Context: an optimization exercise on an open-source flow, tuned for a short achievable clock period and few clock cycles. The choices shown serve that exercise and are no tape-out recipe.
The RTL was checked by simulation tests, not by an equivalence proof against the original design.
The series may have gaps, and a smaller design here may also do less where the tests do not look.

### Clock network drawn from the DEF, run 1

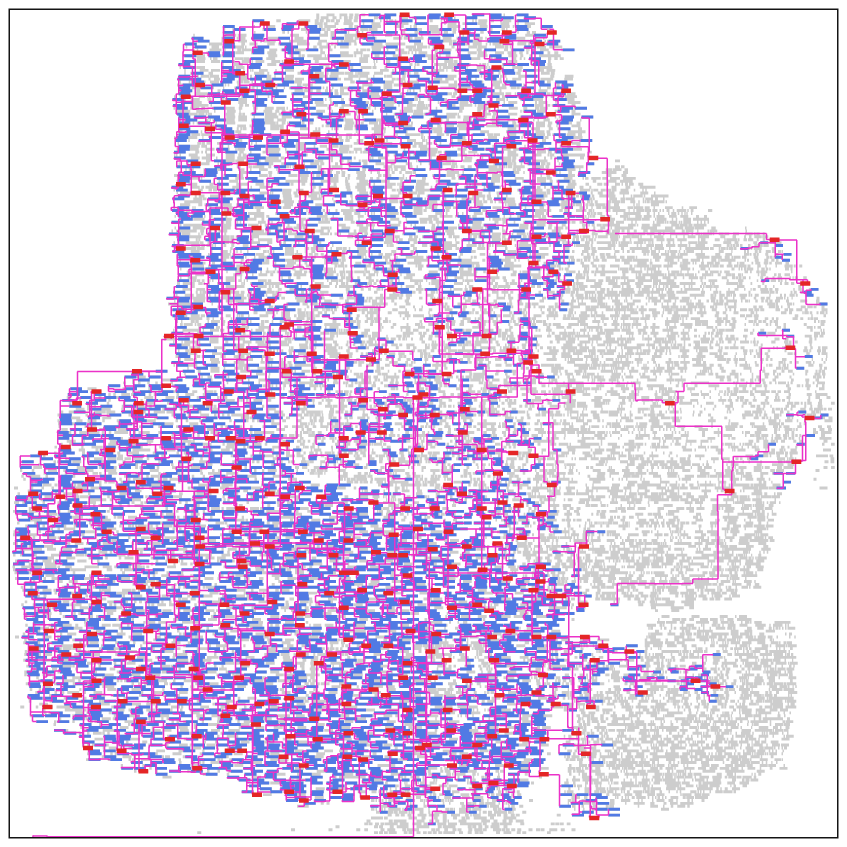
### Top view of the die, run 1

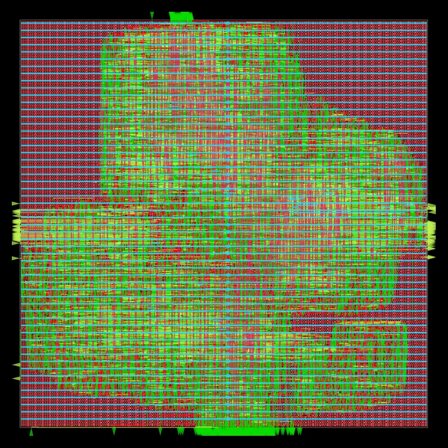
### Signal metal coverage by tile, run 1

39 x 39 tiles, from dark purple (low) to yellow (high), scaled to the fullest tile. Values are wire area over tile area, all layers added.
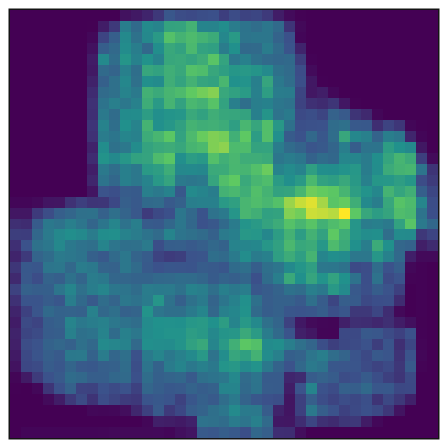
--- run.sh ---
#!/bin/bash
# synth_recipe.tcl (not shown) runs the flow's synth.tcl, then flattens the netlist and writes it again
# the make line also repeats each setting of config.mk as NAME=value (left out here)
make -C /OpenROAD-flow-scripts/flow DESIGN_CONFIG=/design/flow/config.mk WORK_HOME=/design/flow/orfs CLKGATE_MAP_FILE= SYNTH_SCRIPT=/design/flow/synth_recipe.tcl finish
--- config.mk ---
export PLATFORM = sky130hd
export DESIGN_NAME = mips_soc
export DESIGN_NICKNAME = mips_soc
export VERILOG_FILES = /design/flow/design.v
export SDC_FILE = /design/flow/constraint.sdc
export NUM_CORES = 4
export LEC_CHECK = 0
export CAP_MARGIN = 20
export CORE_MARGIN = 2
export CORE_UTILIZATION = 40
export SLEW_MARGIN = 20
--- constraint.sdc ---
create_clock -name core_clock -period 14.0 [get_ports {clk}]
set_input_delay 2.8000 -clock core_clock [delete_from_list [all_inputs] [get_ports {clk}]]
set_output_delay 2.8000 -clock core_clock [all_outputs]
set_load 0.01 [all_outputs]
--- design.v ---
package pipeline_types_pkg;
  typedef struct packed {
    logic [31:0] instr;
    logic [31:0] pc_plus4;
  } id_pipe_t;
  typedef struct packed {
    logic        we_reg;
    logic [1:0]  dm2reg;
    logic        we_dm;
    logic [1:0]  rf_awd_src;
    logic [2:0]  alu_ctrl;
    logic        alu_src;
    logic [1:0]  reg_dst;
    logic        hilo_we;
    logic [31:0] rd1_rf;
    logic [31:0] rd2_rf;
    logic [31:0] sext_imm;
    logic [4:0]  rs;
    logic [4:0]  rt;
    logic [4:0]  rd;
    logic [4:0]  shamt;
    logic [31:0] pc_plus4;
  } exe_pipe_t;
  typedef struct packed {
    logic [31:0] alu_out;
    logic [31:0] lowd_rf;
    logic [31:0] hiwd_rf;
    logic [4:0]  rf_wa;
    logic        we_reg;
    logic [1:0]  dm2reg;
    logic        we_dm;
    logic [1:0]  rf_awd_src;
    logic [31:0] wd_dm;
    logic [31:0] pc_plus4;
  } mem_pipe_t;
  typedef struct packed {
    logic [31:0] rd_dm;
    logic [31:0] awd_rf;
    logic        we_reg;
    logic [1:0]  dm2reg;
    logic [4:0]  rf_wa;
    logic [31:0] pc_plus4;
  } wb_pipe_t;
endpackage
module adder #(
    parameter int WIDTH = 32
) (
    input  wire [WIDTH-1:0] a,
    input  wire [WIDTH-1:0] b,
    output wire [WIDTH-1:0] y
);
  assign y = a + b;
endmodule
module alu #(
    parameter int WIDTH = 32
) (
    input  wire [      2:0] op,
    input  wire [WIDTH-1:0] a,
    input  wire [WIDTH-1:0] b,
    input  wire [      4:0] shamt,
    output wire             zero,
    output reg  [WIDTH-1:0] y
);
  assign zero = (y == 0);
  always_comb begin
    case (op)
      3'b010:  y = a + b;   
      3'b110:  y = a - b;   
      3'b000:  y = a & b;   
      3'b001:  y = a | b;   
      3'b111:  y = ($signed(a) < $signed(b)) ? 32'd1 : 32'd0;   
      3'b100:  y = b << shamt;   
      3'b101:  y = b >> shamt;   
      default: y = 'x;
    endcase
  end
endmodule
module down_cnt #(
    parameter int WIDTH = 32
) (
    input clk,
    input en,
    input load_cnt,
    input [WIDTH-1:0] d,
    output reg [WIDTH-1:0] q
);
  always @(posedge clk) begin
    if (load_cnt) q <= d;
    else if (en) q <= q - 1;
  end
endmodule
module dreg #(
    parameter int WIDTH = 32
) (
    input wire clk,
    input wire rst,
    input wire clr,
    input wire en,
    input wire [WIDTH-1:0] d,
    output reg [WIDTH-1:0] q
);
  always @(posedge clk) begin
    if (rst) q <= 0;
    else if (clr && en) q <= 0;
    else if (en) q <= d;
  end
endmodule
module mult #(
    parameter int WIDTH = 32
) (
    input wire [WIDTH-1:0] a,
    input wire [WIDTH-1:0] b,
    output wire [(WIDTH*2)-1:0] y
);
  assign y = a * b;
endmodule
module mux2 #(
    parameter int WIDTH = 32
) (
    input  wire             sel,
    input  wire [WIDTH-1:0] a,
    input  wire [WIDTH-1:0] b,
    output wire [WIDTH-1:0] y
);
  assign y = (sel) ? b : a;
endmodule
module mux3 #(
    parameter int WIDTH = 32
) (
    input  wire [      1:0] sel,
    input  wire [WIDTH-1:0] a,
    input  wire [WIDTH-1:0] b,
    input  wire [WIDTH-1:0] c,
    output wire [WIDTH-1:0] y
);
  assign y = (sel == 2'd2) ? c : (sel == 2'd1) ? b : a;
endmodule
module mux4 #(
    parameter int WIDTH = 32
) (
    input  wire [      1:0] sel,
    input  wire [WIDTH-1:0] a,
    input  wire [WIDTH-1:0] b,
    input  wire [WIDTH-1:0] c,
    input  wire [WIDTH-1:0] d,
    output wire [WIDTH-1:0] y
);
  assign y = (sel == 2'd3) ? d : (sel == 2'd2) ? c : (sel == 2'd1) ? b : a;
endmodule
module signext #(
    parameter int INWIDTH  = 16,
    parameter int OUTWIDTH = 32
) (
    input  wire [ INWIDTH-1:0] a,
    output wire [OUTWIDTH-1:0] y
);
  localparam int EXTBITS = OUTWIDTH - INWIDTH;
  assign y = {{EXTBITS{a[INWIDTH-1]}}, a};
endmodule
module maindec (
    input  wire [5:0] opcode,
    output wire       we_reg,
    output wire [1:0] reg_dst,   
    output wire       alu_src,   
    output wire       branch,
    output wire       we_dm,
    output wire [1:0] dm2reg,    
    output wire       jump,
    output wire [1:0] alu_op
);
  localparam logic [1:0] REGDSTRT = 2'b00;
  localparam logic [1:0] REGDSTRD = 2'b01;
  localparam logic [1:0] REGDSTRA = 2'b10;
  localparam logic [1:0] DM2REGALU = 2'b00;
  localparam logic [1:0] DM2REGDM = 2'b01;
  localparam logic [1:0] DM2REGPC4 = 2'b10;
  localparam logic [1:0] ALUOPADD = 2'b00;
  localparam logic [1:0] ALUOPSUB = 2'b01;
  localparam logic [1:0] ALUOPFUNCT = 2'b10;
  localparam logic WREGEN = 1'b1;
  localparam logic ALUSRCREG = 1'b0;
  localparam logic ALUSRCIMM = 1'b1;
  localparam logic BRANCHEN = 1'b1;
  localparam logic WDMEN = 1'b1;
  localparam logic JUMPEN = 1'b1;
  reg [10:0] ctrl;
  assign {we_reg, reg_dst, alu_src, branch, we_dm, dm2reg, jump, alu_op} = ctrl;
  always_comb begin
    case (opcode)
      6'b00_0000:   
      ctrl = {WREGEN, REGDSTRD, ALUSRCREG, !BRANCHEN, !WDMEN, DM2REGALU, !JUMPEN, ALUOPFUNCT};
      6'b10_0011:   
      ctrl = {WREGEN, REGDSTRT, ALUSRCIMM, !BRANCHEN, !WDMEN, DM2REGDM, !JUMPEN, ALUOPADD};
      6'b10_1011:   
      ctrl = {!WREGEN, REGDSTRT, ALUSRCIMM, !BRANCHEN, WDMEN, DM2REGALU, !JUMPEN, ALUOPADD};
      6'b00_0100:   
      ctrl = {!WREGEN, REGDSTRT, ALUSRCREG, BRANCHEN, !WDMEN, DM2REGALU, !JUMPEN, ALUOPSUB};
      6'b00_1000:   
      ctrl = {WREGEN, REGDSTRT, ALUSRCIMM, !BRANCHEN, !WDMEN, DM2REGALU, !JUMPEN, ALUOPADD};
      6'b00_0010:   
      ctrl = {!WREGEN, REGDSTRT, ALUSRCREG, !BRANCHEN, !WDMEN, DM2REGALU, JUMPEN, ALUOPADD};
      6'b00_0011:   
      ctrl = {WREGEN, REGDSTRA, ALUSRCREG, !BRANCHEN, !WDMEN, DM2REGPC4, JUMPEN, ALUOPADD};
      default: ctrl = 11'bx_xx_x_x_x_xx_x_xx;
    endcase
  end
endmodule
module auxdec (
    input  wire [1:0] alu_op,
    input  wire [5:0] funct,
    output wire [2:0] alu_ctrl,     
    output wire [1:0] rf_awd_src,   
    output wire       hilo_we,      
    output wire       j_src         
);
  localparam logic [2:0] ALUADD = 3'b010;
  localparam logic [2:0] ALUSUB = 3'b110;
  localparam logic [2:0] ALUAND = 3'b000;
  localparam logic [2:0] ALUOR = 3'b001;
  localparam logic [2:0] ALUSLT = 3'b111;
  localparam logic [2:0] ALUSLL = 3'b100;
  localparam logic [2:0] ALUSRL = 3'b101;
  localparam logic [1:0] RFAWDALU = 2'b00;
  localparam logic [1:0] RFAWDHI = 2'b01;
  localparam logic [1:0] RFAWDLO = 2'b10;
  localparam logic HILOEN = 1'b1;
  localparam logic JNEXTPC = 1'b0;
  localparam logic JREG = 1'b1;
  reg [6:0] ctrl;
  assign {alu_ctrl, rf_awd_src, hilo_we, j_src} = ctrl;
  always_comb begin
    case (alu_op)
      2'b00:   
      ctrl = {ALUADD, RFAWDALU, !HILOEN, JNEXTPC};
      2'b01:   
      ctrl = {ALUSUB, RFAWDALU, !HILOEN, JNEXTPC};
      2'b10:   
      case (funct)
        6'b10_0000:   
        ctrl = {ALUADD, RFAWDALU, !HILOEN, JNEXTPC};
        6'b10_0010:   
        ctrl = {ALUSUB, RFAWDALU, !HILOEN, JNEXTPC};
        6'b10_0100:   
        ctrl = {ALUAND, RFAWDALU, !HILOEN, JNEXTPC};
        6'b10_0101:   
        ctrl = {ALUOR, RFAWDALU, !HILOEN, JNEXTPC};
        6'b10_1010:   
        ctrl = {ALUSLT, RFAWDALU, !HILOEN, JNEXTPC};
        6'b00_0000:   
        ctrl = {ALUSLL, RFAWDALU, !HILOEN, JNEXTPC};
        6'b00_0010:   
        ctrl = {ALUSRL, RFAWDALU, !HILOEN, JNEXTPC};
        6'b01_1001:   
        ctrl = {ALUAND, RFAWDALU, HILOEN, JNEXTPC};
        6'b01_0000:   
        ctrl = {ALUAND, RFAWDHI, !HILOEN, JNEXTPC};
        6'b01_0010:   
        ctrl = {ALUAND, RFAWDLO, !HILOEN, JNEXTPC};
        6'b00_1000:   
        ctrl = {ALUAND, RFAWDALU, !HILOEN, JREG};
        default: ctrl = 7'bxxx_xx_x_x;
      endcase
      default: ctrl = 7'bxxx_xx_x_x;
    endcase
  end
endmodule
module controlunit (
    input  wire [5:0] opcode,
    output wire       we_reg,
    output wire [1:0] reg_dst,
    output wire       alu_src,
    output wire       branch,
    output wire       we_dm,
    output wire [1:0] dm2reg,
    output wire       jump,
    input  wire [5:0] funct,
    output wire [2:0] alu_ctrl,
    output wire [1:0] rf_awd_src,
    output wire       hilo_we,
    output wire       j_src
);
  wire [1:0] alu_op;
  maindec md (
      .opcode (opcode),
      .we_reg (we_reg),
      .reg_dst(reg_dst),
      .alu_src(alu_src),
      .branch (branch),
      .we_dm  (we_dm),
      .dm2reg (dm2reg),
      .alu_op (alu_op),
      .jump   (jump)
  );
  auxdec ad (
      .alu_op    (alu_op),
      .funct     (funct),
      .alu_ctrl  (alu_ctrl),
      .rf_awd_src(rf_awd_src),
      .hilo_we   (hilo_we),
      .j_src     (j_src)
  );
endmodule
module hazardunit (
    input wire [4:0] rse,
    input wire [4:0] rte,
    input wire [4:0] rf_wae,
    input wire [4:0] rf_wam,
    input wire [4:0] rf_waw,
    input wire       we_rege,
    input wire       we_regm,
    input wire       we_regw,
    input wire       lw_dm2rege,
    input wire [1:0] dm2regm,
    input wire [ 4:0] rsd,
    input wire [ 4:0] rtd,
    input wire        branch,
    input wire        j_src,
    output wire       stall_f,
    output wire [1:0] forward_ae,
    output wire [1:0] forward_be,
    output wire       forward_ad,
    output wire       forward_bd,
    output wire       stall_d,
    output wire       flush_e
);
  assign forward_ae =   
      ((rse != 5'd0) && (rse == rf_wam) && we_regm) ? 2'b10 :   
      ((rse != 5'd0) && (rse == rf_waw) && we_regw) ? 2'b01 :   
      2'b00;
  assign forward_be =
        ((rte != 5'd0) && (rte == rf_wam) && we_regm) ? 2'b10 :
        ((rte != 5'd0) && (rte == rf_waw) && we_regw) ? 2'b01 :
        2'b00;
  assign forward_ad =   
      (rsd != 5'd0) && (rsd == rf_wam) && we_regm;
  assign forward_bd = (rtd != 5'd0) && (rtd == rf_wam) && we_regm;
  wire lwstall =  
    ((rsd == rte) || (rtd == rte)) && lw_dm2rege;
  wire branchstall =
        (branch && we_rege &&  
            ((rsd == rf_wae) || (rtd == rf_wae))) ||
        (branch && (dm2regm[0] || dm2regm[1]) &&  
            ((rsd == rf_wam) || (rtd == rf_wam)));
  wire jrstall =
        (j_src && we_rege && (rsd == rf_wae)) ||
        (j_src && (dm2regm[0] || dm2regm[1]) && (rsd == rf_wam));
  wire stall_all = lwstall || branchstall || jrstall;
  assign stall_f = stall_all;
  assign stall_d = stall_all;
  assign flush_e = stall_all;
endmodule
module pipeline (
    input wire clk,
    input wire rst,
    input wire [31:0] awd_rf,
    input wire [31:0] rd_dm,
    input wire [ 4:0] rf_wa,
    input wire [31:0] hiwd_rf,
    input wire [31:0] lowd_rf,
    input wire [31:0] alu_out,
    input wire [31:0] wd_rf,
    input wire [31:0] sext_imm,
    input wire [31:0] rd2_rf,
    input wire [31:0] rd1_rf,
    input wire [31:0] pc_plus4,
    input wire [31:0] instr,
    input wire       hilo_we,
    input wire [1:0] reg_dst,
    input wire       alu_src,
    input wire [2:0] alu_ctrl,
    input wire [1:0] rf_awd_src,
    input wire       we_dm,
    input wire [1:0] dm2reg,
    input wire       we_reg,
    input wire       jump,
    input wire       j_src,
    input wire       branch,
    input wire       stall_d,
    input wire       forward_ad,
    input wire       forward_bd,
    input wire       flush_e,
    input wire [1:0] forward_ae,
    input wire [1:0] forward_be,
    output wire [31:0] instrd,
    output wire [31:0] pc_plus4d,
    output wire [31:0] rd1_rfd,
    output wire pc_src,
    output wire [31:0] sext_imme,
    output wire [ 4:0] rse,
    output wire [ 4:0] rte,
    output wire [ 4:0] rde,
    output wire [ 4:0] shamte,
    output wire [31:0] alu_pae,
    output wire [31:0] wd_dme,
    output wire        we_rege,
    output wire [ 1:0] dm2rege,
    output wire [ 2:0] alu_ctrle,
    output wire        alu_srce,
    output wire [ 1:0] reg_dste,
    output wire        hilo_wee,
    output wire [31:0] alu_outm,
    output wire [31:0] lowd_rfm,
    output wire [31:0] hiwd_rfm,
    output wire [ 4:0] rf_wam,
    output wire [31:0] wd_dmm,
    output wire        we_regm,
    output wire [ 1:0] dm2regm,
    output wire        we_dmm,
    output wire [ 1:0] rf_awd_srcm,
    output wire [31:0] rd_dmw,
    output wire [31:0] awd_rfw,
    output wire [ 4:0] rf_waw,
    output wire [31:0] pc_plus4w,
    output wire        we_regw,
    output wire [ 1:0] dm2regw
);
  localparam int IdW = 64;
  localparam int ExeW = 161;
  localparam int MemW = 171;
  localparam int WbW = 104;
  pipeline_types_pkg::id_pipe_t id_next, id_current;
  pipeline_types_pkg::exe_pipe_t exe_next, exe_current;
  pipeline_types_pkg::mem_pipe_t mem_next, mem_current;
  pipeline_types_pkg::wb_pipe_t wb_next, wb_current;
  logic [IdW-1:0] id_next_flat, id_current_flat;
  logic [ExeW-1:0] exe_next_flat, exe_current_flat;
  logic [MemW-1:0] mem_next_flat, mem_current_flat;
  logic [WbW-1:0] wb_next_flat, wb_current_flat;
  wire        we_dme;
  wire [31:0] rd2_rfd;
  wire        cmp_out;
  wire [ 1:0] rf_awd_srce;
  wire [31:0] pc_plus4e;
  wire [31:0] rd1_rfe;
  wire [31:0] rd2_rfe;
  wire [31:0] pc_plus4m;
  wire [31:0] fwd_m;
  always_comb begin
    id_next.instr    = instr;   
    id_next.pc_plus4 = pc_plus4;   
  end
  assign instrd    = id_current.instr;
  assign pc_plus4d = id_current.pc_plus4;
  assign cmp_out   = rd1_rfd == rd2_rfd;
  assign pc_src    = branch && cmp_out;
  assign id_next_flat = id_next;
  assign id_current   = id_current_flat;
  dreg #(IdW) id (
      .en (!stall_d),
      .rst(rst),
      .clr(jump | j_src | pc_src),
      .clk(clk),
      .d  (id_next_flat),
      .q  (id_current_flat)
  );
  assign fwd_m = (dm2regm == 2'b10) ? pc_plus4m : awd_rf;
  mux2 #(32) rd1_rf_mux (
      .sel(forward_ad),
      .a  (rd1_rf),
      .b  (fwd_m),
      .y  (rd1_rfd)
  );
  mux2 #(32) rd2_rf_mux (
      .sel(forward_bd),
      .a  (rd2_rf),
      .b  (fwd_m),
      .y  (rd2_rfd)
  );
  always_comb begin
    exe_next.we_reg     = we_reg;   
    exe_next.dm2reg     = dm2reg;   
    exe_next.we_dm      = we_dm;   
    exe_next.rf_awd_src = rf_awd_src;   
    exe_next.alu_ctrl   = alu_ctrl;   
    exe_next.alu_src    = alu_src;   
    exe_next.reg_dst    = reg_dst;   
    exe_next.hilo_we    = hilo_we;   
    exe_next.sext_imm   = sext_imm;   
    exe_next.rd1_rf     = rd1_rfd;   
    exe_next.rd2_rf     = rd2_rfd;   
    exe_next.rs         = instrd[25:21];   
    exe_next.rt         = instrd[20:16];   
    exe_next.rd         = instrd[15:11];   
    exe_next.shamt      = instrd[10:6];   
    exe_next.pc_plus4   = pc_plus4d;   
  end
  assign we_rege     = exe_current.we_reg;
  assign dm2rege     = exe_current.dm2reg;
  assign we_dme      = exe_current.we_dm;
  assign rf_awd_srce = exe_current.rf_awd_src;
  assign alu_ctrle   = exe_current.alu_ctrl;
  assign alu_srce    = exe_current.alu_src;
  assign reg_dste    = exe_current.reg_dst;
  assign hilo_wee    = exe_current.hilo_we;
  assign sext_imme   = exe_current.sext_imm;
  assign rd1_rfe     = exe_current.rd1_rf;
  assign rd2_rfe     = exe_current.rd2_rf;
  assign rse         = exe_current.rs;
  assign rte         = exe_current.rt;
  assign rde         = exe_current.rd;
  assign shamte      = exe_current.shamt;
  assign pc_plus4e   = exe_current.pc_plus4;
  assign exe_next_flat = exe_next;
  assign exe_current   = exe_current_flat;
  dreg #(ExeW) exe (
      .en (1'b1),
      .rst(rst),
      .clr(flush_e),
      .clk(clk),
      .d  (exe_next_flat),
      .q  (exe_current_flat)
  );
  mux3 #(32) rd1_rfe_mux (
      .sel(forward_ae),
      .a  (rd1_rfe),
      .b  (wd_rf),
      .c  (fwd_m),
      .y  (alu_pae)
  );
  mux3 #(32) rd2_rfe_mux (
      .sel(forward_be),
      .a  (rd2_rfe),
      .b  (wd_rf),
      .c  (fwd_m),
      .y  (wd_dme)
  );
  always_comb begin
    mem_next.alu_out    = alu_out;   
    mem_next.lowd_rf    = lowd_rf;   
    mem_next.hiwd_rf    = hiwd_rf;   
    mem_next.rf_wa      = rf_wa;   
    mem_next.we_reg     = we_rege;   
    mem_next.dm2reg     = dm2rege;   
    mem_next.we_dm      = we_dme;   
    mem_next.rf_awd_src = rf_awd_srce;   
    mem_next.pc_plus4   = pc_plus4e;   
    mem_next.wd_dm      = wd_dme;   
  end
  assign alu_outm    = mem_current.alu_out;
  assign lowd_rfm    = mem_current.lowd_rf;
  assign hiwd_rfm    = mem_current.hiwd_rf;
  assign rf_wam      = mem_current.rf_wa;
  assign we_regm     = mem_current.we_reg;
  assign dm2regm     = mem_current.dm2reg;
  assign we_dmm      = mem_current.we_dm;
  assign rf_awd_srcm = mem_current.rf_awd_src;
  assign wd_dmm      = mem_current.wd_dm;
  assign pc_plus4m   = mem_current.pc_plus4;
  assign mem_next_flat = mem_next;
  assign mem_current   = mem_current_flat;
  dreg #(MemW) mem (
      .en (1'b1),
      .rst(rst),
      .clr(1'b0),
      .clk(clk),
      .d  (mem_next_flat),
      .q  (mem_current_flat)
  );
  always_comb begin
    wb_next.rd_dm    = rd_dm;   
    wb_next.awd_rf   = awd_rf;   
    wb_next.we_reg   = we_regm;   
    wb_next.dm2reg   = dm2regm;   
    wb_next.rf_wa    = rf_wam;   
    wb_next.pc_plus4 = pc_plus4m;   
  end
  assign rd_dmw    = wb_current.rd_dm;
  assign awd_rfw   = wb_current.awd_rf;
  assign we_regw   = wb_current.we_reg;
  assign dm2regw   = wb_current.dm2reg;
  assign rf_waw    = wb_current.rf_wa;
  assign pc_plus4w = wb_current.pc_plus4;
  assign wb_next_flat = wb_next;
  assign wb_current   = wb_current_flat;
  dreg #(WbW) wb (
      .en (1'b1),
      .rst(rst),
      .clr(1'b0),
      .clk(clk),
      .d  (wb_next_flat),
      .q  (wb_current_flat)
  );
endmodule
module regfile (
    input  wire        clk,
    input  wire        rst,
    input  wire        we,
    input  wire [ 4:0] ra1,
    input  wire [ 4:0] ra2,
    input  wire [ 4:0] ra3,
    input  wire [ 4:0] wa,
    input  wire [31:0] wd,
    output logic [31:0] rd1,
    output logic [31:0] rd2,
    output logic [31:0] rd3
);
  reg [31:0] rf[32];
  integer i;
  always @(posedge clk) begin
    if (rst) begin
      for (i = 0; i < 32; i = i + 1)
        rf[i] <= 32'b0;
      rf[29] <= 32'h100;  
    end
    else if (we && wa != 0) begin
      rf[wa] <= wd;
    end
  end
  always_comb begin
    rd1 = (ra1 == 0) ? 32'b0 : rf[ra1];
    rd2 = (ra2 == 0) ? 32'b0 : rf[ra2];
    rd3 = (ra3 == 0) ? 32'b0 : rf[ra3];
    if (we && (wa != 0) && (wa == ra1)) rd1 = wd;
    if (we && (wa != 0) && (wa == ra2)) rd2 = wd;
    if (we && (wa != 0) && (wa == ra3)) rd3 = wd;
  end
endmodule
module datapath (
    input wire clk,
    input wire rst,
    input wire [31:0] awd_rfw,
    input wire [31:0] rd_dmw,
    input wire [ 4:0] rte,
    input wire [ 4:0] rde,
    input wire [25:0] targetd,  
    input wire [15:0] immd,  
    input wire [ 4:0] ra1d,  
    input wire [ 4:0] ra2d,  
    input wire [ 4:0] ra3,
    input wire [31:0] rd1_rfd,
    input wire [31:0] pc_plus4d,
    input wire [31:0] pc_plus4w,
    input wire [31:0] alu_pae,
    input wire [31:0] wd_dme,
    input wire [31:0] sext_imme,
    input wire [ 4:0] rf_waw,
    input wire [31:0] alu_outm,
    input wire [31:0] hiwd_rfm,
    input wire [31:0] lowd_rfm,
    input wire [ 4:0] shamte,
    input wire       hilo_wee,
    input wire       alu_srce,
    input wire [2:0] alu_ctrle,
    input wire [1:0] rf_awd_srcm,
    input wire [1:0] dm2regw,
    input wire [1:0] reg_dste,
    input wire       we_regw,
    input wire       pc_src,
    input wire       jump,
    input wire       j_src,
    input wire stall_f,
    output wire [31:0] lowd_rf,
    output wire [31:0] hiwd_rf,
    output wire [31:0] alu_out,
    output wire [31:0] awd_rf,
    output wire [31:0] wd_rf,
    output wire [ 4:0] rf_wa,
    output wire [31:0] sext_imm,
    output wire [31:0] rd3,
    output wire [31:0] rd2_rf,
    output wire [31:0] rd1_rf,
    output wire [31:0] pc_plus4,
    output wire [31:0] pc_current
);
  wire [63:0] mult_out;
  wire [31:0] alu_pb;
  wire [31:0] ba;
  wire [31:0] bta;
  wire [31:0] jta;
  wire [31:0] pc_pre_jmp;
  wire [31:0] pc_pre_jr;
  wire [31:0] pc_next;
  assign ba  = {sext_imm[29:0], 2'b0};
  assign jta = {pc_plus4d[31:28], targetd, 2'b0};
  mult #(32) mult (
      .a(alu_pae),
      .b(wd_dme),
      .y(mult_out)
  );
  dreg #(32) lo (
      .en (hilo_wee),
      .rst(rst),
      .clr(1'b0),
      .clk(clk),
      .d  (mult_out[31:0]),
      .q  (lowd_rf)
  );
  dreg #(32) hi (
      .en (hilo_wee),
      .rst(rst),
      .clr(1'b0),
      .clk(clk),
      .d  (mult_out[63:32]),
      .q  (hiwd_rf)
  );
  mux2 #(32) alu_pb_mux (
      .sel(alu_srce),
      .a  (wd_dme),
      .b  (sext_imme),
      .y  (alu_pb)
  );
  alu #(32) alu (
      .op   (alu_ctrle),
      .a    (alu_pae),
      .b    (alu_pb),
      .shamt(shamte),
      .zero (),
      .y    (alu_out)
  );
  mux3 #(32) rf_awd_mux (
      .sel(rf_awd_srcm),
      .a  (alu_outm),
      .b  (hiwd_rfm),
      .c  (lowd_rfm),
      .y  (awd_rf)
  );
  mux3 #(32) rf_mwd_mux (
      .sel(dm2regw),
      .a  (awd_rfw),
      .b  (rd_dmw),
      .c  (pc_plus4w),
      .y  (wd_rf)
  );
  mux3 #(5) rf_wa_mux (
      .sel(reg_dste),
      .a  (rte),
      .b  (rde),
      .c  (5'd31),
      .y  (rf_wa)
  );
  signext #(
      .INWIDTH (16),
      .OUTWIDTH(32)
  ) se (
      .a(immd),
      .y(sext_imm)
  );
  regfile rf (
      .rst(rst),
      .clk(clk),
      .we (we_regw),
      .rd3(rd3),
      .ra1(ra1d),
      .ra2(ra2d),
      .ra3(ra3),
      .wa (rf_waw),
      .wd (wd_rf),
      .rd1(rd1_rf),
      .rd2(rd2_rf)
  );
  adder #(32) pc_plus_4 (
      .a(pc_current),
      .b(32'd4),
      .y(pc_plus4)
  );
  adder #(32) pc_plus_br (
      .a(pc_plus4d),
      .b(ba),
      .y(bta)
  );
  mux2 #(32) pc_src_mux (
      .sel(pc_src),
      .a  (pc_plus4),
      .b  (bta),
      .y  (pc_pre_jmp)
  );
  mux2 #(32) pc_jmp_mux (
      .sel(jump),
      .a  (pc_pre_jmp),
      .b  (jta),
      .y  (pc_pre_jr)
  );
  mux2 #(32) pc_jr_mux (
      .sel(j_src),
      .a  (pc_pre_jr),
      .b  (rd1_rfd),
      .y  (pc_next)
  );
  dreg #(32) pc_reg (
      .en (!stall_f),
      .rst(rst),
      .clr(1'b0),
      .clk(clk),
      .d  (pc_next),
      .q  (pc_current)
  );
endmodule
module mips_core (
    input wire        clk,
    input wire        rst,
    input wire [ 4:0] ra3,
    input wire [31:0] instr,
    input wire [31:0] rd_dm,
    output wire [31:0] alu_out,
    output wire [31:0] wd_dm,
    output wire        we_dm,
    output wire [31:0] pc_current,
    output wire [31:0] rd3
);
  wire [31:0] instrd;
  wire        branch;
  wire [ 1:0] reg_dst;
  wire        we_reg;
  wire        alu_src;
  wire [ 1:0] dm2reg;
  wire [ 2:0] alu_ctrl;
  wire [ 1:0] rf_awd_src;
  wire        hilo_we;
  wire        we_dm_cu;
  wire        jump;
  wire        j_src;
  wire [31:0] pc_plus4;
  wire [31:0] rd1_rf;
  wire [31:0] rd2_rf;
  wire [31:0] sext_imm;
  wire [31:0] wd_rf;
  wire [31:0] alu_out_dp;
  wire [31:0] lowd_rf;
  wire [31:0] hiwd_rf;
  wire [ 4:0] rf_wa;
  wire [31:0] awd_rf;
  wire        hilo_wee;
  wire        alu_srce;
  wire [ 2:0] alu_ctrle;
  wire [ 1:0] rf_awd_srcm;
  wire [ 1:0] dm2regw;
  wire [ 1:0] reg_dste;
  wire        we_regw;
  wire        pc_src;
  wire [ 4:0] shamte;
  wire [31:0] lowd_rfm;
  wire [31:0] hiwd_rfm;
  wire [ 4:0] rf_waw;
  wire [31:0] sext_imme;
  wire [31:0] wd_dme;
  wire [31:0] alu_pae;
  wire [31:0] pc_plus4w;
  wire [31:0] pc_plus4d;
  wire [31:0] rd1_rfd;
  wire [ 4:0] rde;
  wire [ 4:0] rte;
  wire [31:0] rd_dmw;
  wire [31:0] awd_rfw;
  wire        stall_f;
  wire [ 1:0] forward_ae;
  wire [ 1:0] forward_be;
  wire        forward_ad;
  wire        forward_bd;
  wire        stall_d;
  wire        flush_e;
  wire [ 4:0] rse;
  wire [ 4:0] rf_wam;
  wire        we_rege;
  wire        we_regm;
  wire [ 1:0] dm2rege;
  wire [ 1:0] dm2regm;
  controlunit cu (
      .opcode(instrd[31:26]),
      .funct (instrd[5:0]),
      .branch    (branch),
      .reg_dst   (reg_dst),
      .we_reg    (we_reg),
      .alu_src   (alu_src),
      .dm2reg    (dm2reg),
      .alu_ctrl  (alu_ctrl),
      .rf_awd_src(rf_awd_src),
      .hilo_we   (hilo_we),
      .we_dm     (we_dm_cu),
      .jump      (jump),
      .j_src     (j_src)
  );
  datapath dp (
      .clk        (clk),
      .rst        (rst),
      .jump       (jump),
      .j_src      (j_src),
      .hilo_wee   (hilo_wee),
      .alu_srce   (alu_srce),
      .alu_ctrle  (alu_ctrle),
      .rf_awd_srcm(rf_awd_srcm),
      .dm2regw    (dm2regw),
      .reg_dste   (reg_dste),
      .we_regw    (we_regw),
      .pc_src     (pc_src),
      .shamte     (shamte),
      .lowd_rfm   (lowd_rfm),
      .hiwd_rfm   (hiwd_rfm),
      .alu_outm   (alu_out),
      .rf_waw     (rf_waw),
      .sext_imme  (sext_imme),
      .wd_dme     (wd_dme),
      .alu_pae    (alu_pae),
      .pc_plus4w  (pc_plus4w),
      .pc_plus4d  (pc_plus4d),
      .rd1_rfd    (rd1_rfd),
      .rde        (rde),
      .rte        (rte),
      .rd_dmw     (rd_dmw),
      .awd_rfw    (awd_rfw),
      .stall_f    (stall_f),
      .targetd    (instrd[25:0]),
      .immd       (instrd[15:0]),
      .ra1d       (instrd[25:21]),
      .ra2d       (instrd[20:16]),
      .ra3        (ra3),
      .pc_plus4  (pc_plus4),
      .rd1_rf    (rd1_rf),
      .rd2_rf    (rd2_rf),
      .sext_imm  (sext_imm),
      .wd_rf     (wd_rf),
      .alu_out   (alu_out_dp),
      .lowd_rf   (lowd_rf),
      .hiwd_rf   (hiwd_rf),
      .rf_wa     (rf_wa),
      .awd_rf    (awd_rf),
      .pc_current(pc_current),
      .rd3       (rd3)
  );
  hazardunit hu (
      .stall_f   (stall_f),
      .forward_ae(forward_ae),
      .forward_be(forward_be),
      .forward_ad(forward_ad),
      .forward_bd(forward_bd),
      .stall_d   (stall_d),
      .flush_e   (flush_e),
      .rf_waw    (rf_waw),
      .we_regw   (we_regw),
      .rse       (rse),
      .rte       (rte),
      .rf_wae    (rf_wa),
      .rf_wam    (rf_wam),
      .we_rege   (we_rege),
      .we_regm   (we_regm),
      .lw_dm2rege(dm2rege[0]),
      .dm2regm   (dm2regm),
      .rsd       (instrd[25:21]),
      .rtd       (instrd[20:16]),
      .branch    (branch),
      .j_src     (j_src)
  );
  pipeline pl (
      .clk       (clk),
      .rst       (rst),
      .instr     (instr),
      .rd_dm     (rd_dm),
      .branch    (branch),
      .reg_dst   (reg_dst),
      .we_reg    (we_reg),
      .alu_src   (alu_src),
      .dm2reg    (dm2reg),
      .alu_ctrl  (alu_ctrl),
      .rf_awd_src(rf_awd_src),
      .hilo_we   (hilo_we),
      .we_dm     (we_dm_cu),
      .jump      (jump),
      .j_src     (j_src),
      .pc_plus4  (pc_plus4),
      .rd1_rf    (rd1_rf),
      .rd2_rf    (rd2_rf),
      .sext_imm  (sext_imm),
      .wd_rf     (wd_rf),
      .alu_out   (alu_out_dp),
      .lowd_rf   (lowd_rf),
      .hiwd_rf   (hiwd_rf),
      .awd_rf    (awd_rf),
      .rf_wa     (rf_wa),
      .forward_ae(forward_ae),
      .forward_be(forward_be),
      .forward_ad(forward_ad),
      .forward_bd(forward_bd),
      .stall_d   (stall_d),
      .flush_e   (flush_e),
      .alu_outm   (alu_out),
      .wd_dmm     (wd_dm),
      .we_dmm     (we_dm),
      .instrd     (instrd),
      .hilo_wee   (hilo_wee),
      .alu_srce   (alu_srce),
      .alu_ctrle  (alu_ctrle),
      .rf_awd_srcm(rf_awd_srcm),
      .dm2regw    (dm2regw),
      .reg_dste   (reg_dste),
      .pc_src     (pc_src),
      .shamte     (shamte),
      .lowd_rfm   (lowd_rfm),
      .hiwd_rfm   (hiwd_rfm),
      .sext_imme  (sext_imme),
      .wd_dme     (wd_dme),
      .alu_pae    (alu_pae),
      .pc_plus4w  (pc_plus4w),
      .pc_plus4d  (pc_plus4d),
      .rd1_rfd    (rd1_rfd),
      .rde        (rde),
      .rd_dmw     (rd_dmw),
      .awd_rfw    (awd_rfw),
      .rte        (rte),
      .we_regw    (we_regw),
      .rf_waw     (rf_waw),
      .rse        (rse),
      .rf_wam     (rf_wam),
      .we_rege    (we_rege),
      .we_regm    (we_regm),
      .dm2regm    (dm2regm),
      .dm2rege    (dm2rege)
  );
endmodule
module dmem (
    input  wire        clk,
    input  wire        we,
    input  wire [ 5:0] a,
    input  wire [31:0] d,
    output wire [31:0] q,
    input  wire        rst
);
  reg [31:0] ram[64];
  integer i;
  always @(posedge clk) begin
    if (rst) begin
      for (i = 0; i < 32; i = i + 1)
        ram[i] <= 32'hFFFFFFFF;
    end
    else if (we) begin
      ram[a] <= d;
    end
  end
  assign q = ram[a];
endmodule
module fact_ad (
    input  wire [1:0] a,
    input  wire       we,
    output reg        we1,
    output reg        we2,
    output wire [1:0] rdsel
);
  always_comb begin
    case (a)
      2'b00: begin
        we1 = we;
        we2 = 1'b0;
      end
      2'b01: begin
        we1 = 1'b0;
        we2 = we;
      end
      2'b10: begin
        we1 = 1'b0;
        we2 = 1'b0;
      end
      2'b11: begin
        we1 = 1'b0;
        we2 = 1'b0;
      end
      default: begin
        we1 = 1'bx;
        we2 = 1'bx;
      end
    endcase
  end
  assign rdsel = a;
endmodule
module fact_cu (
    input clk,
    input rst,
    input go,
    input gt_in,
    input gt_fact,
    output reg load_cnt,
    output reg en,
    output reg sel_1,
    output reg load_reg,
    output reg sel_2,
    output reg done,
    output reg error
);
  localparam logic [2:0]
    S0 = 3'd0,
    S1 = 3'd1,
    S2 = 3'd2,
    S3 = 3'd3,
    S4 = 3'd4;
  reg [2:0] cs, ns;
  always @(posedge clk) begin
    if (rst) cs <= S0;
    else cs <= ns;
  end
  always_comb begin
    ns = cs;
    load_cnt = 1'b0;
    en = 1'b0;
    sel_1 = 1'b0;
    load_reg = 1'b0;
    sel_2 = 1'b0;
    done = 1'b0;
    error = 1'b0;
    case (cs)
      S0: begin
        if (!go) begin
          ns = S0;
          done = 1'b1;
          sel_2 = 1'b1;
        end else if (gt_in) begin
          ns = S0;
          done = 1'b1;
          error = 1'b1;
        end else begin
          ns = S1;
          load_cnt = 1'b1;
          load_reg = 1'b1;
        end
      end
      S1: begin
        ns = S2;
        sel_1 = 1'b1;
        load_reg = 1'b1;
      end
      S2: begin
        if (gt_fact) begin
          ns = S4;
          en = 1'b1;
          sel_1 = 1'b1;
        end else begin
          ns   = S3;
          done = 1'b1;
        end
      end
      S3: begin
        ns = S0;
        sel_2 = 1'b1;
        done = 1'b1;
      end
      S4: begin
        ns = S2;
        sel_1 = 1'b1;
        load_reg = 1'b1;
      end
      default: ns = S0;
    endcase
  end
endmodule
module fact_dp #(
    parameter int WIDTH = 32
) (
    input clk,
    input rst,
    input load_cnt,
    input en,
    input sel_1,
    input load_reg,
    input sel_2,
    input [WIDTH-1:0] n,
    output gt_in,
    output gt_fact,
    output [WIDTH-1:0] nf
);
  wire [WIDTH-1:0] n_internal;
  wire [WIDTH-1:0] curr_prod;
  wire [(WIDTH*2)-1:0] mul_prod;
  wire [WIDTH-1:0] next_prod;
  assign gt_in = n > 12;
  assign gt_fact = n_internal > 1;
  assign mul_prod = curr_prod * n_internal;
  assign next_prod = (sel_1) ? mul_prod[31:0] : 1;
  assign nf = (sel_2) ? curr_prod : 0;
  down_cnt #(
      .WIDTH(WIDTH)
  ) cnt (
      .clk(clk),
      .en(en),
      .load_cnt(load_cnt),
      .d(n),
      .q(n_internal)
  );
  dreg #(
      .WIDTH(WIDTH)
  ) register (
      .clk(clk),
      .rst(rst),
      .clr(1'b0),
      .en (load_reg),
      .d  (next_prod),
      .q  (curr_prod)
  );
endmodule
module fact #(
    parameter int WIDTH = 32
) (
    input clk,
    input rst,
    input [WIDTH-1:0] n,
    input go,
    output done,
    output err,
    output [WIDTH-1:0] nf
);
  wire load_cnt;
  wire en;
  wire sel_1;
  wire load_reg;
  wire sel_2;
  wire gt_in;
  wire gt_fact;
  fact_cu cu (
      .clk(clk),
      .rst(rst),
      .go(go),
      .gt_in(gt_in),
      .gt_fact(gt_fact),
      .load_cnt(load_cnt),
      .en(en),
      .sel_1(sel_1),
      .load_reg(load_reg),
      .sel_2(sel_2),
      .done(done),
      .error(err)
  );
  fact_dp #(
      .WIDTH(WIDTH)
  ) dp (
      .clk(clk),
      .rst(rst),
      .load_cnt(load_cnt),
      .en(en),
      .sel_1(sel_1),
      .load_reg(load_reg),
      .sel_2(sel_2),
      .n(n),
      .gt_in(gt_in),
      .gt_fact(gt_fact),
      .nf(nf)
  );
endmodule
module fact_top (
    input clk,
    input rst,
    input [1:0] a,
    input we,
    input [3:0] wd,
    output [31:0] rd
);
  wire we2;
  wire we1;
  wire [1:0] rdsel;
  wire [31:0] n_curr;
  wire go_curr;
  wire go_pulse_curr;
  wire done_next, err_next;
  wire [31:0] nf_next;
  wire done_curr, err_curr;
  wire [31:0] nf_curr;
  wire we2_and_we0 = we2 & wd[0];
  fact_ad fact_ad (
      .a(a),
      .we(we),
      .we2(we2),
      .we1(we1),
      .rdsel(rdsel)
  );
  dreg #(32) n_reg (
      .d  ({28'b0, wd}),
      .en (we1),
      .rst(rst),
      .clr(1'b0),
      .clk(clk),
      .q  (n_curr)
  );
  dreg #(1) go_reg (
      .d  (wd[0]),
      .en (we2),
      .rst(rst),
      .clr(1'b0),
      .clk(clk),
      .q  (go_curr)
  );
  dreg #(1) go_pulse_reg (
      .d  (we2_and_we0),
      .en (1'b1),
      .rst(rst),
      .clr(1'b0),
      .clk(clk),
      .q  (go_pulse_curr)
  );
  fact #(32) fact (
      .n(n_curr),
      .go(go_pulse_curr),
      .rst(rst),
      .clk(clk),
      .done(done_next),
      .err(err_next),
      .nf(nf_next)
  );
  dreg #(1) done_reg (
      .d  (done_next),
      .en (1'b1),
      .rst(we2_and_we0),
      .clr(1'b0),
      .clk(clk),
      .q  (done_curr)
  );
  dreg #(1) err_reg (
      .d  (err_next),
      .en (1'b1),
      .rst(we2_and_we0),
      .clr(1'b0),
      .clk(clk),
      .q  (err_curr)
  );
  dreg #(32) res_reg (
      .d  (nf_next),
      .en (done_next),
      .rst(rst),
      .clr(1'b0),
      .clk(clk),
      .q  (nf_curr)
  );
  mux4 #(32) rd_mux (
      .a  (n_curr),
      .b  ({31'b0, go_curr}),
      .c  ({30'b0, err_curr, done_curr}),
      .d  (nf_curr),
      .sel(rdsel),
      .y  (rd)
  );
endmodule
module gpio_ad (
    input  wire [1:0] a,
    input  wire       we,
    output reg        we1,
    output reg        we2,
    output wire [1:0] rdsel
);
  always_comb begin
    case (a)
      2'b00: begin
        we1 = 1'b0;
        we2 = 1'b0;
      end
      2'b01: begin
        we1 = 1'b0;
        we2 = 1'b0;
      end
      2'b10: begin
        we1 = we;
        we2 = 1'b0;
      end
      2'b11: begin
        we1 = 1'b0;
        we2 = we;
      end
      default: begin
        we1 = 1'bx;
        we2 = 1'bx;
      end
    endcase
  end
  assign rdsel = a;
endmodule
module gpio_top (
    input clk,
    input rst,
    input [1:0] a,
    input we,
    input [31:0] wd,
    input [31:0] gpi1,
    input [31:0] gpi2,
    output [31:0] rd,
    output [31:0] gpo1,
    output [31:0] gpo2
);
  wire we2;
  wire we1;
  wire [1:0] rdsel;
  gpio_ad gpio_ad (
      .a(a),
      .we(we),
      .we2(we2),
      .we1(we1),
      .rdsel(rdsel)
  );
  dreg #(32) gpo1_reg (
      .d  (wd),
      .en (we1),
      .rst(rst),
      .clr(1'b0),
      .clk(clk),
      .q  (gpo1)
  );
  dreg #(32) gpo2_reg (
      .d  (wd),
      .en (we2),
      .rst(rst),
      .clr(1'b0),
      .clk(clk),
      .q  (gpo2)
  );
  mux4 #(32) rd_mux (
      .a  (gpi1),
      .b  (gpi2),
      .c  (gpo1),
      .d  (gpo2),
      .sel(rdsel),
      .y  (rd)
  );
endmodule
module mips_ad (
    input  wire [31:0] a,
    input  wire        we,
    output reg         we1,
    output reg         we2,
    output reg         wem,
    output reg  [ 1:0] rdsel
);
  always_comb begin
    casez (a)
      32'h000000??: begin
        we1   = 1'b0;
        we2   = 1'b0;
        wem   = we;
        rdsel = 2'b00;
      end
      32'h000008??: begin
        we1   = we;
        we2   = 1'b0;
        wem   = 1'b0;
        rdsel = 2'b10;
      end
      32'h000009??: begin
        we1   = 1'b0;
        we2   = we;
        wem   = 1'b0;
        rdsel = 2'b11;
      end
      default: begin
        we1   = 1'b0;
        we2   = 1'b0;
        wem   = 1'b0;
        rdsel = 2'b00;
      end
    endcase
  end
endmodule
module mips_soc (
    input wire        clk,
    input wire        rst,
    input wire [ 4:0] ra3,
    input wire [31:0] gpi1,
    input wire [31:0] gpi2,
    input wire [31:0] instr,
    output wire [31:0] rd3,
    output wire [31:0] pc_current,
    output wire        we_dm,
    output wire [31:0] wd_dm,
    output wire [31:0] alu_out,
    output wire [31:0] gpo1,
    output wire [31:0] gpo2
);
  wire we2;
  wire we1;
  wire wem;
  wire [1:0] rdsel;
  wire [31:0] rd_fact;
  wire [31:0] rd_gpio;
  wire [31:0] rd;
  wire [31:0] rd_dm;
  mips_core mips (
      .clk       (clk),
      .rst       (rst),
      .ra3       (ra3),
      .pc_current(pc_current),
      .instr     (instr),
      .alu_out   (alu_out),
      .wd_dm     (wd_dm),
      .we_dm     (we_dm),
      .rd_dm     (rd),
      .rd3       (rd3)
  );
  mips_ad mips_ad (
      .a(alu_out),
      .we(we_dm),
      .we2(we2),
      .we1(we1),
      .wem(wem),
      .rdsel(rdsel)
  );
  dmem dmem (
      .clk(clk),
      .rst(rst),
      .we (wem),
      .a  (alu_out[7:2]),
      .d  (wd_dm),
      .q  (rd_dm)
  );
  fact_top fact (
      .clk(clk),
      .rst(rst),
      .a  (alu_out[3:2]),
      .we (we1),
      .wd (wd_dm[3:0]),
      .rd (rd_fact)
  );
  gpio_top gpio (
      .clk(clk),
      .rst(rst),
      .a(alu_out[3:2]),
      .we(we2),
      .wd(wd_dm),
      .gpi1(gpi1),
      .gpi2(gpi2),
      .rd(rd_gpio),
      .gpo1(gpo1),
      .gpo2(gpo2)
  );
  mux4 #(32) rd_mux (
      .sel(rdsel),
      .a  (rd_dm),
      .b  (rd_dm),
      .c  (rd_fact),
      .d  (rd_gpio),
      .y  (rd)
  );
endmodule
==> results_dict.tcl, run 1 <==
set metrics [dict create \
    status "no timing/DRC/antenna violations" \
    regArea_um2 108000 \
    power_frac_seq_pct 38.1 \
    clock-sinks 3822 \
    crit_family "adder cells" \
    hold_ws_ns 0.429 \
    vias 168000 \
    critical_path_class "flop to flop" \
    gr-usage-all-layers_pct 30.5 \
    buffers 891 \
    powerSeq_uw 13000 \
    fp-row-count 281 \
    synthSimpleGateAreaFrac_pct 11.4 \
    worstSetupEndpoint "mips.dp.hi.q[30]$_SDFFE_PP0P_" \
    grt_max_degree 218 \
    io_pins 296 \
    hold_end "mips.pl.mem.q[0]$_SDFF_PP0_" \
    worstSetupEndpointType "flop" \
    r2r_setup_slack_ns 1.73 \
    worst-path-max-fanout 20 \
    clkTransAtPathRegs_ns 0.06 \
    min_from "mips.pl.exe.q[0]$_SDFF_PP0_" \
    worst_pin_slew_ns 1.35 \
    tns_ns 0 \
    seq_cells 3822 \
    syn_inst 19200 \
    numCtsBuffers 413 \
    r2r.worst_path.cells 35 \
    period_share_pct 87.7 \
    finalPower_uw 34100 \
    ir_drop_mv 0.149 \
    die_area_um2 593000 \
    multiInputGateArea_um2 116000 \
    detail_route.wirelength.met1_um 339000 \
    max_freq_mhz 81.5 \
    synth_top_family_by_area "multiplexers" \
    antenna_cells 37 \
    met3_usage_pct 10.4 \
    dp_slack_ns 2.10 \
    crit_buf_inv 7 \
    clock_cell_area_share_pct 5.26 \
    relSlewSlack_pct 8.91 \
    gr-max-usage-layer "met2" \
    sw_frac_of_total_pct 35.2 \
    ys.flop_type "edfxtp_1" \
    reg2reg_from "mips.pl.wb.q[37]$_SDFF_PP0_" \
    num-nets-final 20800 \
    seq_area_share_pct 41.3 \
    antenna_found_initial 89 \
    synth_adder_area_share_pct 13.9 \
    switching_power_uw 12000 \
    netlist_top_cells_count "edfxtp_1, nor2_1, nand2_1" \
    crit_path_start_kind "flop" \
    wl_per_cell_um 34.1 \
    drt_pass1_iterations 7 \
    yosysMostFrequentCell "edfxtp_1" \
    layout_common_cells "edfxtp_1, nor2_1, inv_1" \
    ys_ff_latch 3822 \
    core_um2 585000 \
    wl_met3_um 125000 \
    pg_clk_uw 11300 \
    crit_cells 35 \
    drtIter0Drc 24600 \
    nClkBuffers 533 \
    worst_hold_path_type "flop to flop" \
    yosysTopAreaCellShare_pct 39.7 \
    holdBufCountCts 0 \
    synth-xor-area-share_pct 1.27 \
    grt_pass1_wl_um 1290000 \
    maxSlewViolCount 0 \
    synth_compound_area_share_pct 5.93 \
    cp_slowest_cell "a21bo_1" \
    post-route-drc-count 0 \
    area_growth_pct 11.1 \
    hold_depth 1 \
    use_met2_pct 44.8 \
    post-place-cells 26200 \
    final_common_cell "edfxtp_1" \
    cts_tree "done" \
    p_per_area_nw_per_um2 131 \
    inverters 1505 \
    grt_pass1_vias 164000 \
    setup_violations 0 \
    finalHoldViolCount 0 \
    cts_resized 0 \
    finalWorstSetupSlack_ns 1.73 \
    p_leak_uw 0.0905 \
    n_fill_cell 53200 \
    cts_buffer_depth 4 \
    clock_power_share_pct 33.0 \
    grtUsageMet1_pct 39.8 \
    arrival_ns 13.15 \
    root_buffer "clkbuf_16" \
    start_util_pct 40.1 \
    top_layer "met5" \
]
Testbench counts for the RTL of run 1, summed over its fixed seeds: cycles 36,958.
Back to the opening pictures, 'Clock network drawn from the DEF':
[red] clock-net drivers | count: 413
[blue] flip-flops | count: 3,822
[magenta] clock wires | length: 50.2 mm
routed clock nets: 414

Back to the opening pictures, 'Top view of the die':
final cell count without fillers: 27,000
final core occ: 44.6%
Final Cell Area: 261,000 um^2
die height: 770 um

Back to the opening pictures, 'Signal metal coverage by tile':
emptiest ninth of the die: north-east
tiles over half the peak: 19%
nearly empty tiles: 22%

### Register map, names as in the netlist, run 1

Scale bar: 200 um. Other sequential cells in the stronger gray, the rest of the logic in the fainter gray.
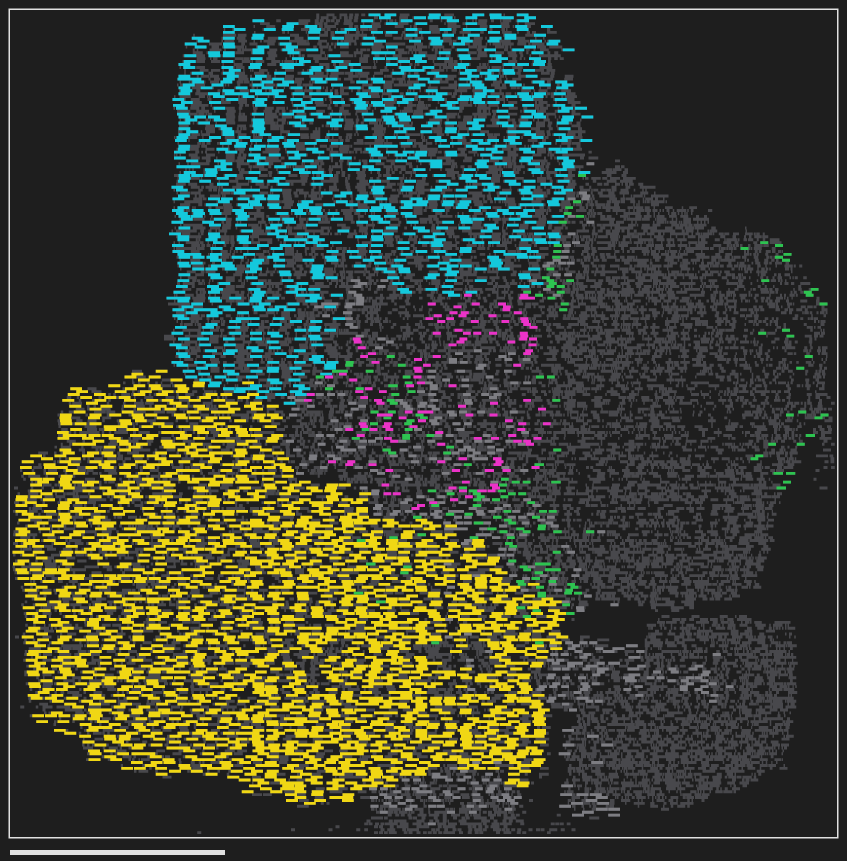

--- run 2 (changed files replaced; the others as in run 1) ---
==> design.v <==
module mips_soc (
    input wire        clk,
    input wire        rst,
    input wire [ 4:0] ra3,
    input wire [31:0] gpi1,
    input wire [31:0] gpi2,
    input wire [31:0] instr,
    output wire [31:0] rd3,
    output wire [31:0] pc_current,
    output wire        we_dm,
    output wire [31:0] wd_dm,
    output wire [31:0] alu_out,
    output wire [31:0] gpo1,
    output wire [31:0] gpo2
);
  integer i;
  reg  [31:0] pc_q;
  reg  [31:0] rf       [32];
  reg  [31:0] ram      [64];
  reg  [31:0] hi_q, lo_q;
  reg  [31:0] gpo1_q, gpo2_q;
  reg  [ 3:0] n_q;
  reg         go_q;
  reg         err_q;
  reg  [31:0] fres_q;
  reg         e_we;   
  reg  [ 4:0] e_rd;
  reg         e_st, e_ld, e_mul, e_br;
  reg         e_fa, e_fb;   
  reg  [31:0] e_a, e_b, e_imm, e_pc4, e_bta;
  reg  [ 4:0] e_sh;
  reg e_s_add, e_s_sub, e_s_and, e_s_or, e_s_slt, e_s_sll, e_s_srl;
  reg e_s_asum, e_s_ld, e_s_hi, e_s_lo, e_s_pc4;
  reg  [31:0] res_q;   
  reg         m1v, m2v;
  reg  [31:0] ma, mb;
  reg  [47:0] pp0, pp1;
  wire [ 5:0] op = instr[31:26];
  wire [ 4:0] rs = instr[25:21];
  wire [ 4:0] rt = instr[20:16];
  wire [ 4:0] rdf = instr[15:11];
  wire [ 5:0] fn = instr[5:0];
  wire        rtype = (op == 6'h00);
  wire        f_add = rtype && (fn == 6'h20);
  wire        f_sub = rtype && (fn == 6'h22);
  wire        f_and = rtype && (fn == 6'h24);
  wire        f_or = rtype && (fn == 6'h25);
  wire        f_slt = rtype && (fn == 6'h2a);
  wire        f_sll = rtype && (fn == 6'h00);
  wire        f_srl = rtype && (fn == 6'h02);
  wire        f_multu = rtype && (fn == 6'h19);
  wire        f_mfhi = rtype && (fn == 6'h10);
  wire        f_mflo = rtype && (fn == 6'h12);
  wire        f_jr = rtype && (fn == 6'h08);
  wire        f_lw = (op == 6'h23);
  wire        f_sw = (op == 6'h2b);
  wire        f_beq = (op == 6'h04);
  wire        f_addi = (op == 6'h08);
  wire        f_j = (op == 6'h02);
  wire        f_jal = (op == 6'h03);
  wire [31:0] rs_val = (rs == 5'd0) ? 32'd0 : rf[rs];
  wire [31:0] rt_val = (rt == 5'd0) ? 32'd0 : rf[rt];
  wire        dep_rs = e_we && (e_rd == rs);
  wire        dep_rt = e_we && (e_rd == rt);
  wire        f_stall = (f_jr && dep_rs) || ((f_mfhi || f_mflo) && (e_mul || m1v));
  wire        beq_same = (rs == rt);
  wire        beq_dep = !beq_same && (dep_rs || dep_rt);
  wire        f_taken = f_beq && (beq_same || (!beq_dep && (rs_val == rt_val)));
  wire        f_ebr = f_beq && beq_dep;
  wire [31:0] pc4 = pc_q + 32'd4;
  wire [31:0] sext = {{16{instr[15]}}, instr[15:0]};
  wire [31:0] bta = pc4 + {sext[29:0], 2'b00};
  wire [31:0] jta = {pc4[31:28], instr[25:0], 2'b00};
  wire        f_rwr = f_add | f_sub | f_and | f_or | f_slt | f_sll | f_srl | f_mfhi | f_mflo;
  wire [ 4:0] f_wa = f_jal ? 5'd31 : f_rwr ? rdf : rt;
  wire        f_we = (f_rwr | f_addi | f_lw | f_jal) && (f_wa != 5'd0);
  wire [31:0] a = e_fa ? res_q : e_a;
  wire [31:0] b = e_fb ? res_q : e_b;
  wire [31:0] asum = a + e_imm;
  wire [31:0] add = a + b;
  wire [31:0] sub = a - b;
  wire        slt = (a[31] ^ b[31]) ? a[31] : sub[31];
  wire [31:0] sll = b << e_sh;
  wire [31:0] srl = b >> e_sh;
  wire        a_ram = (asum[31:8] == 24'h0);
  wire        a_fact = (asum[31:8] == 24'h8);
  wire        a_gpio = (asum[31:8] == 24'h9);
  reg  [31:0] fact_rd, gpio_rd;
  always_comb begin
    case (asum[3:2])
      2'd0: fact_rd = {28'd0, n_q};
      2'd1: fact_rd = {31'd0, go_q};
      2'd2: fact_rd = {30'd0, err_q, 1'b1};
      default: fact_rd = fres_q;
    endcase
    case (asum[3:2])
      2'd0: gpio_rd = gpi1;
      2'd1: gpio_rd = gpi2;
      2'd2: gpio_rd = gpo1_q;
      default: gpio_rd = gpo2_q;
    endcase
  end
  wire [31:0] ram_q = ram[asum[7:2]];
  wire [31:0] ld = a_fact ? fact_rd : a_gpio ? gpio_rd : ram_q;
  wire [31:0] result =
      ({32{e_s_add}} & add) | ({32{e_s_sub}} & sub) | ({32{e_s_and}} & (a & b)) |
      ({32{e_s_or}} & (a | b)) | {31'd0, e_s_slt & slt} | ({32{e_s_sll}} & sll) |
      ({32{e_s_srl}} & srl) | ({32{e_s_asum}} & asum) | ({32{e_s_ld}} & ld) |
      ({32{e_s_hi}} & hi_q) | ({32{e_s_lo}} & lo_q) | ({32{e_s_pc4}} & e_pc4);
  wire        e_redirect = e_br && (a == b);
  reg  [31:0] fact_tab;
  always_comb begin
    case (n_q)
      4'd0: fact_tab = 32'd0;
      4'd1: fact_tab = 32'd1;
      4'd2: fact_tab = 32'd2;
      4'd3: fact_tab = 32'd6;
      4'd4: fact_tab = 32'd24;
      4'd5: fact_tab = 32'd120;
      4'd6: fact_tab = 32'd720;
      4'd7: fact_tab = 32'd5040;
      4'd8: fact_tab = 32'd40320;
      4'd9: fact_tab = 32'd362880;
      4'd10: fact_tab = 32'd3628800;
      4'd11: fact_tab = 32'd39916800;
      4'd12: fact_tab = 32'd479001600;
      default: fact_tab = 32'd0;
    endcase
  end
  assign pc_current = pc_q;
  assign we_dm = e_st;
  assign alu_out = asum;
  assign wd_dm = b;
  assign gpo1 = gpo1_q;
  assign gpo2 = gpo2_q;
  assign rd3 = (ra3 == 5'd0) ? 32'd0 : rf[ra3];
  wire kill = rst || e_redirect || f_stall;   
  always @(posedge clk) begin
    if (rst) pc_q <= 32'd0;
    else if (e_redirect) pc_q <= e_bta;
    else if (!f_stall) begin
      if (f_taken) pc_q <= bta;
      else if (f_j || f_jal) pc_q <= jta;
      else if (f_jr) pc_q <= rs_val;
      else pc_q <= pc4;
    end
  end
  always @(posedge clk) begin
    e_we     <= !kill && f_we;
    e_st     <= !kill && f_sw;
    e_ld     <= !kill && f_lw;
    e_mul    <= !kill && f_multu;
    e_br     <= !kill && f_ebr;
    e_fa     <= dep_rs;
    e_fb     <= dep_rt;
    e_rd     <= f_wa;
    e_a      <= rs_val;
    e_b      <= rt_val;
    e_imm    <= sext;
    e_sh     <= instr[10:6];
    e_pc4    <= pc4;
    e_bta    <= bta;
    e_s_add  <= f_add;
    e_s_sub  <= f_sub;
    e_s_and  <= f_and;
    e_s_or   <= f_or;
    e_s_slt  <= f_slt;
    e_s_sll  <= f_sll;
    e_s_srl  <= f_srl;
    e_s_asum <= f_addi;
    e_s_ld   <= f_lw;
    e_s_hi   <= f_mfhi;
    e_s_lo   <= f_mflo;
    e_s_pc4  <= f_jal;
    res_q    <= result;
  end
  always @(posedge clk) begin
    if (rst) begin
      for (i = 0; i < 32; i = i + 1) rf[i] <= 32'd0;
      rf[29] <= 32'h100;
    end else if (e_we) rf[e_rd] <= result;
  end
  always @(posedge clk) begin
    if (rst) begin
      for (i = 0; i < 32; i = i + 1) ram[i] <= 32'hFFFFFFFF;
    end else if (e_st && a_ram) ram[asum[7:2]] <= b;
  end
  always @(posedge clk) begin
    if (rst) begin
      gpo1_q <= 32'd0;
      gpo2_q <= 32'd0;
      n_q    <= 4'd0;
      go_q   <= 1'b0;
      err_q  <= 1'b0;
      fres_q <= 32'd0;
    end else if (e_st) begin
      if (a_gpio && asum[3:2] == 2'd2) gpo1_q <= b;
      if (a_gpio && asum[3:2] == 2'd3) gpo2_q <= b;
      if (a_fact && asum[3:2] == 2'd0) n_q <= b[3:0];
      if (a_fact && asum[3:2] == 2'd1) begin
        go_q <= b[0];
        if (b[0]) begin
          if (n_q > 4'd12) err_q <= 1'b1;
          else begin
            err_q  <= 1'b0;
            fres_q <= fact_tab;
          end
        end
      end
    end
  end
  always @(posedge clk) begin
    ma  <= a;
    mb  <= b;
    pp0 <= ma * mb[15:0];
    pp1 <= ma * mb[31:16];
    if (rst) begin
      m1v  <= 1'b0;
      m2v  <= 1'b0;
      hi_q <= 32'd0;
      lo_q <= 32'd0;
    end else begin
      m1v <= e_mul;
      m2v <= m1v;
      if (m2v) {hi_q, lo_q} <= {16'd0, pp0} + {pp1, 16'd0};
    end
  end
endmodule
==> config.mk <==
export PLATFORM = sky130hd
export DESIGN_NAME = mips_soc
export DESIGN_NICKNAME = mips_soc
export VERILOG_FILES = /design/flow/design.v
export SDC_FILE = /design/flow/constraint.sdc
export NUM_CORES = 4
export LEC_CHECK = 0
export ABC_CLOCK_PERIOD_IN_PS = 7000
export CAP_MARGIN = 20
export CORE_MARGIN = 2
export CORE_UTILIZATION = 40
export SETUP_SLACK_MARGIN = 5
export SLEW_MARGIN = 20
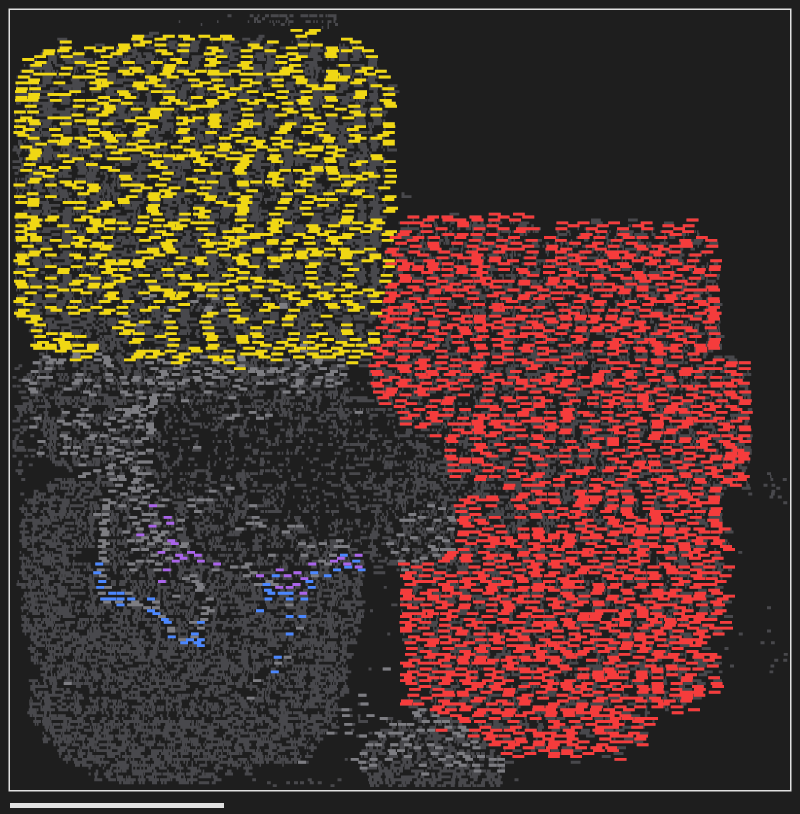
*Register map, names as in the netlist, run 2*
Scale bar: 200 um. Other sequential cells in the stronger gray, the rest of the logic in the fainter gray.
| color | name in the netlist | flops |
|---|---|---|
| blue | `pp0` | 48 |
| yellow | `rf` | 1,024 |
| red | `ram` | 2,048 |
| purple | `lo_q` | 32 |

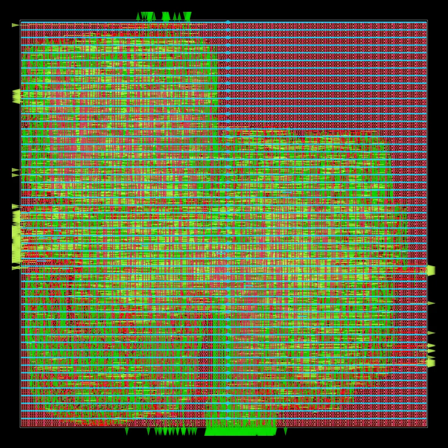
*Top view of the die, run 2*
IO Pins: 296
final core occ: 45.0%
DIE AREA: 529,000 um^2
std cell rows: 265
die width: 728 um

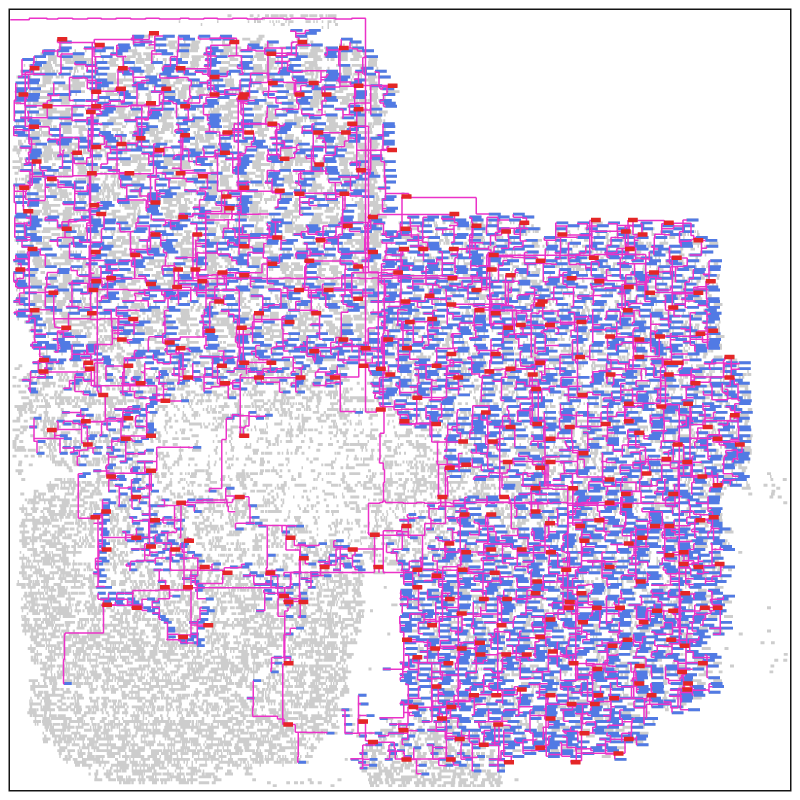
*Clock network drawn from the DEF, run 2*
[blue] flip-flops | count: 3,618
[red] clock-net drivers | count: 391
[magenta] clock wires | length: 46.8 mm
routed clock nets: 392

==> results_dict.tcl, run 2 <==
set metrics [dict create \
    synth_cell_type_count 93 \
    inverters 1115 \
    antenna_found_initial 50 \
    grt_pass1_wl_um 1160000 \
    p_leak_uw 0.0811 \
    cp_common_cell "o211ai_1" \
    core_um2 521000 \
    ys_ff_latch 3618 \
    detail_route.wirelength.met1_um 309000 \
    postCtsSetupRepairBufs 1 \
    maxSlewViolCount 0 \
    wl_per_cell_um 33.4 \
    hold_depth 2 \
    grtUsageMet1_pct 40.5 \
    synth-xor-area-share_pct 0.983 \
    worstSetupEndpointType "flop" \
    r2r_setup_slack_ns 4.92 \
    synth_top_family_by_area "multiplexers" \
    seq_area_share_pct 44.0 \
    grt_pass1_vias 151000 \
    cts_tree "done" \
    root_buffer "clkbuf_16" \
    period_share_pct 64.9 \
    r2r.worst_path.cells 23 \
    finalPower_uw 48100 \
    reg2reg_from "e_fb$_DFF_P_" \
    p_per_area_nw_per_um2 205 \
    clock_power_share_pct 21.7 \
    final_cells 24700 \
    relSlewSlack_pct 10.5 \
    gr-max-usage-layer "met2" \
    layout_common_cells "edfxtp_1, nand2_1, nor2_1" \
    synth_area_um2 209000 \
    hold_ws_ns 0.462 \
    yosysMostFrequentCell "edfxtp_1" \
    gr-usage-all-layers_pct 30.5 \
    min_from "fres_q[10]$_SDFFE_PP0P_" \
    cp_slowest_cell "a21oi_4" \
    syn_inst 17700 \
    nClkBuffers 518 \
    final_common_cell "edfxtp_1" \
    seq_cells 3618 \
    crit_buf_inv 3 \
    buffers 821 \
    yosysTopAreaCellShare_pct 44.0 \
    crit_family "compound AO/OA/AOI/OAI gates" \
    worst-path-max-fanout 36 \
    regArea_um2 103000 \
    crit_required_ns 14.67 \
    sw_frac_of_total_pct 43.6 \
    start_util_pct 40.2 \
    ys.flop_type "edfxtp_1" \
    status "no timing/DRC/antenna violations" \
    netlist_top_cells_count "edfxtp_1, nand2_1, nor2_1" \
    n_fill_cell 47500 \
    pg_clk_uw 10400 \
    drtIter0Drc 23800 \
    switching_power_uw 21000 \
    tns_ns 0 \
    critical_path_class "flop to flop" \
    crit_path_start_kind "flop" \
    clkTransAtPathRegs_ns 0.06 \
    clock-sinks 3618 \
    worstPathCellList "buf_4 -> mux2i_4 -> buf_4 -> inv_2 -> ha_1 -> o21bai_1 -> a221oi_1 -> a2bb2oi_1 -> o211ai_1 -> a21oi_1 -> o2111a_1 -> or3_1 -> o211ai_1 -> o21ba_2 -> o21bai_1 -> fa_1 -> a22oi_1 -> o211ai_1 -> a221o_1 -> a31oi_1 -> o21ai_0 -> a21oi_4 -> a21oi_1" \
    dp_slack_ns 4.11 \
    cts_resized 17 \
    antenna_cells 42 \
    num-nets-final 18800 \
    synthMuxAreaShare_pct 13.8 \
    ir_drop_mv 0.495 \
    multiInputGateArea_um2 98000 \
    area_growth_pct 11.9 \
    worst_pin_slew_ns 1.34 \
    vias 156000 \
    hold_end "fres_q[10]$_SDFFE_PP0P_" \
    finalWorstSetupSlack_ns 4.92 \
    arrival_ns 9.75 \
    synthSimpleGateAreaFrac_pct 11.9 \
    met3_usage_pct 7.71 \
    worst_hold_path_type "flop to flop" \
    cts_buffer_depth 4 \
    power_frac_seq_pct 26.2 \
    wl_met3_um 102000 \
    max_freq_mhz 110 \
    worstSetupEndpoint "rf[5][31]$_SDFFCE_PN0P_" \
    use_met2_pct 46.1 \
    clock_cell_area_share_pct 5.43 \
    drt_pass1_iterations 7 \
    synth_adder_area_share_pct 10.6 \
    holdBufCountCts 0 \
    design_area_um2 234000 \
    synth_compound_area_share_pct 8.55 \
    numCtsBuffers 391 \
    powerSeq_uw 12600 \
    post-place-cells 24000 \
    grt_max_degree 112 \
    largest_register_ff_count 2048 \
    setup_violations 0 \
]
Testbench counts for the RTL of run 2, summed over its fixed seeds: cycles 28,092.
### Power grid, run 2

Scale bar: 200 um. Pins as bars on the die edge. Tap cells in gray.
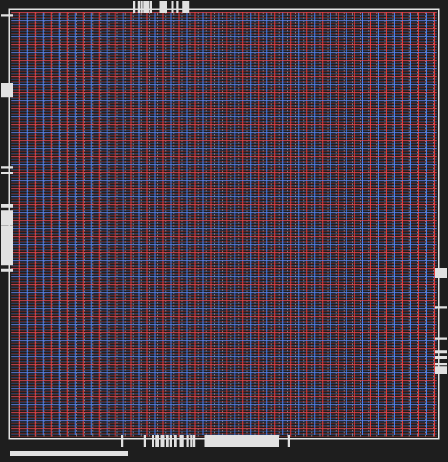

==> run 3, diff against run 2 <==
--- a/design.v
+++ b/design.v
@@ -29,3 +29,3 @@
   reg         e_fa, e_fb;   
-  reg  [31:0] e_a, e_b, e_imm, e_pc4, e_bta;
+  reg  [31:0] e_a, e_b, e_imm, e_pc4, e_bta, e_addr;
   reg  [ 4:0] e_sh;
@@ -36,3 +36,3 @@
   reg  [31:0] ma, mb;
-  reg  [47:0] pp0, pp1;
+  reg  [31:0] p00, p01, p10, p11;
   wire [ 5:0] op = instr[31:26];
@@ -64,3 +64,4 @@
   wire        dep_rt = e_we && (e_rd == rt);
-  wire        f_stall = (f_jr && dep_rs) || ((f_mfhi || f_mflo) && (e_mul || m1v));
+  wire        f_stall = ((f_jr || f_lw || f_sw) && dep_rs) ||
+                        ((f_mfhi || f_mflo) && (e_mul || m1v));
   wire        beq_same = (rs == rt);
@@ -73,2 +74,24 @@
   wire [31:0] jta = {pc4[31:28], instr[25:0], 2'b00};
+  wire [31:0] f_addr = rs_val + sext;
+  localparam int NB = 4;
+  reg         bt_v  [NB];
+  reg  [29:0] bt_tag[NB];
+  reg  [29:0] bt_tgt[NB];
+  reg  [ 1:0] bt_ptr;
+  reg  [29:0] last_pc;   
+  reg         last_ok;   
+  reg         bt_hit;
+  reg  [29:0] bt_dst;
+  always_comb begin
+    bt_hit = 1'b0;
+    bt_dst = 30'd0;
+    for (int k = 0; k < NB; k++)
+      if (bt_v[k] && bt_tag[k] == pc_q[31:2]) begin
+        bt_hit = 1'b1;
+        bt_dst = bt_tgt[k];
+      end
+  end
+  wire        f_uncond = f_j || (f_beq && beq_same);
+  wire [31:0] f_utgt = f_j ? jta : bta;
+  wire        bt_fill = f_uncond && last_ok;
   wire        f_rwr = f_add | f_sub | f_and | f_or | f_slt | f_sll | f_srl | f_mfhi | f_mflo;
@@ -84,8 +107,8 @@
   wire [31:0] srl = b >> e_sh;
-  wire        a_ram = (asum[31:8] == 24'h0);
-  wire        a_fact = (asum[31:8] == 24'h8);
-  wire        a_gpio = (asum[31:8] == 24'h9);
+  wire        a_ram = (e_addr[31:8] == 24'h0);
+  wire        a_fact = (e_addr[31:8] == 24'h8);
+  wire        a_gpio = (e_addr[31:8] == 24'h9);
   reg  [31:0] fact_rd, gpio_rd;
   always_comb begin
-    case (asum[3:2])
+    case (e_addr[3:2])
       2'd0: fact_rd = {28'd0, n_q};
@@ -95,3 +118,3 @@
     endcase
-    case (asum[3:2])
+    case (e_addr[3:2])
       2'd0: gpio_rd = gpi1;
@@ -102,3 +125,3 @@
   end
-  wire [31:0] ram_q = ram[asum[7:2]];
+  wire [31:0] ram_q = ram[e_addr[7:2]];
   wire [31:0] ld = a_fact ? fact_rd : a_gpio ? gpio_rd : ram_q;
@@ -131,3 +154,3 @@
   assign we_dm = e_st;
-  assign alu_out = asum;
+  assign alu_out = e_addr;
   assign wd_dm = b;
@@ -144,2 +167,3 @@
       else if (f_jr) pc_q <= rs_val;
+      else if (bt_hit) pc_q <= {bt_dst, 2'b00};
       else pc_q <= pc4;
@@ -162,2 +186,3 @@
     e_bta    <= bta;
+    e_addr   <= f_addr;
     e_s_add  <= f_add;
@@ -178,2 +203,22 @@
     if (rst) begin
+      for (int k = 0; k < NB; k++) bt_v[k] <= 1'b0;
+      bt_ptr  <= 2'd0;
+      last_ok <= 1'b0;
+    end else begin
+      if (!e_redirect && !f_stall) begin
+        last_pc <= pc_q[31:2];
+        last_ok <= !(f_taken || f_j || f_jal || f_jr || bt_hit);
+        if (bt_fill) begin
+          bt_v[bt_ptr]   <= 1'b1;
+          bt_tag[bt_ptr] <= last_pc;
+          bt_tgt[bt_ptr] <= f_utgt[31:2];
+          bt_ptr <= bt_ptr + 2'd1;
+        end
+      end else if (e_redirect) begin
+        last_ok <= 1'b0;
+      end
+    end
+  end
+  always @(posedge clk) begin
+    if (rst) begin
       for (i = 0; i < 32; i = i + 1) rf[i] <= 32'd0;
@@ -185,3 +230,3 @@
       for (i = 0; i < 32; i = i + 1) ram[i] <= 32'hFFFFFFFF;
-    end else if (e_st && a_ram) ram[asum[7:2]] <= b;
+    end else if (e_st && a_ram) ram[e_addr[7:2]] <= b;
   end
@@ -196,6 +241,6 @@
     end else if (e_st) begin
-      if (a_gpio && asum[3:2] == 2'd2) gpo1_q <= b;
-      if (a_gpio && asum[3:2] == 2'd3) gpo2_q <= b;
-      if (a_fact && asum[3:2] == 2'd0) n_q <= b[3:0];
-      if (a_fact && asum[3:2] == 2'd1) begin
+      if (a_gpio && e_addr[3:2] == 2'd2) gpo1_q <= b;
+      if (a_gpio && e_addr[3:2] == 2'd3) gpo2_q <= b;
+      if (a_fact && e_addr[3:2] == 2'd0) n_q <= b[3:0];
+      if (a_fact && e_addr[3:2] == 2'd1) begin
         go_q <= b[0];
@@ -214,4 +259,6 @@
     mb  <= b;
-    pp0 <= ma * mb[15:0];
-    pp1 <= ma * mb[31:16];
+    p00 <= ma[15:0] * mb[15:0];
+    p01 <= ma[15:0] * mb[31:16];
+    p10 <= ma[31:16] * mb[15:0];
+    p11 <= ma[31:16] * mb[31:16];
     if (rst) begin
@@ -224,3 +271,3 @@
       m2v <= m1v;
-      if (m2v) {hi_q, lo_q} <= {16'd0, pp0} + {pp1, 16'd0};
+      if (m2v) {hi_q, lo_q} <= {p11, p00} + {16'd0, p01, 16'd0} + {16'd0, p10, 16'd0};
     end
==> flow/run.sh (new file) <==
#!/bin/bash
set -euo pipefail
export SETUP_SLACK_MARGIN=7
bash standard.sh finish > standard_flow.log 2>&1
==> standard.sh (new file) <==
#!/bin/bash
# synth_recipe.tcl (not shown) runs the flow's synth.tcl, then flattens the netlist and writes it again
# the make line also repeats each setting of config.mk as NAME=value (left out here)
make -C /OpenROAD-flow-scripts/flow DESIGN_CONFIG=/design/flow/config.mk WORK_HOME=/design/flow/orfs CLKGATE_MAP_FILE= SYNTH_SCRIPT=/design/flow/synth_recipe.tcl "${@:-finish}"
--- a/config.mk
+++ b/config.mk
@@ -10,4 +10,4 @@
 export CORE_MARGIN = 2
-export CORE_UTILIZATION = 40
-export SETUP_SLACK_MARGIN = 5
+export CORE_UTILIZATION = 55
+export PLACE_DENSITY = 0.65
 export SLEW_MARGIN = 20
removed: run.sh
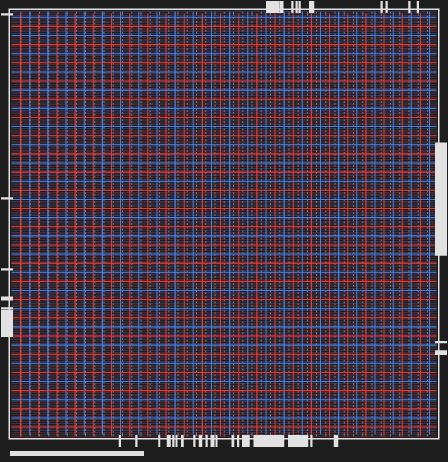
*Power grid, run 3*
Scale bar: 200 um. Pins as bars on the die edge. Tap cells in gray.
| color | net |
|---|---|
| blue | VDD |
| red | VSS |
met5 straps: 46
tap cells: 5,287
met4 straps: 46

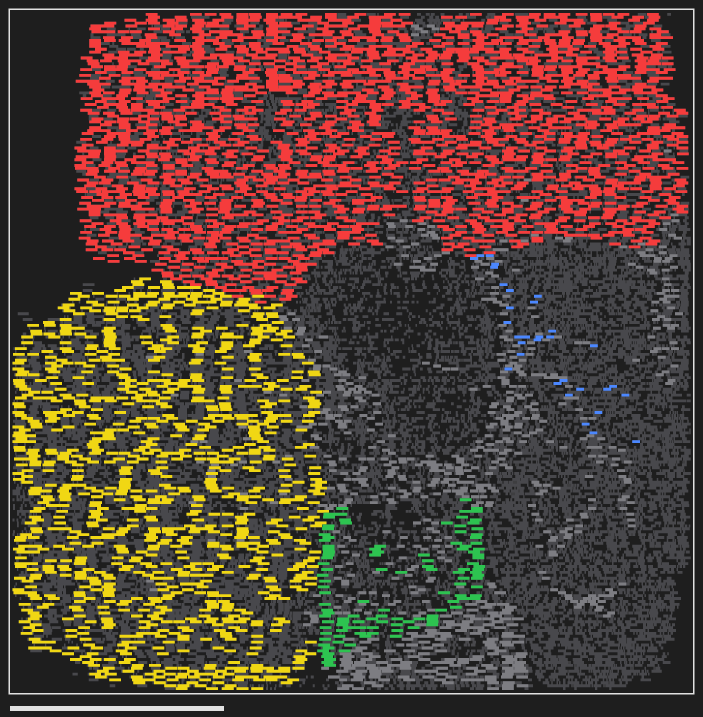
*Register map, names as in the netlist, run 3*
Scale bar: 200 um. Other sequential cells in the stronger gray, the rest of the logic in the fainter gray.
| color | name in the netlist | flops |
|---|---|---|
| blue | `p00` | 32 |
| red | `ram` | 2,048 |
| yellow | `rf` | 1,024 |
| green | `bt_tgt` | 120 |
not colored: 735

==> results_dict.tcl, run 3 <==
set metrics [dict create \
    pg_clk_uw 11200 \
    p_per_area_nw_per_um2 179 \
    grt_pass1_vias 151000 \
    synthMuxAreaShare_pct 16.9 \
    worst_pin_slew_ns 1.21 \
    finalWorstSetupSlack_ns 6.07 \
    io_pins 296 \
    p_leak_uw 0.0885 \
    post-place-cells 21700 \
    cts_resized 417 \
    nClkBuffers 517 \
    num-nets-final 18600 \
    synthSimpleGateAreaFrac_pct 9.65 \
    netlist_top_cells_count "edfxtp_1, nand2_1, nor2_1" \
    max_freq_mhz 126 \
    syn_inst 17000 \
    design_area_um2 251000 \
    clock_power_share_pct 24.9 \
    worstPathCellList "buf_16 -> buf_12 -> buf_12 -> buf_16 -> buf_16 -> buf_12 -> mux4_2 -> mux4_2 -> mux2i_4 -> nor2_1 -> buf_2" \
    hold_end "e_bta[1]$_DFF_P_" \
    crit_required_ns 11.20 \
    die_x_um 639 \
    synth_cell_type_count 96 \
    worstSetupEndpoint "rd3[15]" \
    seq_cells 3959 \
    final_cells 22800 \
    crit_family "multiplexers" \
    ys_ff_latch 3959 \
    synth-xor-area-share_pct 1.69 \
    vias 157000 \
    use_met2_pct 57.5 \
    status "no timing/DRC/antenna violations" \
    sw_frac_of_total_pct 38.6 \
    powerSeq_uw 14000 \
    clock-sinks 3959 \
    fp-row-count 233 \
    worstSetupEndpointType "primary output" \
    gr-usage-all-layers_pct 40.8 \
    largest_register_ff_count 2048 \
    multiInputGateArea_um2 102000 \
    area_growth_pct 12.9 \
    buffers 988 \
    ir_drop_mv 0.286 \
    clkTransAtPathRegs_ns 0.06 \
    numCtsBuffers 415 \
    drtIter0Drc 25900 \
    ys.flop_type "edfxtp_1" \
    detail_route.wirelength.met1_um 294000 \
]
Testbench counts for the RTL of run 3, summed over its fixed seeds: cycles 27,536.
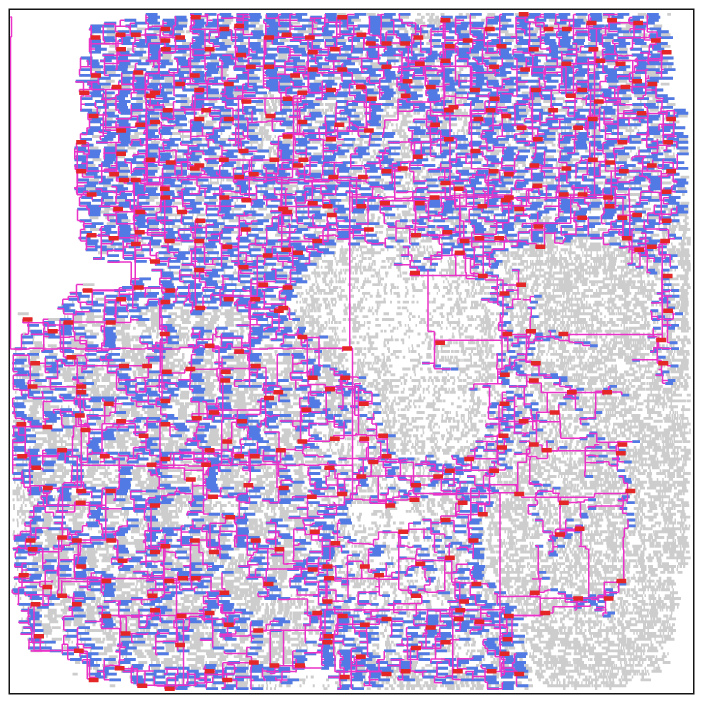
*Clock network drawn from the DEF, run 3*
[blue] flip-flops | count: 3,959
[red] clock-net drivers | count: 415
[magenta] clock wires | length: 47.9 mm
routed clock nets: 416
flops lie: widely spread

### Top view of the die, run 3

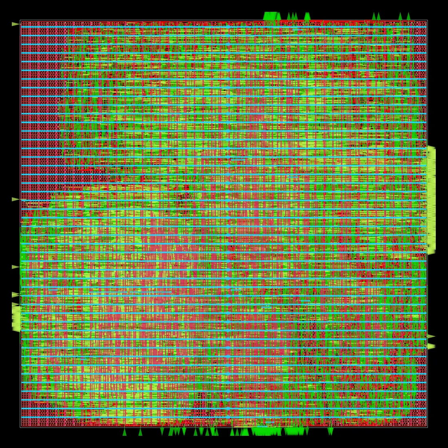

==> run 4, diff against run 3 <==
--- a/design.v
+++ b/design.v
@@ -18,2 +18,6 @@
   reg  [31:0] rf       [32];
+  reg  [31:0] rfd      [32];
+  reg         d_we;
+  reg  [ 4:0] d_rd;
+  reg  [31:0] d_res;
   reg  [31:0] ram      [64];
@@ -27,5 +31,4 @@
   reg  [ 4:0] e_rd;
-  reg         e_st, e_ld, e_mul, e_br;
-  reg         e_fa, e_fb;   
-  reg  [31:0] e_a, e_b, e_imm, e_pc4, e_bta, e_addr;
+  reg         e_st, e_ld, e_mul;
+  reg  [31:0] e_a, e_b, e_imm, e_pc4, e_addr;
   reg  [ 4:0] e_sh;
@@ -33,3 +36,2 @@
   reg e_s_asum, e_s_ld, e_s_hi, e_s_lo, e_s_pc4;
-  reg  [31:0] res_q;   
   reg         m1v, m2v;
@@ -60,12 +62,11 @@
   wire        f_jal = (op == 6'h03);
-  wire [31:0] rs_val = (rs == 5'd0) ? 32'd0 : rf[rs];
-  wire [31:0] rt_val = (rt == 5'd0) ? 32'd0 : rf[rt];
+  wire [31:0] result;   
   wire        dep_rs = e_we && (e_rd == rs);
   wire        dep_rt = e_we && (e_rd == rt);
-  wire        f_stall = ((f_jr || f_lw || f_sw) && dep_rs) ||
-                        ((f_mfhi || f_mflo) && (e_mul || m1v));
+  wire [31:0] rs_rf = (rs == 5'd0) ? 32'd0 : rf[rs];
+  wire [31:0] rs_val = dep_rs ? result : rs_rf;
+  wire [31:0] rt_val = dep_rt ? result : (rt == 5'd0) ? 32'd0 : rf[rt];
+  wire        f_stall = ((f_lw || f_sw) && dep_rs) || ((f_mfhi || f_mflo) && (e_mul || m1v));
   wire        beq_same = (rs == rt);
-  wire        beq_dep = !beq_same && (dep_rs || dep_rt);
-  wire        f_taken = f_beq && (beq_same || (!beq_dep && (rs_val == rt_val)));
-  wire        f_ebr = f_beq && beq_dep;
+  wire        f_taken = f_beq && (beq_same || (rs_val == rt_val));
   wire [31:0] pc4 = pc_q + 32'd4;
@@ -74,3 +75,3 @@
   wire [31:0] jta = {pc4[31:28], instr[25:0], 2'b00};
-  wire [31:0] f_addr = rs_val + sext;
+  wire [31:0] f_addr = rs_rf + sext;
   localparam int NB = 4;
@@ -99,4 +100,4 @@
   wire        f_we = (f_rwr | f_addi | f_lw | f_jal) && (f_wa != 5'd0);
-  wire [31:0] a = e_fa ? res_q : e_a;
-  wire [31:0] b = e_fb ? res_q : e_b;
+  wire [31:0] a = e_a;
+  wire [31:0] b = e_b;
   wire [31:0] asum = a + e_imm;
@@ -127,3 +128,3 @@
   wire [31:0] ld = a_fact ? fact_rd : a_gpio ? gpio_rd : ram_q;
-  wire [31:0] result =
+  assign result =
       ({32{e_s_add}} & add) | ({32{e_s_sub}} & sub) | ({32{e_s_and}} & (a & b)) |
@@ -132,3 +133,2 @@
       ({32{e_s_hi}} & hi_q) | ({32{e_s_lo}} & lo_q) | ({32{e_s_pc4}} & e_pc4);
-  wire        e_redirect = e_br && (a == b);
   reg  [31:0] fact_tab;
@@ -158,7 +158,6 @@
   assign gpo2 = gpo2_q;
-  assign rd3 = (ra3 == 5'd0) ? 32'd0 : rf[ra3];
-  wire kill = rst || e_redirect || f_stall;   
+  assign rd3 = (ra3 == 5'd0) ? 32'd0 : rfd[ra3];
+  wire kill = rst || f_stall;   
   always @(posedge clk) begin
     if (rst) pc_q <= 32'd0;
-    else if (e_redirect) pc_q <= e_bta;
     else if (!f_stall) begin
@@ -176,5 +175,2 @@
     e_mul    <= !kill && f_multu;
-    e_br     <= !kill && f_ebr;
-    e_fa     <= dep_rs;
-    e_fb     <= dep_rt;
     e_rd     <= f_wa;
@@ -185,3 +181,2 @@
     e_pc4    <= pc4;
-    e_bta    <= bta;
     e_addr   <= f_addr;
@@ -199,3 +194,2 @@
     e_s_pc4  <= f_jal;
-    res_q    <= result;
   end
@@ -207,3 +201,3 @@
     end else begin
-      if (!e_redirect && !f_stall) begin
+      if (!f_stall) begin
         last_pc <= pc_q[31:2];
@@ -216,6 +210,16 @@
         end
-      end else if (e_redirect) begin
-        last_ok <= 1'b0;
       end
     end
+  end
+  always @(posedge clk) begin
+    if (rst) begin
+      d_we <= 1'b0;
+      for (i = 0; i < 32; i = i + 1) rfd[i] <= 32'd0;
+      rfd[29] <= 32'h100;
+    end else begin
+      d_we <= e_we;
+      if (d_we) rfd[d_rd] <= d_res;
+    end
+    d_rd  <= e_rd;
+    d_res <= result;
   end
--- a/config.mk
+++ b/config.mk
@@ -8,6 +8,5 @@
 export ABC_CLOCK_PERIOD_IN_PS = 7000
-export CAP_MARGIN = 20
+export CAP_MARGIN = 35
 export CORE_MARGIN = 2
-export CORE_UTILIZATION = 55
-export PLACE_DENSITY = 0.65
+export CORE_UTILIZATION = 40
 export SLEW_MARGIN = 20
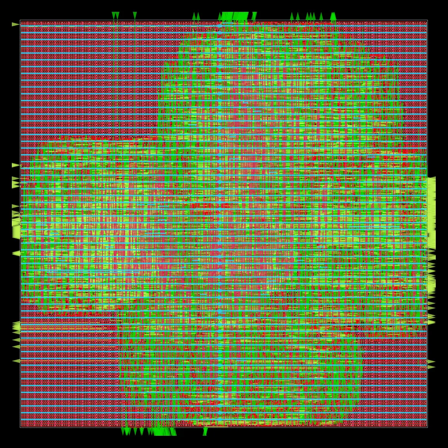
*Top view of the die, run 4*
final cell count without fillers: 29,500
die height: 817 um
Final Routed Wirelength: 1,040,000 um

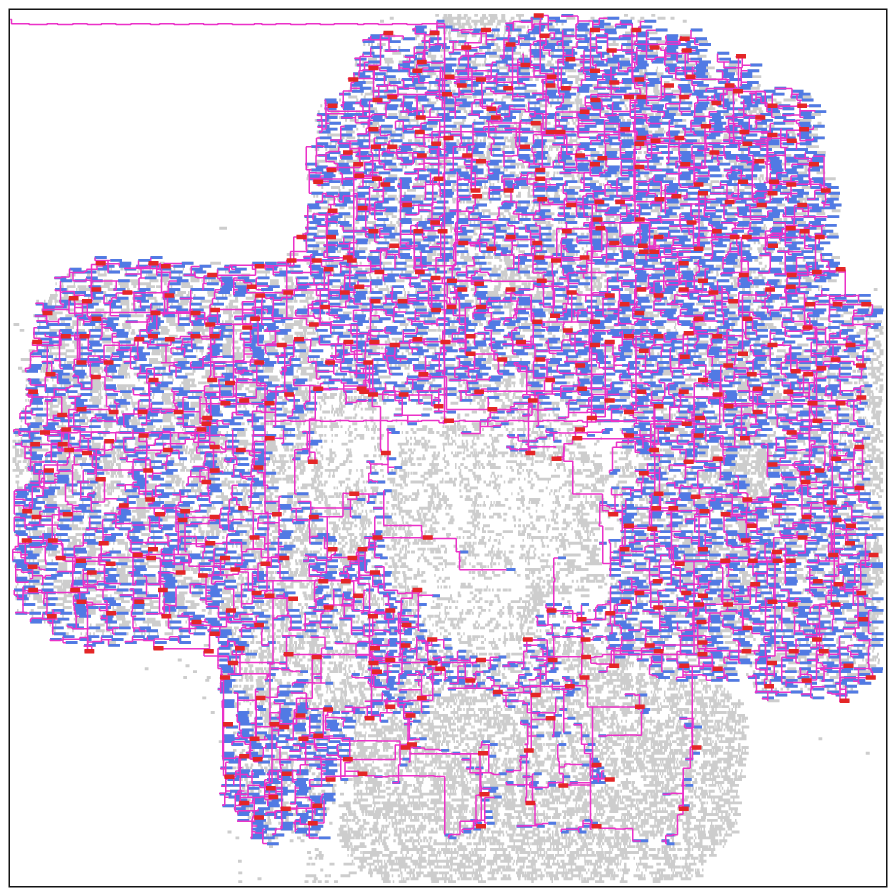
*Clock network drawn from the DEF, run 4*
[blue] flip-flops | count: 4,956
[magenta] clock wires | length: 64.2 mm
[red] clock-net drivers | count: 545
routed clock nets: 546
flops lie: widely spread

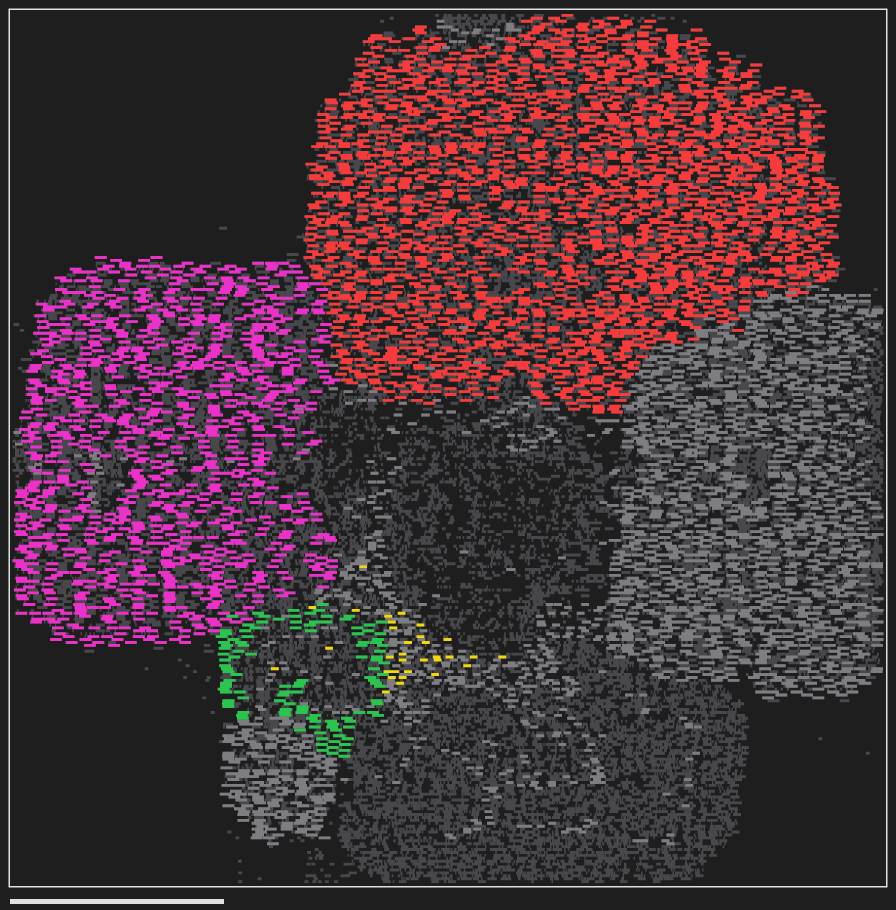
*Register map, names as in the netlist, run 4*
Scale bar: 200 um. Other sequential cells in the stronger gray, the rest of the logic in the fainter gray.
| color | name in the netlist | flops |
|---|---|---|
| magenta | `rf` | 1,024 |
| yellow | `e_pc4` | 32 |
| red | `ram` | 2,048 |
| green | `bt_tgt` | 120 |

==> results_dict.tcl, run 4 <==
set metrics [dict create \
    yosysTopAreaCellShare_pct 49.6 \
    maxSlewViolCount 0 \
    clock-sinks 4956 \
    pg_clk_uw 14400 \
    synth-xor-area-share_pct 1.35 \
    worstSetupEndpoint "rd3[20]" \
    area_growth_pct 15.2 \
    syn_inst 20100 \
    vias 185000 \
    io_pins 296 \
    detail_route.wirelength.met1_um 383000 \
    synth_cell_type_count 110 \
    crit_family "multiplexers" \
    largest_register_ff_count 2048 \
    worstSetupEndpointType "primary output" \
    synthMuxAreaShare_pct 14.0 \
    status "no timing/DRC/antenna violations" \
    r2r.worst_path.cells 19 \
    ys_ff_latch 4956 \
    worstPathCellList "buf_16 -> buf_16 -> buf_6 -> buf_12 -> buf_16 -> mux4_2 -> mux4_2 -> mux2i_4 -> nor2_1 -> buf_2" \
    design_area_um2 305000 \
    crit_buf_inv 6 \
    ir_drop_mv 0.187 \
    num-nets-final 21800 \
    cts_resized 570 \
    netlist_top_cells_count "edfxtp_1, nor2_1, and2_1" \
    hold_depth 0 \
    multiInputGateArea_um2 113000 \
    use_met2_pct 45.3 \
    sw_frac_of_total_pct 36.7 \
    max_freq_mhz 128 \
    grt_pass1_vias 180000 \
    p_leak_uw 0.106 \
    synth_area_um2 264000 \
    powerSeq_uw 17300 \
    synthSimpleGateAreaFrac_pct 11.9 \
    worst_pin_slew_ns 1.32 \
    hold_end "e_pc4[1]$_DFF_P_" \
    cts_buffer_depth 4 \
    finalWorstSetupSlack_ns 6.17 \
    ys.flop_type "edfxtp_1" \
    crit_required_ns 11.20 \
    post-place-cells 28100 \
    gr-usage-all-layers_pct 30.2 \
    clock_power_share_pct 29.0 \
    seq_area_share_pct 47.0 \
    clkTransAtPathRegs_ns 0.06 \
    buffers 1303 \
]
Testbench counts for the RTL of run 4, summed over its fixed seeds: cycles 27,224.

==> layout pictures side by side <==
Signal metal coverage by tile.
Plate I
20 x 20 tiles, from dark purple (low) to yellow (high), scaled to the fullest tile. Values are wire area over tile area, all layers added.
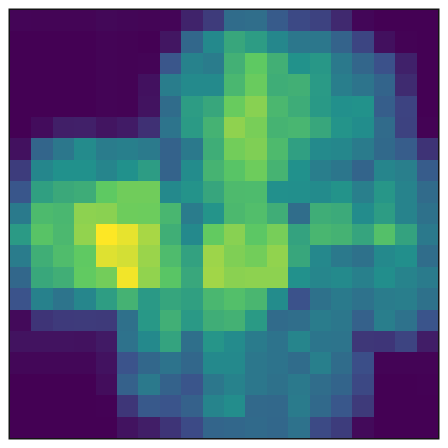
Plate II
36 x 36 tiles, from dark purple (low) to yellow (high), scaled to the fullest tile. Values are wire area over tile area, all layers added.
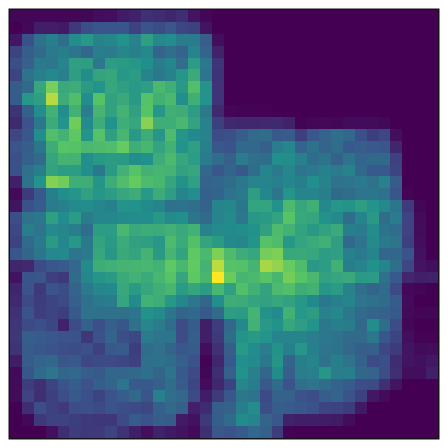
Plate III
32 x 32 tiles, from dark purple (low) to yellow (high), scaled to the fullest tile. Values are wire area over tile area, all layers added.
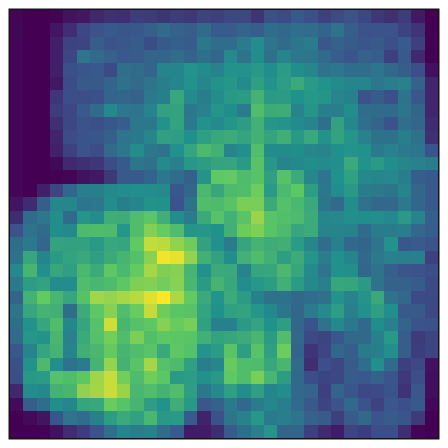
| picture | from |
|---|---|
| Plate II | run 2 |
| Plate I | run 4 |
| Plate III | run 3 |

[what the ideal ports hide]
The results above use ideal ports. As a check the final layouts listed here were re-extracted and re-timed, cells and wires unchanged. Step 1: set_driving_cell puts a clkbuf_16 on clk and a buf_2 on each other input, an assumption about the parent block. Step 2 adds t to the input delays and takes it off the output delays; t is the mean of the earliest and latest rising clock arrival at the registers after step 1. Input paths then give back, and output paths get back, about the clock's delay inside the block. Slacks: ideal / step 1 / step 2; pairs: ideal / step 1.
| run | t, ns | setup WS [ns] | worst register clock-pin slew, ns |
|---|---|---|---|
| run 1 | 1.151 | 1.729 / 1.729 / 1.729 | 0.08 / 0.08 |
| run 2 | 1.143 | 4.916 / 4.844 / 4.693 | 0.07 / 0.07 |
| run 3 | 1.127 | 6.065 / 5.656 / 5.656 | 0.07 / 0.07 |
| run 4 | 1.222 | 6.171 / 5.866 / 5.218 | 0.08 / 0.08 |
After both steps setup and hold are still met in every run listed. The setup slack of run 4, which loses most, moves by -0.305 ns with the drivers and by -0.953 ns with both steps.
